What follows belongs to an exercise in optimizing a design on an open flow for small area; a production flow would make more cautious choices.
Where RTL was checked, it was by simulation tests only, not by an equivalence proof against the original.
Not every run is shown, and edits may drop behaviour that the tests do not exercise.
Function not checked in run 2: the RTL went through the layout flow alone.

==> design/flow/design.v <==
`timescale 1ns/1ps
module fmul (
    input  wire        clk,
    input  wire [31:0] a,
    input  wire [31:0] b,
    output reg  [31:0] s
);
  reg [31:0] ra, rb;
  always @(posedge clk) begin
    ra <= a;
    rb <= b;
  end
  function [22:0] round_even(input [25:0] num);
    begin
      if ((4 < num[3:0] && num[3:0] < 8) || (11 < num[3:0]))
        round_even = num[25:3] + 23'd1;
      else
        round_even = num[25:3];
    end
  endfunction
  function round_even_carry(input [25:0] num);
    begin
      if (num[25:0] > 26'h3fffffb)
        round_even_carry = 1'b1;
      else
        round_even_carry = 1'b0;
    end
  endfunction
  localparam [31:0] NAN   = 32'h7fffffff;
  localparam [31:0] ZERO  = 32'h00000000;
  localparam [31:0] NZERO = 32'h80000000;
  localparam [31:0] INF   = 32'h7f800000;
  localparam [31:0] NINF  = 32'hff800000;
  reg [31:0] result;
  reg [8:0]  a_exp, b_exp, exp;
  reg [13:0] a_hmant, b_hmant, a_lmant, b_lmant;
  reg [27:0] product, ah_bh, ah_bl, al_bh;
  reg        s_bit;
  reg [25:0] mant;
  always @* begin
    result  = ZERO;
    a_exp   = 9'd0;
    b_exp   = 9'd0;
    exp     = 9'd0;
    a_hmant = 14'd0;
    b_hmant = 14'd0;
    a_lmant = 14'd0;
    b_lmant = 14'd0;
    product = 28'd0;
    ah_bh   = 28'd0;
    ah_bl   = 28'd0;
    al_bh   = 28'd0;
    s_bit   = 1'b0;
    mant    = 26'd0;
    if ((ra[30:23] == 8'd255 && ra[22:0] != 23'd0) ||
        (rb[30:23] == 8'd255 && rb[22:0] != 23'd0)) begin
      result = NAN;
    end else if ((ra[30:23] == 8'd255 && rb[30:23] == 8'd0) ||
                 (ra[30:23] == 8'd0 && rb[30:23] == 8'd255)) begin
      result = NAN;
    end else if (ra[30:23] == 8'd255 || rb[30:23] == 8'd255) begin
      if (ra[31] == rb[31])
        result = INF;
      else
        result = NINF;
    end else if (ra[30:23] == 8'd0 || rb[30:23] == 8'd0) begin
      if (ra[31] == rb[31])
        result = ZERO;
      else
        result = NZERO;
    end else begin
      result[31] = ra[31] ^ rb[31];
      a_exp = {1'b0, ra[30:23]};
      b_exp = {1'b0, rb[30:23]};
      exp   = a_exp + b_exp;
      a_hmant = {1'b1, ra[22:10]};
      b_hmant = {1'b1, rb[22:10]};
      a_lmant = {4'b0000, ra[9:0]};
      b_lmant = {4'b0000, rb[9:0]};
      ah_bh = a_hmant * b_hmant;
      ah_bl = a_hmant * b_lmant;
      al_bh = a_lmant * b_hmant;
      product = ah_bh + (ah_bl >> 10) + (al_bh >> 10);
      if (product[27] == 1'b1) begin
        s_bit = product[1] | product[0];
        mant  = {product[26:2], s_bit};
        result[22:0] = round_even(mant);
        exp = exp + 9'd1;
        if (round_even_carry(mant) == 1'b1)
          exp = exp + 9'd1;
      end else begin
        mant = product[25:0];
        result[22:0] = round_even(mant);
        if (round_even_carry(mant) == 1'b1)
          exp = exp + 9'd1;
      end
      if (exp > 9'd127) begin
        if ({1'b0, exp} - 10'd127 > 10'd254) begin
          if (ra[31] == rb[31])
            result = INF;
          else
            result = NINF;
        end else begin
          exp = exp - 9'd127;
          result[30:23] = exp[7:0];
        end
      end else begin
        if (ra[31] == rb[31])
          result = ZERO;
        else
          result = NZERO;
      end
    end
    s = result;
  end
endmodule
==> design/flow/run.sh <==
#!/bin/bash
# synth_recipe.tcl (not shown) runs the flow's synth.tcl, then flattens the netlist and writes it again
# the make line also repeats each setting of config.mk as NAME=value (left out here)
make -C /OpenROAD-flow-scripts/flow DESIGN_CONFIG=/design/flow/config.mk WORK_HOME=/design/flow/orfs CLKGATE_MAP_FILE= SYNTH_SCRIPT=/design/flow/synth_recipe.tcl finish
==> design/flow/config.mk <==
export PLATFORM = sky130hd
export DESIGN_NAME = fmul
export DESIGN_NICKNAME = fmul
export VERILOG_FILES = /design/flow/design.v
export SDC_FILE = /design/flow/constraint.sdc
export NUM_CORES = 4
export LEC_CHECK = 0
export CAP_MARGIN = 20
export CORE_MARGIN = 2
export CORE_UTILIZATION = 40
export SLEW_MARGIN = 20
==> design/flow/constraint.sdc <==
create_clock -name core_clock -period 18.0 [get_ports {clk}]
set_input_delay 3.6000 -clock core_clock [delete_from_list [all_inputs] [get_ports {clk}]]
set_output_delay 3.6000 -clock core_clock [all_outputs]
set_load 0.01 [all_outputs]
==> report_table.html, run 1 <==
<table>
<tr><th>Metric</th><th>Value</th></tr>
<tr><th colspan="2">Run status</th></tr>
<tr><td>Run status</td><td>finished clean</td></tr>
<tr><th colspan="2">Drt</th></tr>
<tr><td>Number of DRC violations after detailed-routing iteration 0</td><td>roughly 810</td></tr>
<tr><td>Number of nets with antenna violations after routing</td><td>0</td></tr>
<tr><td>Drc violations</td><td>0</td></tr>
<tr><td>Vias per Instance</td><td>approximately 5.3</td></tr>
<tr><td>First-pass iteration count of the detailed router</td><td>5</td></tr>
<tr><td>WL per Instance</td><td>18.2 um</td></tr>
<tr><th colspan="2">Placed design</th></tr>
<tr><td>Total placed instance area</td><td>between 0.02 and 0.025 sq mm</td></tr>
<tr><td>Routability congestion estimate</td><td>a little under 0.9</td></tr>
<tr><td>HPWL reported at the end of detailed placement</td><td>about 44,000 um</td></tr>
<tr><td>Place WS</td><td>-186 ps</td></tr>
<tr><td>PortBufs</td><td>between 90 and 100</td></tr>
<tr><th colspan="2">Global routing</th></tr>
<tr><td>Global-route wire length before repair</td><td>approximately 90,000 um</td></tr>
<tr><td>Total global routing overflow</td><td>0</td></tr>
<tr><td>Largest net degree at the start of global routing</td><td>roughly 40</td></tr>
<tr><td>Total Routing Usage GR</td><td>between 20% and 30%</td></tr>
<tr><td>Antenna violations before repair</td><td>1</td></tr>
<tr><td>Vias in the first global route</td><td>about 17,000</td></tr>
<tr><th colspan="2">Die</th></tr>
<tr><td>Placeable core region</td><td>0.0490 sq mm</td></tr>
<tr><td>Floorplan die area</td><td>between 0.05 and 0.06 sq mm</td></tr>
<tr><td>IO Pins</td><td>97</td></tr>
<tr><td>Horizontal die dimension</td><td>about 230 um</td></tr>
<tr><td>Initial Util</td><td>between 40% and 50%</td></tr>
<tr><td>Die Y</td><td>between 200 and 250 um</td></tr>
<tr><td>Rows</td><td>81</td></tr>
<tr><th colspan="2">Timing</th></tr>
<tr><td>Upper clock frequency limit</td><td>57.0 MHz</td></tr>
<tr><td>Count of final setup violators</td><td>0</td></tr>
<tr><td>Period Utilization, post-route</td><td>between 90% and 100%</td></tr>
<tr><td>Worst-margin pin slew</td><td>between 900 and 1000 ps</td></tr>
<tr><td>Hold Slack</td><td>3650 ps</td></tr>
<tr><td>Fin. Hold Viols</td><td>0</td></tr>
<tr><td>Normalized max-slew margin</td><td>a little over a third</td></tr>
<tr><td>Crit path setup slack, layout</td><td>roughly 450 ps</td></tr>
<tr><td>Clock period minus worst slack</td><td>approximately 18,000 ps</td></tr>
<tr><td>Number of max-slew violations in the final report</td><td>0</td></tr>
<tr><th colspan="2">Clock network</th></tr>
<tr><td>H-tree levels</td><td>3</td></tr>
<tr><td>CTS clock-pin slew for the worst setup and hold paths</td><td>70 ps</td></tr>
<tr><td>TritonCTS clock tree</td><td>yes</td></tr>
<tr><td>Number of buffers on the longest clock path</td><td>2</td></tr>
<tr><td>Number of buffers inserted during clock tree synthesis</td><td>9</td></tr>
<tr><td>CTS Hold Bufs</td><td>0</td></tr>
<tr><td>Clock Root Buffer</td><td>sky130_fd_sc_hd__clkbuf_16</td></tr>
<tr><th colspan="2">Setup path</th></tr>
<tr><td>Critical Path Start Type</td><td>register</td></tr>
<tr><td>Max FO, Critical Path</td><td>8</td></tr>
<tr><td>Cell mode on critical path</td><td>sky130_fd_sc_hd__fa_1</td></tr>
<tr><td>Standard cell with the maximum stage delay on the critical path</td><td>sky130_fd_sc_hd__or4_4</td></tr>
<tr><td>Critical Path Sink Type</td><td>output pin</td></tr>
<tr><td>Arrival time reported for the critical path endpoint</td><td>roughly 14,000 ps</td></tr>
<tr><td>Critical path data required time</td><td>14,400 ps</td></tr>
<tr><td>Delay of the slowest cell on the worst path</td><td>620 ps</td></tr>
<tr><th colspan="2">Synth</th></tr>
<tr><td>#FFs+latches synth</td><td>64</td></tr>
<tr><td>Cell count after synthesis</td><td>2,312</td></tr>
<tr><td>Avg Cell Area, Syn</td><td>roughly 8.6 sq um</td></tr>
<tr><td>Post-Syn Area</td><td>roughly 0.020 sq mm</td></tr>
<tr><td>Most used flip-flop cell after synthesis</td><td>sky130_fd_sc_hd__dfxtp_1</td></tr>
<tr><td>Top cell type's share of synthesized area</td><td>between 30 and 40%</td></tr>
<tr><td>Most area-consuming cells after synthesis</td><td>sky130_fd_sc_hd__fa_1 (36%), sky130_fd_sc_hd__ha_1 (14%), sky130_fd_sc_hd__inv_1 (7.8%)</td></tr>
<tr><td>Proportion of synthesized chip area in sequential cells</td><td>under 10%</td></tr>
<tr><td>Count of synthesis-stage warnings from yosys</td><td>1</td></tr>
<tr><td>Count of different cell masters after synthesis</td><td>80</td></tr>
<tr><td>Area leader, netlist</td><td>sky130_fd_sc_hd__fa_1</td></tr>
<tr><td>Number of flops mapped to enable cells by yosys</td><td>0</td></tr>
<tr><td>Async S/R FF share, synth</td><td>0%</td></tr>
<tr><th colspan="2">Worst hold path</th></tr>
<tr><td>HP Class</td><td>input port to register</td></tr>
<tr><td>Hold worst-path end</td><td>ra[8]$_DFF_P_</td></tr>
<tr><td>HP Start</td><td>a[8]</td></tr>
<tr><td>Hold Path Cell Cnt</td><td>1</td></tr>
<tr><th colspan="2">Run</th></tr>
<tr><td>Number of max-cap violations</td><td>0</td></tr>
<tr><th colspan="2">Finish</th></tr>
<tr><td>Layout cell share with drive strength beyond 1</td><td>under 10%</td></tr>
<tr><td>Synth-to-layout area growth</td><td>14.6%</td></tr>
<tr><td>Final net count</td><td>~3,000</td></tr>
<tr><td>Fill cell total of the finished layout</td><td>4,855</td></tr>
<tr><td>Share of the core filled with cells in the final layout</td><td>roughly 47%</td></tr>
<tr><td>Total inserted antenna cells</td><td>0</td></tr>
<tr><td>Final Instance Area</td><td>approximately 0.023 sq mm</td></tr>
</table>
==> run 1: cell usage after synthesis, types with 7 or more instances <==
cell type                     n
sky130_fd_sc_hd__nor2b_1      7
sky130_fd_sc_hd__clkbuf_1    95
sky130_fd_sc_hd__nor3_1      28
sky130_fd_sc_hd__nand2b_1    10
sky130_fd_sc_hd__a31oi_1      8
sky130_fd_sc_hd__nand3_1     34
sky130_fd_sc_hd__dfxtp_1     64
sky130_fd_sc_hd__xor2_1      46
sky130_fd_sc_hd__a211oi_1    12
sky130_fd_sc_hd__nor4_1      20
sky130_fd_sc_hd__ha_1       227
sky130_fd_sc_hd__fa_1       356
sky130_fd_sc_hd__nand2_1    308
sky130_fd_sc_hd__nand4_1     17
sky130_fd_sc_hd__or4_1       10
sky130_fd_sc_hd__and3_1      14
sky130_fd_sc_hd__inv_1      411
sky130_fd_sc_hd__and2_1     210
sky130_fd_sc_hd__o211ai_1     8
sky130_fd_sc_hd__xnor2_1     55
sky130_fd_sc_hd__or3_1       13
sky130_fd_sc_hd__o2111ai_1   19
sky130_fd_sc_hd__o21ai_0     38
sky130_fd_sc_hd__a21oi_1     58
sky130_fd_sc_hd__or2_2        7
sky130_fd_sc_hd__o21a_1      15
sky130_fd_sc_hd__nor2_1      76
sky130_fd_sc_hd__a21o_1      17
sky130_fd_sc_hd__o21ai_1     27
==> run 1: per-layer routing <==
layer,GRT usage (%),up-vias,wire [um]
met3,3.84,84,3150
met2,37.9,443,27400
met4,7.07,2,1440
met1,29.8,8138,23800
li1,-,7498,-
met5,0,-,8
==> run 1: flip-flops by register name, indices dropped and copies added, names as in the netlist <==
register,count
ra,32
rb,32
==> run 1: cell type report <==
type / count / area, sq um / area share (%)
Clock buffer: 10 / 239 / 1.05
Clock inverter: 5 / 81.3 / 0.357
Inverter: 411 / 1540 / 6.77
Multi-Input combinational cell: 1730 / 17000 / 74.8
Sequential cell: 64 / 1300 / 5.69
Tap cell: 664 / 831 / 3.65
Timing Repair Buffer: 184 / 1740 / 7.64
==> run 1: through the flow <==
stage	TNS, ps	std cells
2_1_floorplan	0	2312
3_3_place_gp	-60.5	3027
3_5_place_dp	-3440	3027
4_1_cts	0	3045
5_1_grt	-880	3068
6_report	0	3068
==> run 1: layout by cell type, fill, tap and decap left out, drive strengths merged, types with 18 or more instances in the layout <==
| cell | n |
|---|---|
| nand3 | 34 |
| and2 | 210 |
| xor2 | 46 |
| o2111ai | 19 |
| inv | 411 |
| nand2 | 308 |
| clkdlybuf4s50 | 87 |
| ha | 227 |
| o21ai | 65 |
| nor4 | 21 |
| a21o | 18 |
| dfxtp | 64 |
| xnor2 | 55 |
| buf | 85 |
| nor3 | 29 |
| nor2 | 76 |
| fa | 356 |
| a21oi | 58 |
==> run 1: worst max-delay path: cells and delay by family, from the launching register on <==
family          cells  cell delay, ps
simple gates        8            2960
fa+ha+maj          14            6270
flops               1             410
xor+xnor            1             180
buf+inv            11            1340
compound gates     14            2380
==> run 1: logic make-up after synthesis <==
| logic type | count (synthesis) | share of synthesized area [%] |
|---|---|---|
| DFF | 64 | 6.45 |
| and+or+nand+nor | 774 | 19.5 |
| xor gates and xnor gates | 101 | 4.45 |
| adders and majority gates | 583 | 50.2 |
| buffers and inverters | 519 | 10.0 |
| AOI/OAI and AO/OA | 268 | 9.29 |
| muxes | 3 | 0.151 |
==> run 1: worst max-delay path by stage <==
| stage | endpoint | slack, ps | start |
|---|---|---|---|
| floorplan | s[23] | 770 | ra[15]$_DFF_P_ |
| finish | s[5] | 450 | ra[15]$_DFF_P_ |
| global placement | s[23] | -20 | ra[12]$_DFF_P_ |
| global route | s[12] | -80 | rb[6]$_DFF_P_ |
| detailed placement | s[25] | -190 | ra[15]$_DFF_P_ |
| CTS | s[10] | 4 | ra[12]$_DFF_P_ |
==> run 1: repair_timing <==
action                                  in CTS  in global routing
cloned                                       1                  3
endpoints found under the setup margin      31                 31
pin swaps                                    3                 24
gates resized for setup                     20                 96
setup buffers                                2                 20
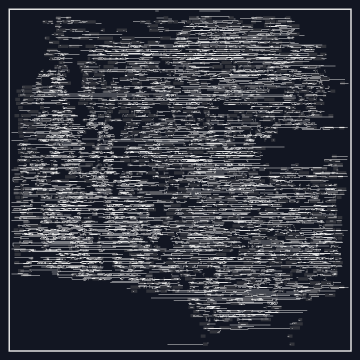
*Met1 routing, run 1*
Scale: 1.5 px per um. Cells faint in the background.
longest straight run = 99.8 um
main direction = horizontal
share of all routed wire = 43%
nets with wire on the layer = 2,789
wire length on this layer = 23.8 mm
Final Routed Wirelength: 55,700 um
vias post-DR: 16,200
global-route track usage on met1: 29.8%

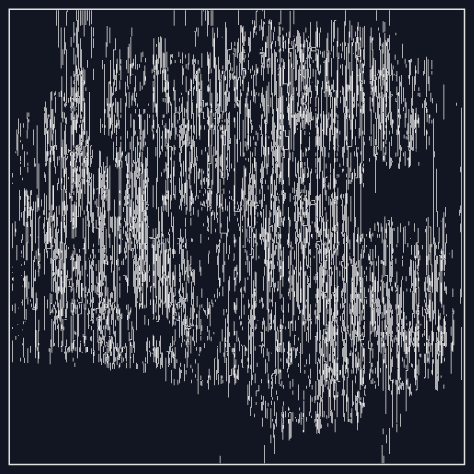
*Metal 2, run 1*
Scale: 2 px per um.
main direction = vertical
nets with wire on the layer = 2,638
longest straight run = 94.7 um
Global Route met2 Usage: 37.9%

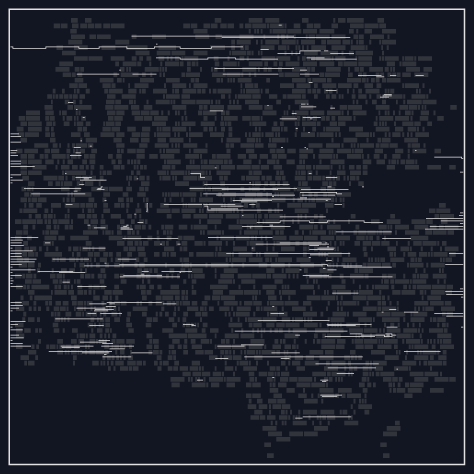
*Signal wires on met3, run 1*
Scale: 2 px per um. Cells faint in the background.
wire length on this layer = 3,150 um
main direction = horizontal
nets with wire on the layer = 197
longest straight run = 119 um

### Metal 4, run 1

Scale: 2 px per um.
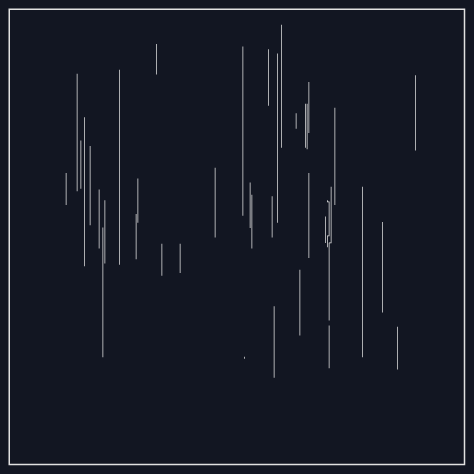

--- run 2: outline of the changes from run 1 ---
design/flow/design.v: 116 -> 2362 lines; modules unchanged: 0
  fmul: edited, 115 -> 2349 lines
  fmul_fa: new, 4 lines
  fmul_ha: new, 4 lines
  fmul_hn: new, 4 lines
==> module fmul_hn as of run 2 <==
module fmul_hn (input wire a, input wire b, output wire s, output wire co);
  assign s  = ~(a ^ b);
  assign co = a | b;
endmodule
==> module fmul_fa as of run 2 <==
module fmul_fa (input wire a, input wire b, input wire ci, output wire s, output wire co);
  assign s  = a ^ b ^ ci;
  assign co = (a & b) | (a & ci) | (b & ci);
endmodule
==> module fmul_ha as of run 2 <==
module fmul_ha (input wire a, input wire b, output wire s, output wire co);
  assign s  = a ^ b;
  assign co = a & b;
endmodule
==> design/flow/flow/run.sh (new file) <==
#!/bin/bash
# Layout flow: the standard flow (standard.sh, unchanged synthesis) with
# two placement settings changed:
#  - every input and output port is buffered with buf_2 (buffer_ports -buffer_cell)
#  - the buffers Yosys/ABC inserted are removed at floorplan (REMOVE_ABC_BUFFERS),
#    so repair_design re-buffers only where the layout needs it
# All make output goes to standard.log in the work folder; ORFS's per-step logs
# stay under orfs/logs.
set -euo pipefail
cd "$(dirname "$0")/.."
bash standard.sh \
  BUFFER_PORTS_ARGS="-buffer_cell sky130_fd_sc_hd__buf_2" \
  REMOVE_ABC_BUFFERS=1 \
  finish > standard.log 2>&1
==> design/flow/standard.sh (new file) <==
#!/bin/bash
# synth_recipe.tcl (not shown) runs the flow's synth.tcl, then flattens the netlist and writes it again
# the make line also repeats each setting of config.mk as NAME=value (left out here)
make -C /OpenROAD-flow-scripts/flow DESIGN_CONFIG=/design/flow/config.mk WORK_HOME=/design/flow/orfs CLKGATE_MAP_FILE= SYNTH_SCRIPT=/design/flow/synth_recipe.tcl "${@:-finish}"
--- a/design/flow/config.mk
+++ b/design/flow/config.mk
@@ -9,3 +9,5 @@
 export CORE_MARGIN = 2
 export CORE_UTILIZATION = 40
+export GPL_TIMING_DRIVEN = 0
 export SLEW_MARGIN = 20
+export SYNTH_HIERARCHICAL = 1
removed: design/flow/run.sh
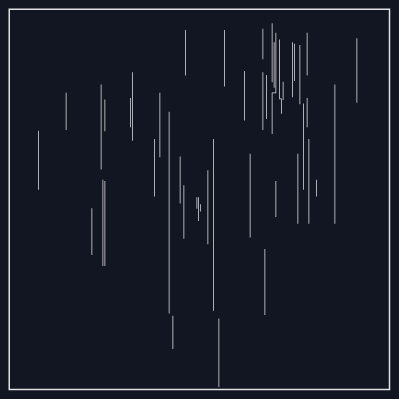
*Metal 4, run 2*
Scale: 2 px per um.
wire length on this layer = 1,390 um
nets with wire on the layer = 36
main direction = vertical
share of all routed wire = 3.4%
Final Routed Wirelength: 40,700 um
vias post-DR: 10,200

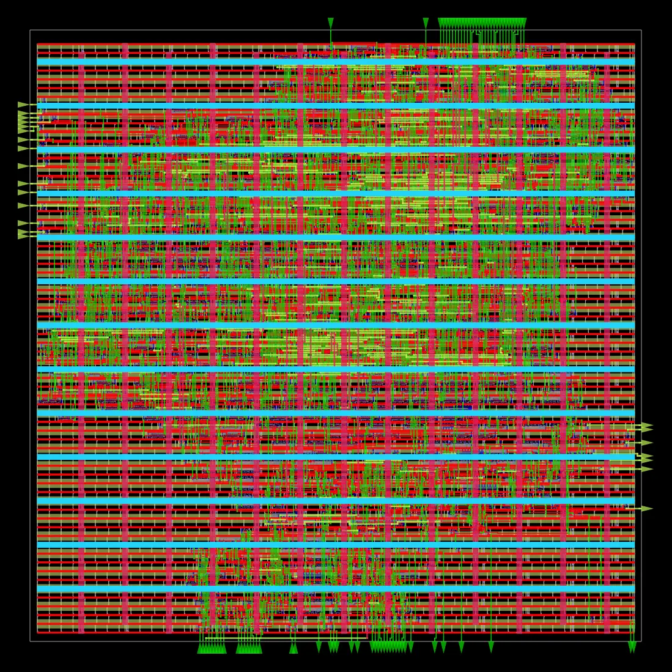
*Final layout, run 2*
floorplan die area: 0.0359 sq mm
Die Y: 189 um

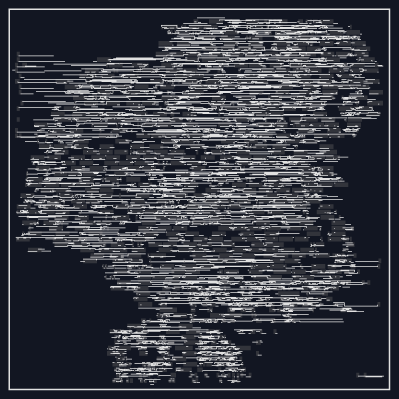
*Met1 routing, run 2*
Scale: 2 px per um. Cells faint in the background.
nets with wire on the layer = 1,625
main direction = horizontal
longest straight run = 55.2 um
wire length on this layer = 16,200 um

==> run 2 against run 1 <==
Critical path depth shrank 7. Flip-flop and latch count shrank 26. Clock-buffer cell count shrank 4. Critical path type is now input port to register. Largest cell class unchanged.
==> report_table.html, run 2 <==
<table>
<tr><th>Metric</th><th>Value</th></tr>
<tr><th colspan="2">Placed design</th></tr>
<tr><td>HPWL reported at the end of detailed placement</td><td>just under 30,000 um</td></tr>
<tr><td>Place WS</td><td>-832 ps</td></tr>
<tr><td>PortBufs</td><td>96</td></tr>
<tr><th colspan="2">Timing</th></tr>
<tr><td>Fin. Hold Viols</td><td>0</td></tr>
<tr><td>Clock period minus worst slack</td><td>17,650 ps</td></tr>
<tr><td>Upper clock frequency limit</td><td>56.7 MHz</td></tr>
<tr><td>Number of max-slew violations in the final report</td><td>0</td></tr>
<tr><th colspan="2">Setup path</th></tr>
<tr><td>Arrival time reported for the critical path endpoint</td><td>about 18,000 ps</td></tr>
<tr><td>Standard cell with the maximum stage delay on the critical path</td><td>sky130_fd_sc_hd__fa_1</td></tr>
<tr><td>Critical path data required time</td><td>~18,000 ps</td></tr>
<tr><td>Max FO, Critical Path</td><td>23</td></tr>
<tr><td>Critical Path Start Type</td><td>input port</td></tr>
<tr><td>Cell mode on critical path</td><td>sky130_fd_sc_hd__fa_1</td></tr>
<tr><th colspan="2">Clock network</th></tr>
<tr><td>Total setup buffers inserted after CTS</td><td>0</td></tr>
<tr><td>CTS clock-pin slew for the worst setup and hold paths</td><td>roughly 50 ps</td></tr>
<tr><td>H-tree levels</td><td>2</td></tr>
<tr><td>Clock Root Buffer</td><td>sky130_fd_sc_hd__clkbuf_16</td></tr>
<tr><th colspan="2">Finish</th></tr>
<tr><td>Largest registers</td><td>rp x26, re x9</td></tr>
<tr><td>Most common cell after layout, fill and taps aside</td><td>sky130_fd_sc_hd__nand2_1</td></tr>
<tr><td>Total inserted antenna cells</td><td>0</td></tr>
<tr><td>Top library cells by usage in the layout, fill and taps aside</td><td>sky130_fd_sc_hd__nand2_1 (454), sky130_fd_sc_hd__fa_1 (416), sky130_fd_sc_hd__inv_1 (88), sky130_fd_sc_hd__buf_2 (75), sky130_fd_sc_hd__dfxtp_1 (37)</td></tr>
<tr><td>Final cell count without fillers</td><td>between 1,500 and 2,000</td></tr>
<tr><td>Synth-to-layout area growth</td><td>7.12%</td></tr>
<tr><td>Layout cell share with drive strength beyond 1</td><td>9.82%</td></tr>
<tr><th colspan="2">Worst hold path</th></tr>
<tr><td>HP Class</td><td>input port to register</td></tr>
<tr><th colspan="2">Synth</th></tr>
<tr><td>Most area-consuming cells after synthesis</td><td>sky130_fd_sc_hd__fa_1 (62%), sky130_fd_sc_hd__nand2_1 (12%), sky130_fd_sc_hd__dfxtp_1 (5.5%)</td></tr>
<tr><td>Count of different cell masters after synthesis</td><td>52</td></tr>
<tr><td>Synth top cells by count</td><td>sky130_fd_sc_hd__nand2_1 (454), sky130_fd_sc_hd__fa_1 (429), sky130_fd_sc_hd__clkbuf_1 (100)</td></tr>
<tr><td>Most used flip-flop cell after synthesis</td><td>sky130_fd_sc_hd__dfxtp_1</td></tr>
<tr><td>Avg Cell Area, Syn</td><td>9.95 sq um</td></tr>
<tr><td>Cell count after synthesis</td><td>1,382</td></tr>
<tr><td>Top cell type's share of synthesized area</td><td>62.5%</td></tr>
<tr><td>Area leader, netlist</td><td>sky130_fd_sc_hd__fa_1</td></tr>
<tr><td>Async S/R FF share, synth</td><td>0%</td></tr>
<tr><td>Post-Syn Area</td><td>0.0137 sq mm</td></tr>
<tr><td>Proportion of synthesized chip area in sequential cells</td><td>5.53%</td></tr>
<tr><td>Most frequent cell after synthesis</td><td>sky130_fd_sc_hd__nand2_1</td></tr>
<tr><th colspan="2">Die</th></tr>
<tr><td>IO Pins</td><td>between 90 and 100</td></tr>
<tr><td>Placeable core region</td><td>approximately 0.034 sq mm</td></tr>
<tr><th colspan="2">Drt</th></tr>
<tr><td>First-pass iteration count of the detailed router</td><td>5</td></tr>
<tr><td>WL per Instance</td><td>22.3 um</td></tr>
<tr><td>Number of DRC violations after detailed-routing iteration 0</td><td>between 700 and 800</td></tr>
<tr><td>Drc violations</td><td>0</td></tr>
<tr><td>Vias per Instance</td><td>between 5 and 6</td></tr>
<tr><th colspan="2">Global routing</th></tr>
<tr><td>Total Routing Usage GR</td><td>23.4%</td></tr>
<tr><td>Total global routing overflow</td><td>0</td></tr>
<tr><td>Global-route wire length before repair</td><td>about 64,000 um</td></tr>
<tr><td>Vias in the first global route</td><td>~11,000</td></tr>
<tr><th colspan="2">Run</th></tr>
<tr><td>Number of max-cap violations</td><td>0</td></tr>
<tr><th colspan="2">Run status</th></tr>
<tr><td>Run status</td><td>finished clean</td></tr>
</table>
run 2: changes by cell type after synthesis, moves of 51 or more:
cell	change
sky130_fd_sc_hd__inv_1	-323
sky130_fd_sc_hd__ha_1	-215
sky130_fd_sc_hd__and2_1	-207
sky130_fd_sc_hd__nand2_1	+146
sky130_fd_sc_hd__fa_1	+73
sky130_fd_sc_hd__nor2_1	-53
sky130_fd_sc_hd__a21oi_1	-51
run 2: modules after synthesis (local to each module, per instance):
module	area [sq um]	cells inside	times used
fmul	5160	949	1
fmul_fa	20.0	1	427
fmul_ha	12.5	1	1
fmul_hn	27.5	5	1
run 2: repair_timing:
item | in CTS | in global routing
pin swaps | 0 | 3
hold buffers | 0 | 0
endpoints found under the setup margin | 4 | 3
gates resized for setup | 39 | 21
run 2: final cells by class:
class                   instances  area (sq um)
inverters                      89           334
flip-flops and latches         38           762
repair buffers                 97           658
multi-input cells            1144         12200
fillers                      3262         19000
clock buffers                   6           139
well taps                     448           561
clock inverters                 1          30.0
run 2: kinds of logic (layout without fill, tap and decap cells):
group / Yosys count / in the layout / synth area share [%]
adders and majority gates: 441 / 441 / 63.6
DFF: 38 / 38 / 5.53
buffers and inverters: 200 / 193 / 5.65
AOI/OAI and AO/OA: 59 / 59 / 2.93
muxes: 29 / 29 / 2.26
xor gates and xnor gates: 37 / 37 / 2.36
and+or+nand+nor: 578 / 578 / 17.7
run 2: final timing paths:
kind | from | end | slack (ps) | depth (start not counted)
max | b[10] | rp[24]$_DFF_P_ | 350 | 41
min | a[31] | rsg$_DFF_P_ | 3560 | 3
run 2: routing by layer:
layer | share of wire, % | up-vias | global-route usage (%)
met1 | 40 | 5375 | 30.6
met3 | 8.2 | 101 | 5.32
met2 | 49 | 485 | 38.8
met4 | 3.4 | 0 | 7.63
met5 | 0 | - | 0
li1 | - | 4200 | -
run 2: metrics by stage:
step	util, %	TNS (ps)	instance area, sq um	hold WS [ps]
after CTS	43.5	0	14700	3550
final	43.7	0	14700	3560
after floorplan	-	0	13300	3740
after detailed placement	42.6	-2450	14400	3840
after global routing	43.7	0	14700	3580
after global placement	42.6	-2030	14300	3840
run 2: critical path, delay by kind of cell:
| family | cells | cell delay [ps] |
|---|---|---|
| buf+inv | 4 | 310 |
| fa+ha+maj | 36 | 13760 |
| simple gates | 1 | 100 |
### Metal 2, run 2

Scale: 3 px per um.
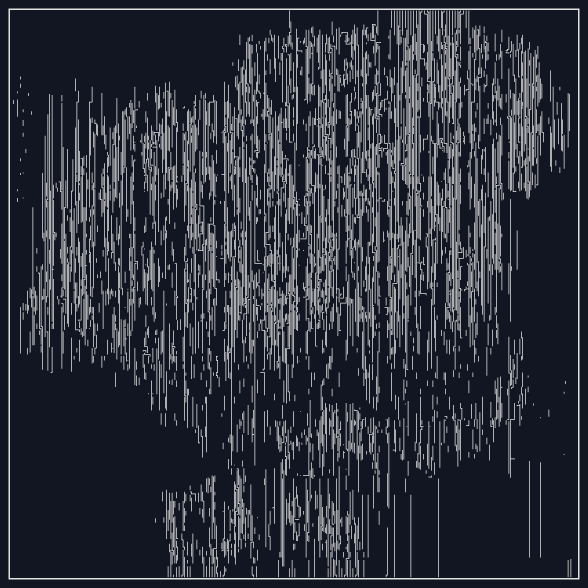

## Run 3: what changed since run 2
--- a/design/flow/design.v
+++ b/design/flow/design.v
@@ -2316,20 +2316,18 @@
   wire ea_z   = ~|ea;
   wire eb_z   = ~|eb;
-  wire nan    = (ea_max & (|a[22:0])) | (eb_max & (|b[22:0])) |
-                (ea_max & eb_z) | (ea_z & eb_max);
-  wire inf    = ea_max | eb_max;
-  wire zer    = ea_z | eb_z;
-  wire [8:0]  es  = {1'b0, ea} + {1'b0, eb} + 9'd1;
-  wire [8:0]  ef  = zer ? 9'd0 : (inf ? 9'd400 : es);
+  wire a_nan  = ea_max & (|a[22:0]);
+  wire b_nan  = eb_max & (|b[22:0]);
   reg  [25:0] rp;
   reg         rst;
-  reg  [8:0]  re;
-  reg         rsg, rnan;
+  reg  [8:0]  re0;
+  reg         rsg, rnan, rinf, rzer;
   always @(posedge clk) begin
     rp   <= pt[27:2];
     rst  <= pt[1] | pt[0];
-    re   <= ef;
-    rsg  <= (a[31] ^ b[31]) & ~nan;
-    rnan <= nan;
+    re0  <= {1'b0, ea} + {1'b0, eb};
+    rsg  <= a[31] ^ b[31];
+    rnan <= a_nan | b_nan | (ea_max & eb_z) | (ea_z & eb_max);
+    rinf <= ea_max | eb_max;
+    rzer <= ea_z | eb_z;
   end
   wire        p27 = rp[25];
@@ -2340,11 +2338,19 @@
   wire [23:0] fi  = {1'b0, fr} + {23'd0, rup};
   wire        rc  = fi[23];
-  wire [8:0]  xe  = re + {8'd0, p27} + {8'd0, rc};
-  wire        uf  = (xe <= 9'd128);
-  wire        of  = (xe >= 9'd383);
+  wire [8:0]  e   = re0 + {8'd0, p27} + {8'd0, rc};
+  wire [8:0]  em  = e - 9'd127;
+  wire        uf  = (e <= 9'd127);
+  wire        of  = (e > 9'd381);
   always @* begin
-    s[31]    = rsg;
-    s[30:23] = (rnan | of) ? 8'hff : (uf ? 8'h00 : {~xe[7], xe[6:0]});
-    s[22:0]  = rnan ? 23'h7fffff : ((uf | of) ? 23'd0 : fi[22:0]);
+    if (rnan)
+      s = 32'h7fffffff;
+    else if (rinf)
+      s = {rsg, 8'hff, 23'd0};
+    else if (rzer || uf)
+      s = {rsg, 31'd0};
+    else if (of)
+      s = {rsg, 8'hff, 23'd0};
+    else
+      s = {rsg, em[7:0], fi[22:0]};
   end
 endmodule
==> design/flow/run.sh (new file) <==
#!/bin/bash
# synth_recipe.tcl (not shown) runs the flow's synth.tcl, then flattens the netlist and writes it again
# the make line also repeats each setting of config.mk as NAME=value (left out here)
make -C /OpenROAD-flow-scripts/flow DESIGN_CONFIG=/design/flow/config.mk WORK_HOME=/design/flow/orfs CLKGATE_MAP_FILE= SYNTH_SCRIPT=/design/flow/synth_recipe.tcl finish
--- a/design/flow/config.mk
+++ b/design/flow/config.mk
@@ -9,5 +9,4 @@
 export CORE_MARGIN = 2
 export CORE_UTILIZATION = 40
-export GPL_TIMING_DRIVEN = 0
 export SLEW_MARGIN = 20
 export SYNTH_HIERARCHICAL = 1
removed: design/flow/flow/run.sh
removed: design/flow/standard.sh
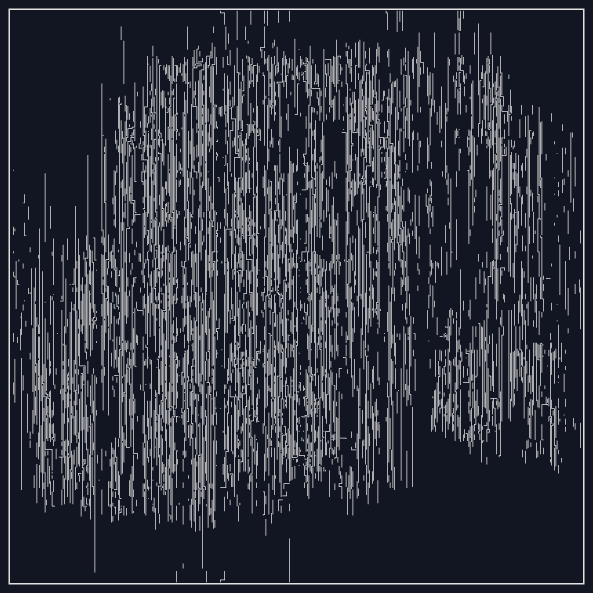
*Metal 2, run 3*
Scale: 3 px per um.
nets with wire on the layer = 1,769
share of all routed wire = 46%
longest straight run = 78.5 um
vias post-DR: 11,000
Final Routed Wirelength: 45,800 um
Global Route met2 Usage: 42.5%

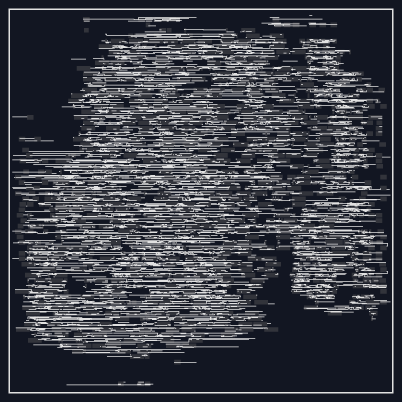
*Met1 routing, run 3*
Scale: 2 px per um. Cells faint in the background.
wire length on this layer = 17,900 um
longest straight run = 41.9 um

==> run 3 against run 2 <==
Still clean on timing, DRC and antenna. Core utilization rose by 2.9 points. Clock-buffer cell count decreased by 1. Final area grew 9.0%. Non-clock buffer count up 101. Critical path depth unchanged. Critical endpoint unchanged. Largest cell class unchanged.
==> report_table.html, run 3 <==
<table>
<tr><th>Metric</th><th>Value</th></tr>
<tr><th colspan="2">Timing</th></tr>
<tr><td>Crit path setup slack, layout</td><td>around 410 ps</td></tr>
<tr><td>Setup TNS</td><td>0 ps</td></tr>
<tr><td>Clock period minus worst slack</td><td>approximately 18,000 ps</td></tr>
<tr><td>Hold Slack</td><td>3900 ps</td></tr>
<tr><td>Number of max-slew violations in the final report</td><td>0</td></tr>
<tr><td>Upper clock frequency limit</td><td>~57 MHz</td></tr>
<tr><td>Worst-margin pin slew</td><td>916 ps</td></tr>
<tr><td>Normalized max-slew margin</td><td>about two fifths</td></tr>
<tr><th colspan="2">Die</th></tr>
<tr><td>Initial Util</td><td>around two fifths</td></tr>
<tr><td>Rows</td><td>between 60 and 70</td></tr>
<tr><td>IO Pins</td><td>97</td></tr>
<tr><td>Horizontal die dimension</td><td>roughly 190 um</td></tr>
<tr><th colspan="2">Synth</th></tr>
<tr><td>#FFs+latches synth</td><td>40</td></tr>
<tr><td>Async S/R FF share, synth</td><td>0%</td></tr>
<tr><td>Number of flops mapped to enable cells by yosys</td><td>0</td></tr>
<tr><td>Avg Cell Area, Syn</td><td>9.99 sq um</td></tr>
<tr><td>Area leader, netlist</td><td>sky130_fd_sc_hd__fa_1</td></tr>
<tr><td>Mux contribution to synthesized area</td><td>1.68%</td></tr>
<tr><td>Most frequent cell after synthesis</td><td>sky130_fd_sc_hd__nand2_1</td></tr>
<tr><td>Top cell type's share of synthesized area</td><td>61.4%</td></tr>
<tr><td>Adder-Cell Fraction of Synth Area</td><td>62.6%</td></tr>
<tr><td>Share of the synthesized area in compound gates (AO/OA/AOI/OAI)</td><td>~3.9%</td></tr>
<tr><td>Share of synthesized cell area in and, or, nand and nor gates</td><td>between 15 and 20%</td></tr>
<tr><th colspan="2">Finish</th></tr>
<tr><td>Synth-to-layout area growth</td><td>14.7%</td></tr>
<tr><td>Top library cells by usage in the layout, fill and taps aside</td><td>sky130_fd_sc_hd__nand2_1 (456), sky130_fd_sc_hd__fa_1 (404), sky130_fd_sc_hd__buf_4 (99), sky130_fd_sc_hd__clkdlybuf4s50_1 (90), sky130_fd_sc_hd__inv_1 (85)</td></tr>
<tr><td>Largest register FFs</td><td>26</td></tr>
<tr><td>Area of the multi-input gates</td><td>about 0.012 sq mm</td></tr>
<tr><th colspan="2">Setup path</th></tr>
<tr><td>Critical path startpoint</td><td>a[2]</td></tr>
<tr><td>Crit path to</td><td>rp[24]$_DFF_P_</td></tr>
<tr><td>Standard cell with the maximum stage delay on the critical path</td><td>sky130_fd_sc_hd__clkdlybuf4s50_1</td></tr>
<tr><td>Delay of the slowest cell on the worst path</td><td>slightly above 500 ps</td></tr>
<tr><td>Arrival time reported for the critical path endpoint</td><td>17,780 ps</td></tr>
<tr><th colspan="2">Global routing</th></tr>
<tr><td>Largest net degree at the start of global routing</td><td>38</td></tr>
<tr><td>Vias in the first global route</td><td>roughly 12,000</td></tr>
<tr><td>Antenna violations before repair</td><td>2</td></tr>
<tr><td>Total Routing Usage GR</td><td>a little over a quarter</td></tr>
<tr><th colspan="2">Placed design</th></tr>
<tr><td>HPWL reported at the end of detailed placement</td><td>~36,000 um</td></tr>
<tr><td>PortBufs</td><td>96</td></tr>
<tr><th colspan="2">Run status</th></tr>
<tr><td>Run status</td><td>finished clean</td></tr>
<tr><th colspan="2">Drt</th></tr>
<tr><td>Number of DRC violations after detailed-routing iteration 0</td><td>885</td></tr>
<tr><td>Number of nets with antenna violations after routing</td><td>0</td></tr>
<tr><td>WL per Instance</td><td>about 23 um</td></tr>
<tr><td>Vias per Instance</td><td>between 5 and 6</td></tr>
<tr><th colspan="2">Clock network</th></tr>
<tr><td>Clock Root Buffer</td><td>sky130_fd_sc_hd__clkbuf_16</td></tr>
<tr><td>CTS clock-pin slew for the worst setup and hold paths</td><td>roughly 60 ps</td></tr>
<tr><td>CTS Hold Bufs</td><td>0</td></tr>
<tr><th colspan="2">Worst hold path</th></tr>
<tr><td>HP Class</td><td>input port to register</td></tr>
</table>
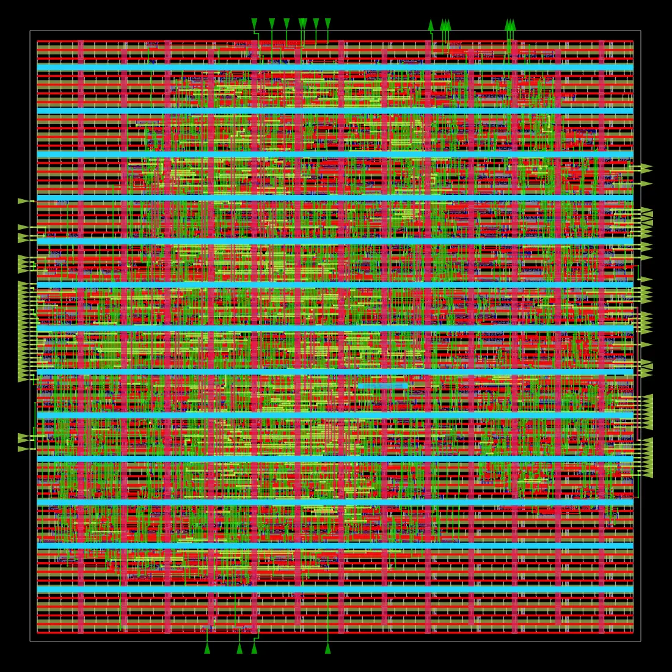
*Final layout, run 3*
Die Y: 191 um
floorplan die area: 0.0365 sq mm

## run 3: layout make-up
| type | count | share of cell area [%] |
|---|---|---|
| inverter | 86 | 2.01 |
| timing repair buffer | 198 | 10.9 |
| clock inverter | 3 | 0.265 |
| sequential | 40 | 4.99 |
| tap | 455 | 3.55 |
| antenna | 1 | 0.0156 |
| clock buffer | 5 | 0.780 |
| multi-input combinational | 1161 | 77.5 |
## run 3: worst max-delay path, delay by kind of cell
kind	cells	cell delay [ps]
fa+ha+maj	36	13410
buf+inv	4	660
simple gates	1	90
## run 3: stage by stage
step           std cells  cell area, sq um
2_1_floorplan       1400             14000
3_3_place_gp        1939             15800
3_5_place_dp        1939             15800
4_1_cts             1947             16000
5_1_grt             1948             16000
6_report            1949             16000
## run 3: worst min-delay path by stage
| stage | from | to | slack, ps | cells after the start |
|---|---|---|---|---|
| after CTS | a[31] | rsg$_DFF_P_ | 3900 | 2 |
| after global placement | a[31] | rsg$_DFF_P_ | 4190 | 2 |
| final | a[31] | rsg$_DFF_P_ | 3900 | 2 |
| after global routing | b[31] | rsg$_DFF_P_ | 3910 | 2 |
| after floorplan | a[31] | rsg$_DFF_P_ | 3690 | 1 |
| after detailed placement | a[31] | rsg$_DFF_P_ | 4180 | 2 |
## run 3: routing by layer
metal	share of wire [%]	vias to the layer above	GRT usage [%]
met5	0.028	-	0
met4	4.5	2	10.6
met3	10	131	5.12
met2	46	717	42.5
met1	39	5654	34.4
li1	-	4462	-
## run 3: modules after synthesis (local to each module, per instance)
module	copies in the design	cell area, sq um
fmul	1	5400
fmul_hn	1	27.5
fmul_fa	427	20.0
fmul_ha	1	12.5
## run 3: logic make-up (layout without fill, tap and decap cells)
family,Yosys count,after routing
other cells,0,1
simple gates,575,575
compound gates,78,78
flops,40,40
mux,23,23
buf+inv,199,292
fa+ha+maj,443,443
xor+xnor,42,42
## run 3: what timing repair did
| action | in CTS | in global routing |
|---|---|---|
| setup endpoints to repair | 4 | 3 |
| gates resized for setup | 19 | 15 |
| pin swaps | 5 | 3 |
### Metal 4, run 3

Scale: 2 px per um.
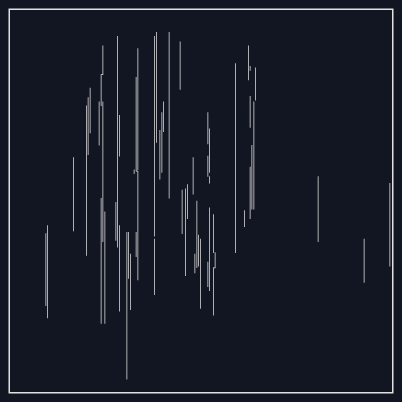

## Run 4: large edit since run 3, in outline
design/flow/design.v: 2368 -> 2369 lines; modules unchanged: 2
  fmul: edited, 2355 -> 2360 lines
  removed: fmul_hn
==> design/flow/flow/run.sh (new file) <==
#!/bin/bash
# Layout flow: the standard flow (standard.sh, unchanged synthesis) with
# two placement settings changed:
#  - every input and output port is buffered with buf_2 (buffer_ports -buffer_cell)
#  - the buffers Yosys/ABC inserted are removed at floorplan (REMOVE_ABC_BUFFERS),
#    so repair_design re-buffers only where the layout needs it
# All make output goes to standard.log in the work folder; ORFS's per-step logs
# stay under orfs/logs.
set -euo pipefail
cd "$(dirname "$0")/.."
bash standard.sh \
  BUFFER_PORTS_ARGS="-buffer_cell sky130_fd_sc_hd__buf_2" \
  REMOVE_ABC_BUFFERS=1 \
  finish > standard.log 2>&1
==> design/flow/standard.sh (new file) <==
#!/bin/bash
# synth_recipe.tcl (not shown) runs the flow's synth.tcl, then flattens the netlist and writes it again
# the make line also repeats each setting of config.mk as NAME=value (left out here)
make -C /OpenROAD-flow-scripts/flow DESIGN_CONFIG=/design/flow/config.mk WORK_HOME=/design/flow/orfs CLKGATE_MAP_FILE= SYNTH_SCRIPT=/design/flow/synth_recipe.tcl "${@:-finish}"
--- a/design/flow/config.mk
+++ b/design/flow/config.mk
@@ -9,4 +9,5 @@
 export CORE_MARGIN = 2
 export CORE_UTILIZATION = 40
+export GPL_TIMING_DRIVEN = 0
 export SLEW_MARGIN = 20
 export SYNTH_HIERARCHICAL = 1
removed: design/flow/run.sh
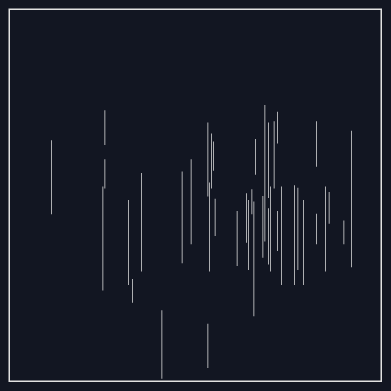
*Metal 4, run 4*
Scale: 2 px per um.
nets with wire on the layer = 33
wire length on this layer = 1,310 um
longest straight run = 68.0 um
share of all routed wire = 3.4%
main direction = vertical
vias post-DR: 9,559
Final Routed Wirelength: 39,100 um

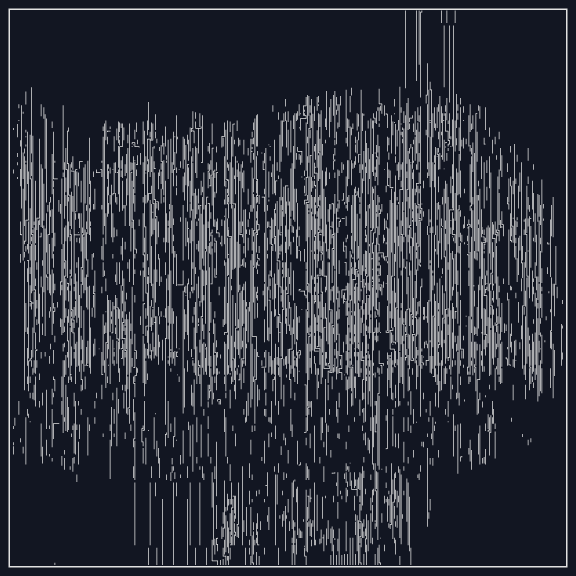
*Metal 2, run 4*
Scale: 3 px per um.
wire length on this layer = 18,800 um
longest straight run = 94.6 um
share of all routed wire = 48%
nets with wire on the layer = 1,594
main direction = vertical
Global Route met2 Usage: 38.9%

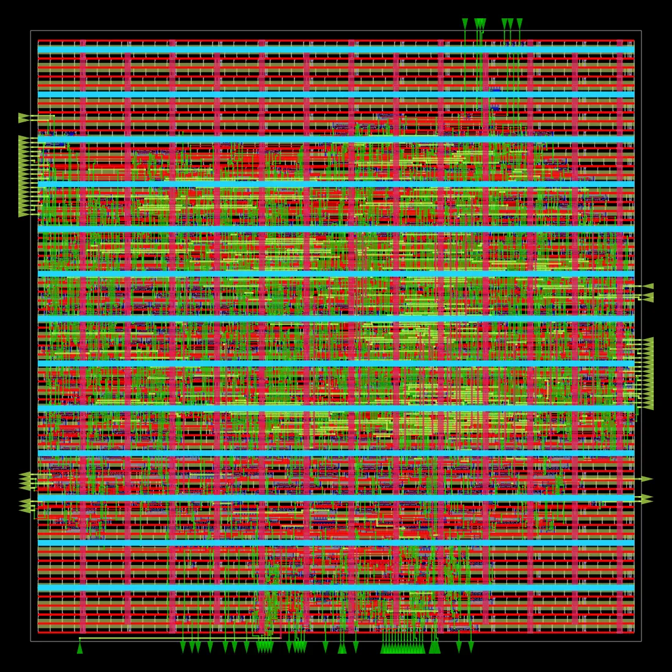
*Final layout, run 4*
Final Instance Area: 0.0142 sq mm
Rows: 66
IO Pins: 97
horizontal die dimension: 185 um
final cell count without fillers: 1,694

==> run 4 against run 3 <==
Still clean on timing, DRC and antenna. Highest routed layer is now met4. Critical path depth fell by 2. Synthesized cell count down 11%. Clock-buffer cell count did not move. Sequential share of layout area is 0.39 points higher. Critical endpoint is now rpn[24]$_DFF_P_. First-iteration DRC count shrank 21%. Critical path type unchanged.
==> report_table.html, run 4 <==
<table>
<tr><th>Metric</th><th>Value</th></tr>
<tr><th colspan="2">Timing</th></tr>
<tr><td>Upper clock frequency limit</td><td>roughly 57 MHz</td></tr>
<tr><td>Period Utilization, post-route</td><td>a little over nine tenths</td></tr>
<tr><td>Clock period minus worst slack</td><td>17,580 ps</td></tr>
<tr><td>Fin. Hold Viols</td><td>0</td></tr>
<tr><td>Worst-margin pin slew</td><td>between 900 and 1000 ps</td></tr>
<tr><td>Count of final setup violators</td><td>0</td></tr>
<tr><td>Crit path setup slack, layout</td><td>between 400 and 500 ps</td></tr>
<tr><td>Normalized max-slew margin</td><td>35.1%</td></tr>
<tr><td>Number of max-slew violations in the final report</td><td>0</td></tr>
<tr><td>Setup TNS</td><td>0 ps</td></tr>
<tr><th colspan="2">Synth</th></tr>
<tr><td>Count of synthesis-stage warnings from yosys</td><td>7</td></tr>
<tr><td>Most frequent cell after synthesis</td><td>sky130_fd_sc_hd__nand2_1</td></tr>
<tr><td>Avg Cell Area, Syn</td><td>10.5 sq um</td></tr>
<tr><td>Post-Syn Area</td><td>around 0.013 sq mm</td></tr>
<tr><td>Top cell type's share of synthesized area</td><td>roughly two thirds</td></tr>
<tr><td>Number of flops mapped to enable cells by yosys</td><td>0</td></tr>
<tr><td>Count of different cell masters after synthesis</td><td>39</td></tr>
<tr><td>#FFs+latches synth</td><td>38</td></tr>
<tr><td>Most area-consuming cells after synthesis</td><td>sky130_fd_sc_hd__fa_1 (65%), sky130_fd_sc_hd__nand2_1 (13%), sky130_fd_sc_hd__dfxtp_1 (5.8%)</td></tr>
<tr><td>Synth top cells by count</td><td>sky130_fd_sc_hd__nand2_1 (438), sky130_fd_sc_hd__fa_1 (429), sky130_fd_sc_hd__clkbuf_1 (98)</td></tr>
<tr><td>Async S/R FF share, synth</td><td>0%</td></tr>
<tr><td>Proportion of synthesized chip area in sequential cells</td><td>5.79%</td></tr>
<tr><td>Cell count after synthesis</td><td>between 1,000 and 1,500</td></tr>
<tr><td>Area leader, netlist</td><td>sky130_fd_sc_hd__fa_1</td></tr>
<tr><td>Most used flip-flop cell after synthesis</td><td>sky130_fd_sc_hd__dfxtp_1</td></tr>
<tr><th colspan="2">Setup path</th></tr>
<tr><td>Delay of the slowest cell on the worst path</td><td>approximately 500 ps</td></tr>
<tr><td>Critical Path Start Type</td><td>input port</td></tr>
<tr><td>Max FO, Critical Path</td><td>25</td></tr>
<tr><td>Arrival time reported for the critical path endpoint</td><td>between 15,000 and 20,000 ps</td></tr>
<tr><td>Critical path data required time</td><td>18,160 ps</td></tr>
<tr><td>Critical path startpoint</td><td>b[14]</td></tr>
<tr><td>Cell mode on critical path</td><td>sky130_fd_sc_hd__fa_1</td></tr>
<tr><td>Critical Path Sink Type</td><td>register</td></tr>
<tr><td>Top cell family by delay on the critical path</td><td>adder cells</td></tr>
<tr><td>Standard cell with the maximum stage delay on the critical path</td><td>sky130_fd_sc_hd__fa_1</td></tr>
<tr><td>Bufs and invs on worst path</td><td>3</td></tr>
<tr><th colspan="2">Placed design</th></tr>
<tr><td>Total placed instance area</td><td>around 0.014 sq mm</td></tr>
<tr><td>PortBufs</td><td>between 90 and 100</td></tr>
<tr><td>Routability congestion estimate</td><td>0.838</td></tr>
<tr><td>HPWL reported at the end of detailed placement</td><td>27,400 um</td></tr>
<tr><td>Place WS</td><td>-852 ps</td></tr>
<tr><th colspan="2">Clock network</th></tr>
<tr><td>Number of buffers inserted during clock tree synthesis</td><td>5</td></tr>
<tr><td>CTS Hold Bufs</td><td>0</td></tr>
<tr><td>Number of buffers on the longest clock path</td><td>2</td></tr>
<tr><td>Clock Root Buffer</td><td>sky130_fd_sc_hd__clkbuf_16</td></tr>
<tr><td>CTS clock-pin slew for the worst setup and hold paths</td><td>approximately 60 ps</td></tr>
<tr><td>H-tree levels</td><td>2</td></tr>
<tr><td>Total setup buffers inserted after CTS</td><td>0</td></tr>
<tr><td>TritonCTS clock tree</td><td>yes</td></tr>
<tr><th colspan="2">Drt</th></tr>
<tr><td>WL per Instance</td><td>~23 um</td></tr>
<tr><td>First-pass iteration count of the detailed router</td><td>5</td></tr>
<tr><td>Number of DRC violations after detailed-routing iteration 0</td><td>700</td></tr>
<tr><td>Vias per Instance</td><td>about 5.6</td></tr>
<tr><td>Number of nets with antenna violations after routing</td><td>0</td></tr>
<tr><td>Drc violations</td><td>0</td></tr>
<tr><th colspan="2">Finish</th></tr>
<tr><td>Total inserted antenna cells</td><td>0</td></tr>
<tr><td>Synth-to-layout area growth</td><td>7.73%</td></tr>
<tr><td>Largest register FFs</td><td>26</td></tr>
<tr><td>Register with the most flip-flops</td><td>rpn</td></tr>
<tr><td>Largest registers</td><td>rpn x26, re x9</td></tr>
<tr><td>Share of the core filled with cells in the final layout</td><td>43.6%</td></tr>
<tr><td>Final net count</td><td>1,786</td></tr>
<tr><td>Most common cell after layout, fill and taps aside</td><td>sky130_fd_sc_hd__nand2_1</td></tr>
<tr><td>Top library cells by usage in the layout, fill and taps aside</td><td>sky130_fd_sc_hd__nand2_1 (436), sky130_fd_sc_hd__fa_1 (419), sky130_fd_sc_hd__buf_2 (74), sky130_fd_sc_hd__inv_1 (57), sky130_fd_sc_hd__ha_1 (41)</td></tr>
<tr><td>Layout cell share with drive strength beyond 1</td><td>a little over a tenth</td></tr>
<tr><th colspan="2">Global routing</th></tr>
<tr><td>Antenna violations before repair</td><td>0</td></tr>
<tr><td>Vias in the first global route</td><td>roughly 11,000</td></tr>
<tr><td>Total global routing overflow</td><td>0</td></tr>
<tr><td>Total Routing Usage GR</td><td>23.9%</td></tr>
<tr><td>Global-route wire length before repair</td><td>between 60,000 and 70,000 um</td></tr>
<tr><td>Largest net degree at the start of global routing</td><td>26</td></tr>
<tr><th colspan="2">Worst hold path</th></tr>
<tr><td>HP Start</td><td>a[31]</td></tr>
<tr><td>HP Class</td><td>input port to register</td></tr>
<tr><th colspan="2">Die</th></tr>
<tr><td>Placeable core region</td><td>0.0325 sq mm</td></tr>
<tr><td>Initial Util</td><td>around two fifths</td></tr>
<tr><td>Floorplan die area</td><td>0.0343 sq mm</td></tr>
<tr><th colspan="2">Run status</th></tr>
<tr><td>Run status</td><td>finished clean</td></tr>
<tr><th colspan="2">Run</th></tr>
<tr><td>Number of max-cap violations</td><td>0</td></tr>
</table>
==> run 4: area by class of cell <==
type	count	area [sq um]
tap	442	553
clock buffer	5	125
fill	3109	18300
inverter	57	214
multi-input combinational	1052	11800
timing repair buffer	97	648
sequential	38	762
clock inverter	3	40.0
==> run 4: routing by layer <==
layer / track usage (%) / routed length, um / vias to the layer above / part of all wire, %
met4: 7.49 / 1310 / 0 / 3.4
met3: 5.21 / 3830 / 85 / 9.8
met2: 38.9 / 18800 / 545 / 48
li1: - / - / 3801 / -
met5: 0 / 0 / - / 0
met1: 32.1 / 15100 / 5128 / 39
==> run 4: per-module statistics from Yosys, one instance, submodules excluded <==
module | cell area (sq um) | flops+latches
fmul | 4180 | 38
fmul_fa | 20.0 | 0
fmul_ha | 12.5 | 0
==> run 4: final timing paths <==
path / cells after the start / end / slack (ps)
setup / recovery: 39 / rpn[24]$_DFF_P_ / 420
hold / removal: 3 / rsg$_DFF_P_ / 3560
==> run 4: stage by stage <==
step                      hold slack, ps  cells
final                               3560   1694
after global routing                3570   1694
after CTS                           3560   1694
after detailed placement            3850   1686
after global placement              3840   1685
after floorplan                     3740   1147
==> run 4: logic make-up (layout without fill, tap and decap cells) <==
group | count (synthesis) | after routing | synth area share, %
XOR/XNOR | 1 | 1 | 0.0666
AO/OA/AOI/OAI | 52 | 52 | 2.86
buffers and inverters | 161 | 162 | 4.66
AND/OR/NAND/NOR | 505 | 505 | 15.6
flip-flops | 38 | 38 | 5.79
adder cells (fa/ha/maj) | 470 | 470 | 69.2
multiplexers | 24 | 24 | 1.84
==> run 4: what timing repair did <==
action / 4_1_cts / 5_1_grt
pin swaps: 0 / 2
cloned: 0 / 0
endpoints found under the setup margin: 3 / 3
resized for setup: 44 / 18
### Signal wires on met3, run 4

Scale: 3 px per um. Cells faint in the background.
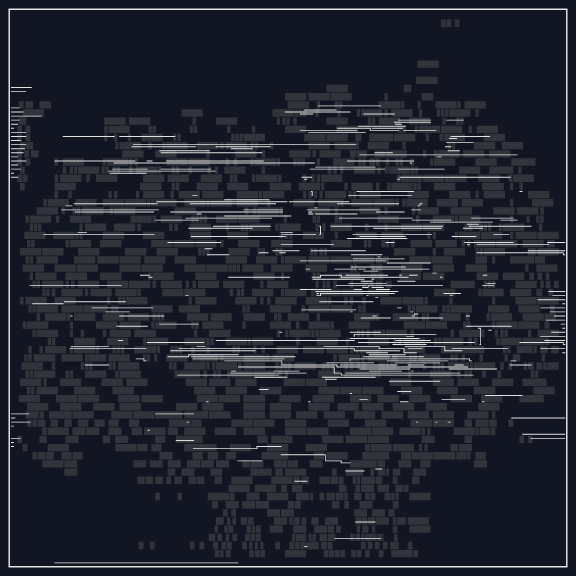

## Run 5: what changed since run 4
==> design/flow/flow/run.sh (replaced) <==
#!/bin/bash
# Layout flow: the standard flow (standard.sh, with its unchanged
# synthesis) with these placement and clock-tree settings changed:
#  - every input and output port is buffered with buf_1 (buffer_ports
#    -buffer_cell); repair_design upsizes the ones that need more drive
#  - the buffers Yosys/ABC inserted are removed at floorplan
#    (REMOVE_ABC_BUFFERS), so repair_design re-buffers only where the layout
#    needs it
#  - the clock tree is built from clkbuf_8 without dummy loads (CTS_ARGS);
#    it stays a balanced tree from the clock port
# All make output goes to standard.log in the work folder; ORFS's per-step
# logs stay under orfs/logs.
set -euo pipefail
cd "$(dirname "$0")/.."
bash standard.sh \
  BUFFER_PORTS_ARGS="-buffer_cell sky130_fd_sc_hd__buf_1" \
  REMOVE_ABC_BUFFERS=1 \
  CTS_ARGS="-sink_clustering_enable -repair_clock_nets -buf_list sky130_fd_sc_hd__clkbuf_8 -dont_use_dummy_load" \
  finish > standard.log 2>&1
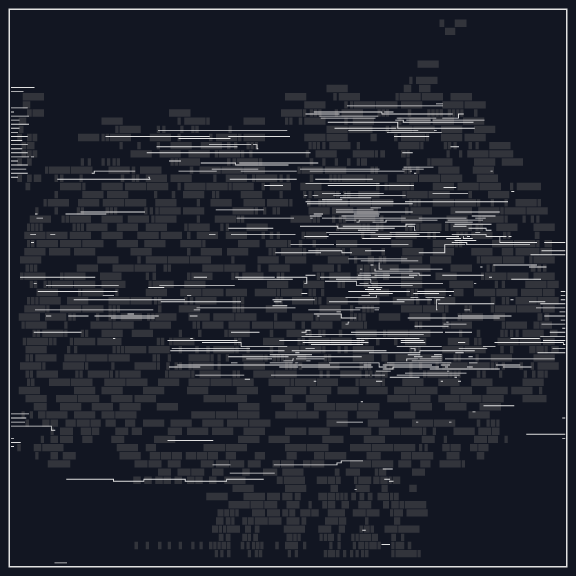
*Signal wires on met3, run 5*
Scale: 3 px per um. Cells faint in the background.
nets with wire on the layer = 159
wire length on this layer = 3,950 um
share of all routed wire = 10%
vias post-DR: 9,613
GR Util met3: 5.15%

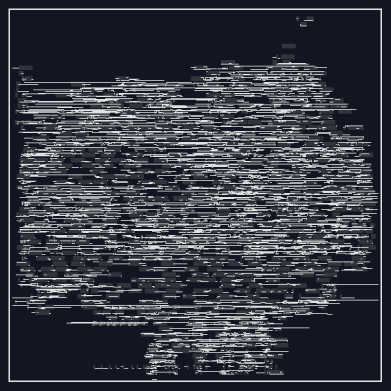
*Met1 routing, run 5*
Scale: 2 px per um. Cells faint in the background.
share of all routed wire = 39%
nets with wire on the layer = 1,536
global-route track usage on met1: 32.8%
Final Routed Wirelength: 39,200 um

==> run 5 against run 4 <==
Still clean on timing, DRC and antenna. Wire length is 0.42% higher. Area after synthesis stayed put. Synthesized cell count stayed put. Worst hold slack better by 19 ps. Flip-flop and latch count stayed put. Clock-buffer cell count stayed put. Critical endpoint unchanged. Highest routed layer unchanged.
==> report_table.html, run 5 <==
<table>
<tr><th>Metric</th><th>Value</th></tr>
<tr><th colspan="2">Synth</th></tr>
<tr><td>Count of different cell masters after synthesis</td><td>39</td></tr>
<tr><td>Most used flip-flop cell after synthesis</td><td>sky130_fd_sc_hd__dfxtp_1</td></tr>
<tr><td>Avg Cell Area, Syn</td><td>around 11 sq um</td></tr>
<tr><td>Proportion of synthesized chip area in sequential cells</td><td>slightly below 6%</td></tr>
<tr><td>Number of flops mapped to enable cells by yosys</td><td>0</td></tr>
<tr><td>Cell count after synthesis</td><td>approximately 1,300</td></tr>
<tr><td>Most area-consuming cells after synthesis</td><td>sky130_fd_sc_hd__fa_1 (65%), sky130_fd_sc_hd__nand2_1 (13%), sky130_fd_sc_hd__dfxtp_1 (5.8%)</td></tr>
<tr><td>Post-Syn Area</td><td>around 0.013 sq mm</td></tr>
<tr><td>Area leader, netlist</td><td>sky130_fd_sc_hd__fa_1</td></tr>
<tr><th colspan="2">Placed design</th></tr>
<tr><td>Total placed instance area</td><td>0.0137 sq mm</td></tr>
<tr><td>Routability congestion estimate</td><td>0.843</td></tr>
<tr><td>PortBufs</td><td>96</td></tr>
<tr><td>Place WS</td><td>-1060 ps</td></tr>
<tr><td>HPWL reported at the end of detailed placement</td><td>27,700 um</td></tr>
<tr><td>Number of placed instances, taps included</td><td>about 1,700</td></tr>
<tr><th colspan="2">Setup path</th></tr>
<tr><td>Max FO, Critical Path</td><td>15</td></tr>
<tr><td>Critical Path Sink Type</td><td>register</td></tr>
<tr><td>Critical path data required time</td><td>roughly 18,000 ps</td></tr>
<tr><td>Standard cell with the maximum stage delay on the critical path</td><td>sky130_fd_sc_hd__clkdlybuf4s15_1</td></tr>
<tr><td>Arrival time reported for the critical path endpoint</td><td>~18,000 ps</td></tr>
<tr><th colspan="2">Global routing</th></tr>
<tr><td>Largest net degree at the start of global routing</td><td>26</td></tr>
<tr><td>Vias in the first global route</td><td>around 11,000</td></tr>
<tr><td>Antenna violations before repair</td><td>0</td></tr>
<tr><th colspan="2">Run</th></tr>
<tr><td>Number of max-cap violations</td><td>0</td></tr>
<tr><th colspan="2">Worst hold path</th></tr>
<tr><td>HP Class</td><td>input port to register</td></tr>
<tr><th colspan="2">Finish</th></tr>
<tr><td>Final net count</td><td>1,786</td></tr>
<tr><td>Synth-to-layout area growth</td><td>6.69%</td></tr>
<tr><td>Largest registers</td><td>rpn x26, re x9</td></tr>
<tr><td>Final cell count without fillers</td><td>roughly 1,700</td></tr>
<tr><td>Share of the core filled with cells in the final layout</td><td>a little over two fifths</td></tr>
<tr><th colspan="2">Timing</th></tr>
<tr><td>Count of final setup violators</td><td>0</td></tr>
<tr><td>Clock period minus worst slack</td><td>approximately 18,000 ps</td></tr>
<tr><td>Fin. Hold Viols</td><td>0</td></tr>
<tr><th colspan="2">Clock network</th></tr>
<tr><td>CTS clock-pin slew for the worst setup and hold paths</td><td>80 ps</td></tr>
<tr><td>TritonCTS clock tree</td><td>yes</td></tr>
<tr><th colspan="2">Die</th></tr>
<tr><td>Initial Util</td><td>just over 40%</td></tr>
<tr><td>Rows</td><td>66</td></tr>
<tr><td>Horizontal die dimension</td><td>roughly 190 um</td></tr>
<tr><th colspan="2">Run status</th></tr>
<tr><td>Run status</td><td>finished clean</td></tr>
</table>
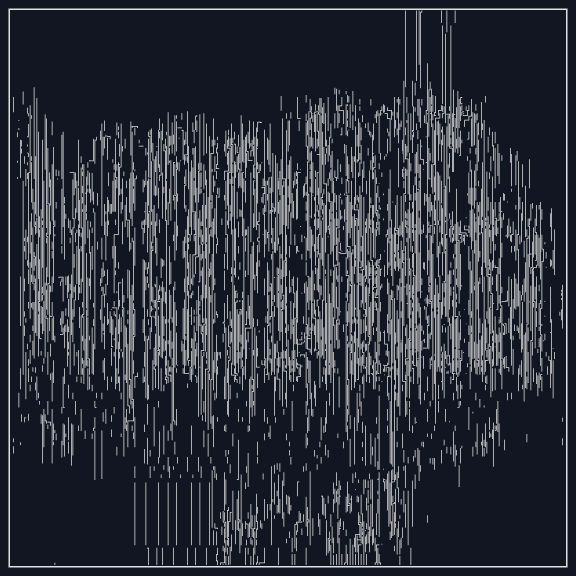
*Metal 2, run 5*
Scale: 3 px per um.
longest straight run = 64.6 um
main direction = vertical
share of all routed wire = 48%

==> run 5: area by class of cell <==
| class | instances | area [sq um] |
|---|---|---|
| clock buffer | 5 | 68.8 |
| fill | 3107 | 18400 |
| inverter | 57 | 214 |
| multi-input combinational | 1052 | 11800 |
| sequential | 38 | 762 |
| tap | 442 | 553 |
| timing repair buffer | 97 | 621 |
==> run 5: critical path: cells and delay by family <==
kind,cells,cell delay (ps)
and+or+nand+nor,1,210
adders and majority gates,33,13060
buffers and inverters,3,880
==> run 5: modules after synthesis (local to each module, per instance) <==
module	cells inside	times used	flip-flops and latches	area (sq um)
fmul	791	1	38	4180
fmul_fa	1	428	0	20.0
fmul_ha	1	32	0	12.5
==> run 5: timing repair <==
item / CTS / global route
pin swaps: 0 / 1
hold buffers: 0 / 0
setup endpoints to repair: 4 / 3
gates resized for setup: 84 / 26
endpoints found under the hold margin: 0 / 0
cloned: 0 / 0
==> run 5: cells by family after synthesis <==
group,after synthesis,synth area share [%]
mux,24,1.84
fa+ha+maj,470,69.2
flops,38,5.79
compound gates,52,2.86
buf+inv,161,4.66
xor+xnor,1,0.0666
simple gates,505,15.6
==> run 5: worst paths after layout <==
| kind | start | endpoint | cells after the start |
|---|---|---|---|
| hold / removal | a[31] | rsg$_DFF_P_ | 3 |
| setup / recovery | b[9] | rpn[24]$_DFF_P_ | 37 |
==> run 5: layer usage <==
metal	track usage (%)	vias up	wire length (um)
met5	0	-	0
met1	32.8	5104	15200
met3	5.15	103	3950
met4	7.56	0	1250
met2	39.1	604	18900
li1	-	3802	-
### Final layout, run 5

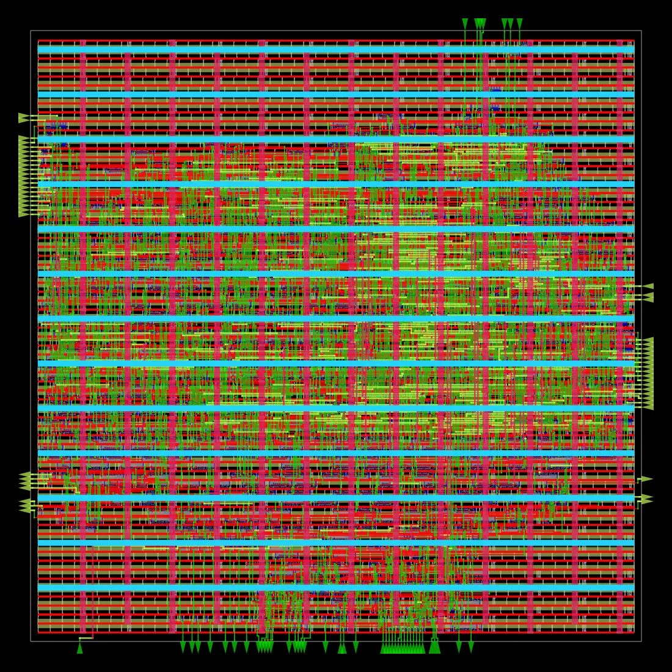

## Run 6: what changed since run 5
--- a/design/flow/design.v
+++ b/design/flow/design.v
@@ -1353,8 +1353,4 @@
   wire s1346;
   wire c1347;
-  wire s1348;
-  wire c1349;
-  wire s1350;
-  wire c1351;
   assign q1 = ~(a[10] & b[10]);
   assign q2 = ~(a[10] & b[11]);
@@ -2278,7 +2274,5 @@
   fmul_fa u1345 (.a(s1342), .b(c1337), .ci(c1339), .s(s1344), .co(c1345));
   fmul_fa u1347 (.a(l194), .b(l195), .ci(c1341), .s(s1346), .co(c1347));
-  fmul_fa u1349 (.a(s1346), .b(c1343), .ci(c1345), .s(s1348), .co(c1349));
-  fmul_ha u1351 (.a(c1347), .b(c1349), .s(s1350), .co(c1351));
-  wire [27:0] pn;
+  wire [24:0] pn;
   assign pn[0] = s674;
   assign pn[1] = s714;
@@ -2306,7 +2300,6 @@
   assign pn[23] = s1338;
   assign pn[24] = s1344;
-  assign pn[25] = s1348;
-  assign pn[26] = s1350;
-  assign pn[27] = c1351;
+  wire [2:0] csv = {c1347, s1346, c1343};
+  wire        csc = c1345;
   wire [7:0]  ea  = a[30:23];
   wire [7:0]  eb  = b[30:23];
@@ -2321,10 +2314,14 @@
   wire [8:0]  es  = {1'b0, ea} + {1'b0, eb} + 9'd1;
   wire [8:0]  ef  = zer ? 9'd0 : (inf ? 9'd400 : es);
-  reg  [25:0] rpn;    
+  reg  [22:0] rpn;    
+  reg  [2:0] rcv;    
+  reg         rcc;
   reg         rst;    
   reg  [8:0]  re;
   reg         rsg, rnan;
   always @(posedge clk) begin
-    rpn  <= pn[27:2];
+    rpn  <= pn[24:2];
+    rcv  <= csv;
+    rcc  <= csc;
     rst  <= ~(pn[1] & pn[0]);
     re   <= ef;
@@ -2332,8 +2329,14 @@
     rnan <= nan;
   end
-  wire        p27 = ~rpn[25];
-  wire [22:0] fr  = ~(p27 ? rpn[24:2] : rpn[23:1]);
-  wire        g   = ~(p27 ? rpn[1] : rpn[0]);
-  wire        st  = rst | (p27 & ~rpn[0]);
+  wire [3:0] ptt = ((4'd1 << 0) & {4{~rcv[0]}}) +
+      ((4'd1 << 0) & {4{~rcv[1]}}) +
+      ((4'd1 << 1) & {4{~rcv[2]}}) +
+      {3'd0, ~rcc} +
+      4'd2;
+  wire [25:0] rpf = {~ptt[2:0], rpn};    
+  wire        p27 = ~rpf[25];
+  wire [22:0] fr  = ~(p27 ? rpf[24:2] : rpf[23:1]);
+  wire        g   = ~(p27 ? rpf[1] : rpf[0]);
+  wire        st  = rst | (p27 & ~rpf[0]);
   wire        rup = g & (fr[0] | st);
   wire [23:0] fi;
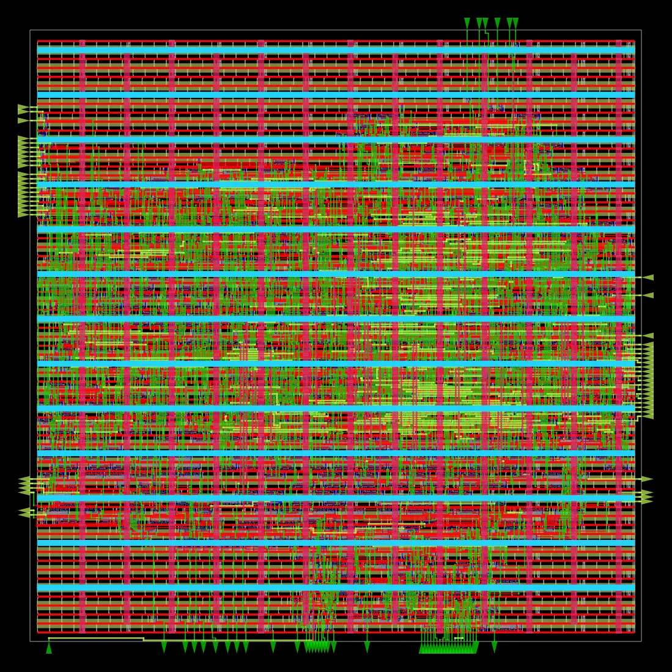
*Final layout, run 6*
Final Instance Area: 0.0139 sq mm
Die Y: 186 um

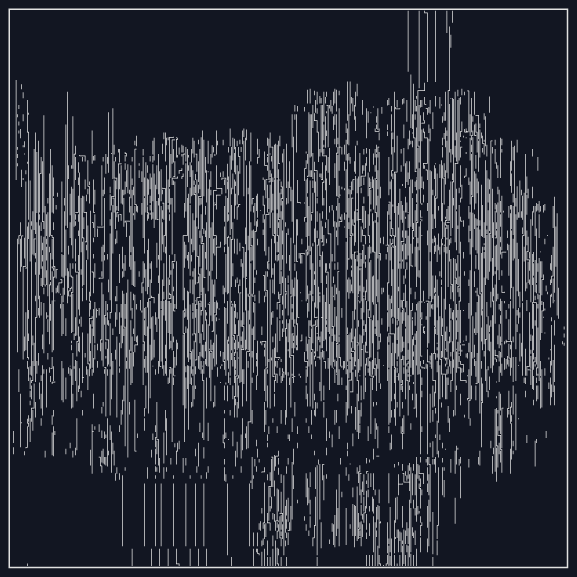
*Metal 2, run 6*
Scale: 3 px per um.
wire length on this layer = 18,900 um
share of all routed wire = 48%
Global Route met2 Usage: 39.4%
Final Routed Wirelength: 39,300 um
vias post-DR: 9,496

==> run 6 against run 5 <==
Core utilization fell by 0.61 points. Sequential share of layout area rose by 0.20 points. Final area fell by 1.2%. Via count fell by 1.2%. Die area rose by 0.33%.
==> report_table.html, run 6 <==
<table>
<tr><th>Metric</th><th>Value</th></tr>
<tr><th colspan="2">Drt</th></tr>
<tr><td>First-pass iteration count of the detailed router</td><td>7</td></tr>
<tr><td>Highest routed metal layer</td><td>met4</td></tr>
<tr><td>Drc violations</td><td>0</td></tr>
<tr><td>Vias per Instance</td><td>between 5 and 6</td></tr>
<tr><td>Number of DRC violations after detailed-routing iteration 0</td><td>approximately 670</td></tr>
<tr><td>Total length of routed met2 wires</td><td>between 15,000 and 20,000 um</td></tr>
<tr><td>Routed metal-1 wire length</td><td>15,400 um</td></tr>
<tr><td>WL per Instance</td><td>23.2 um</td></tr>
<tr><td>Met3 WL</td><td>~3600 um</td></tr>
<tr><td>Number of nets with antenna violations after routing</td><td>0</td></tr>
<tr><th colspan="2">Clock network</th></tr>
<tr><td>H-tree levels</td><td>2</td></tr>
<tr><td>Total setup buffers inserted after CTS</td><td>0</td></tr>
<tr><td>TritonCTS clock tree</td><td>yes</td></tr>
<tr><td>CTS clock-pin slew for the worst setup and hold paths</td><td>80 ps</td></tr>
<tr><td>Clock Root Buffer</td><td>sky130_fd_sc_hd__clkbuf_8</td></tr>
<tr><td>Number of buffers inserted during clock tree synthesis</td><td>5</td></tr>
<tr><td>Clock sink count</td><td>39</td></tr>
<tr><td>Number of buffers on the longest clock path</td><td>2</td></tr>
<tr><th colspan="2">Synth</th></tr>
<tr><td>Async S/R FF share, synth</td><td>0%</td></tr>
<tr><td>Most area-consuming cells after synthesis</td><td>sky130_fd_sc_hd__fa_1 (65%), sky130_fd_sc_hd__nand2_1 (12%), sky130_fd_sc_hd__dfxtp_1 (5.9%)</td></tr>
<tr><td>Most frequent cell after synthesis</td><td>sky130_fd_sc_hd__nand2_1</td></tr>
<tr><td>Post-Syn Area</td><td>roughly 0.013 sq mm</td></tr>
<tr><td>Most used flip-flop cell after synthesis</td><td>sky130_fd_sc_hd__dfxtp_1</td></tr>
<tr><td>Number of flops mapped to enable cells by yosys</td><td>0</td></tr>
<tr><td>Proportion of synthesized chip area in sequential cells</td><td>between 5 and 6%</td></tr>
<tr><td>Cell count after synthesis</td><td>1,252</td></tr>
<tr><td>Avg Cell Area, Syn</td><td>10.5 sq um</td></tr>
<tr><td>#FFs+latches synth</td><td>39</td></tr>
<tr><td>Top cell type's share of synthesized area</td><td>~65%</td></tr>
<tr><td>Area leader, netlist</td><td>sky130_fd_sc_hd__fa_1</td></tr>
<tr><td>Count of different cell masters after synthesis</td><td>between 40 and 50</td></tr>
<tr><td>Synth top cells by count</td><td>sky130_fd_sc_hd__nand2_1 (438), sky130_fd_sc_hd__fa_1 (429), sky130_fd_sc_hd__clkbuf_1 (98)</td></tr>
<tr><td>Count of synthesis-stage warnings from yosys</td><td>7</td></tr>
<tr><th colspan="2">Worst hold path</th></tr>
<tr><td>HP Class</td><td>input port to register</td></tr>
<tr><th colspan="2">Timing</th></tr>
<tr><td>Number of max-slew violations in the final report</td><td>0</td></tr>
<tr><td>Clock period minus worst slack</td><td>roughly 18,000 ps</td></tr>
<tr><td>Upper clock frequency limit</td><td>56.9 MHz</td></tr>
<tr><td>Count of final setup violators</td><td>0</td></tr>
<tr><td>RSZ-0062 raised after global routing</td><td>false</td></tr>
<tr><td>Normalized max-slew margin</td><td>19.5%</td></tr>
<tr><td>Hold Slack</td><td>~3600 ps</td></tr>
<tr><td>Fin. Hold Viols</td><td>0</td></tr>
<tr><td>Setup TNS</td><td>0 ps</td></tr>
<tr><td>Worst-margin pin slew</td><td>approximately 1200 ps</td></tr>
<tr><td>Period Utilization, post-route</td><td>between 90 and 100%</td></tr>
<tr><th colspan="2">Run</th></tr>
<tr><td>Number of max-cap violations</td><td>0</td></tr>
<tr><th colspan="2">Setup path</th></tr>
<tr><td>Max FO, Critical Path</td><td>25</td></tr>
<tr><td>Crit path to</td><td>rpn[22]$_DFF_P_</td></tr>
<tr><td>Standard cell with the maximum stage delay on the critical path</td><td>sky130_fd_sc_hd__fa_1</td></tr>
<tr><td>Delay of the slowest cell on the worst path</td><td>~460 ps</td></tr>
<tr><td>Critical Path Start Type</td><td>input port</td></tr>
<tr><td>Critical Path Sink Type</td><td>register</td></tr>
<tr><td>Arrival time reported for the critical path endpoint</td><td>17,760 ps</td></tr>
<tr><td>Critical path startpoint</td><td>b[12]</td></tr>
<tr><td>Cell mode on critical path</td><td>sky130_fd_sc_hd__fa_1</td></tr>
<tr><td>Critical path type</td><td>input port to register</td></tr>
<tr><td>Critical path data required time</td><td>approximately 18,000 ps</td></tr>
<tr><th colspan="2">Die</th></tr>
<tr><td>Floorplan die area</td><td>between 0.03 and 0.04 sq mm</td></tr>
<tr><td>Horizontal die dimension</td><td>186 um</td></tr>
<tr><td>Placeable core region</td><td>about 0.033 sq mm</td></tr>
<tr><td>IO Pins</td><td>97</td></tr>
<tr><td>Initial Util</td><td>approximately two fifths</td></tr>
<tr><td>Rows</td><td>66</td></tr>
<tr><th colspan="2">Global routing</th></tr>
<tr><td>Vias in the first global route</td><td>about 11,000</td></tr>
<tr><td>Global-route wire length before repair</td><td>between 60,000 and 70,000 um</td></tr>
<tr><td>Total global routing overflow</td><td>0</td></tr>
<tr><td>Antenna violations before repair</td><td>1</td></tr>
<tr><td>Total Routing Usage GR</td><td>24.1%</td></tr>
<tr><td>Largest net degree at the start of global routing</td><td>26</td></tr>
<tr><th colspan="2">Finish</th></tr>
<tr><td>Largest registers</td><td>rpn x23, re x9, rcv x3</td></tr>
<tr><td>Layout cell share with drive strength beyond 1</td><td>about 5.3%</td></tr>
<tr><td>Share of the core filled with cells in the final layout</td><td>a little over two fifths</td></tr>
<tr><td>Register with the most flip-flops</td><td>rpn</td></tr>
<tr><td>Synth-to-layout area growth</td><td>5.08%</td></tr>
<tr><td>Most common cell after layout, fill and taps aside</td><td>sky130_fd_sc_hd__nand2_1</td></tr>
<tr><td>Top library cells by usage in the layout, fill and taps aside</td><td>sky130_fd_sc_hd__nand2_1 (438), sky130_fd_sc_hd__fa_1 (429), sky130_fd_sc_hd__inv_1 (57), sky130_fd_sc_hd__buf_1 (56), sky130_fd_sc_hd__ha_1 (40)</td></tr>
<tr><td>Largest register FFs</td><td>23</td></tr>
<tr><td>Final net count</td><td>about 1,800</td></tr>
<tr><th colspan="2">Placed design</th></tr>
<tr><td>HPWL reported at the end of detailed placement</td><td>about 28,000 um</td></tr>
<tr><td>Routability congestion estimate</td><td>0.850</td></tr>
<tr><td>PortBufs</td><td>between 90 and 100</td></tr>
<tr><td>Total placed instance area</td><td>about 0.014 sq mm</td></tr>
<tr><th colspan="2">Run status</th></tr>
<tr><td>Run status</td><td>finished clean</td></tr>
</table>
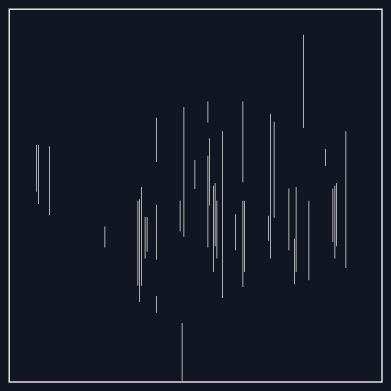
*Metal 4, run 6*
Scale: 2 px per um.
main direction = vertical
share of all routed wire = 3.4%
nets with wire on the layer = 30
wire length on this layer = 1,350 um
longest straight run = 83.0 um

-- run 6: metrics by stage --
stage,setup WS [ps],std cells
3_5_place_dp,-345,1687
4_1_cts,8.88,1692
6_report,420,1693
2_1_floorplan,1200,1148
3_3_place_gp,-925,1686
5_1_grt,5.42,1692
-- run 6: worst max-delay path, delay by kind of cell --
family / cells / cell delay, ps
fa+ha+maj: 34 / 13430
buf+inv: 3 / 520
simple gates: 1 / 140
-- run 6: kinds of logic (layout without fill, tap and decap cells) --
kind of cell	Yosys count	after routing	share of synthesized area [%]
AOI/OAI and AO/OA	52	52	2.85
xor gates and xnor gates	1	1	0.0664
adders and majority gates	470	470	69.0
buffers and inverters	161	159	4.65
DFF	39	39	5.92
muxes	24	24	1.83
other	0	1	0
and+or+nand+nor	505	505	15.7
-- run 6: modules after synthesis, one instance, submodules excluded --
module,cell area (sq um),times used,flops+latches,cells
fmul_ha,12.5,31,0,1
fmul,4260,1,39,794
fmul_fa,20.0,427,0,1
-- run 6: worst min-delay path by stage --
stage               start     endpoint  depth (start not counted)
global placement    a[31]  rsg$_DFF_P_                          3
detailed placement  a[31]  rsg$_DFF_P_                          3
floorplan           a[31]  rsg$_DFF_P_                          2
CTS                 a[31]  rsg$_DFF_P_                          3
finish              a[31]  rsg$_DFF_P_                          3
global route        b[31]  rsg$_DFF_P_                          3
-- run 6: cell type report --
type	count	area (sq um)
fillers	3168	18700
multi-input cells	1052	11800
flip-flops and latches	39	781
well taps	442	553
repair buffers	97	440
inverters	57	214
clock buffers	5	68.8
diodes	1	2.50
-- run 6: repair_timing --
item | 4_1_cts | 5_1_grt
resized for setup | 6 | 25
hold buffers | 0 | 0
setup endpoints to repair | 1 | 2
-- run 6: routing by layer --
layer  vias up  track usage (%)
met5         -                0
met4         0             8.31
met3        87             4.95
met2       525             39.4
met1      5078             32.2
li1       3806                -

==> afterwards: timing with drivers on the ports <==
The flow's constraints put no driver on any port. The routed layouts listed below were extracted and timed again, unchanged, in two steps.
Step 1 assumes that a clkbuf_16 drives the clock port and a buf_2 every other input.
Step 2 also shifts input and output timing later by t, the mid clock arrival at the registers, as if the neighbouring blocks saw the same clock.
Three values: no drivers, after step 1, after step 2; two values: the first two.
| run | shift t [ns] | setup slack, ns | hold WS [ns] | slew at the worst register clock pin (ns) | pins driven straight from the clock port |
|---|---|---|---|---|---|
| run 1 | 0.437 | 0.450 / 0.393 / 0.830 | 3.651 / 3.617 / 4.054 | 0.07 / 0.07 | 1 |
| run 2 | 0.319 | 0.349 / 0.301 / -0.017 | 3.556 / 3.541 / 3.859 | 0.06 / 0.06 | 1 |
| run 3 | 0.314 | 0.409 / 0.402 / 0.089 | 3.898 / 3.891 / 4.204 | 0.06 / 0.06 | 1 |
| run 4 | 0.317 | 0.417 / 0.390 / 0.074 | 3.558 / 3.545 / 3.862 | 0.06 / 0.06 | 1 |
| run 5 | 0.322 | 0.412 / 0.388 / 0.067 | 3.577 / 3.568 / 3.890 | 0.08 / 0.08 | 1 |
| run 6 | 0.318 | 0.420 / 0.419 / 0.102 | 3.557 / 3.549 / 3.867 | 0.08 / 0.08 | 1 |
With both steps, setup timing fails in run 2, where it was met with ideal ports. The setup slack of run 2, which loses most, moves by -0.048 ns with the drivers and by -0.366 ns with both steps.
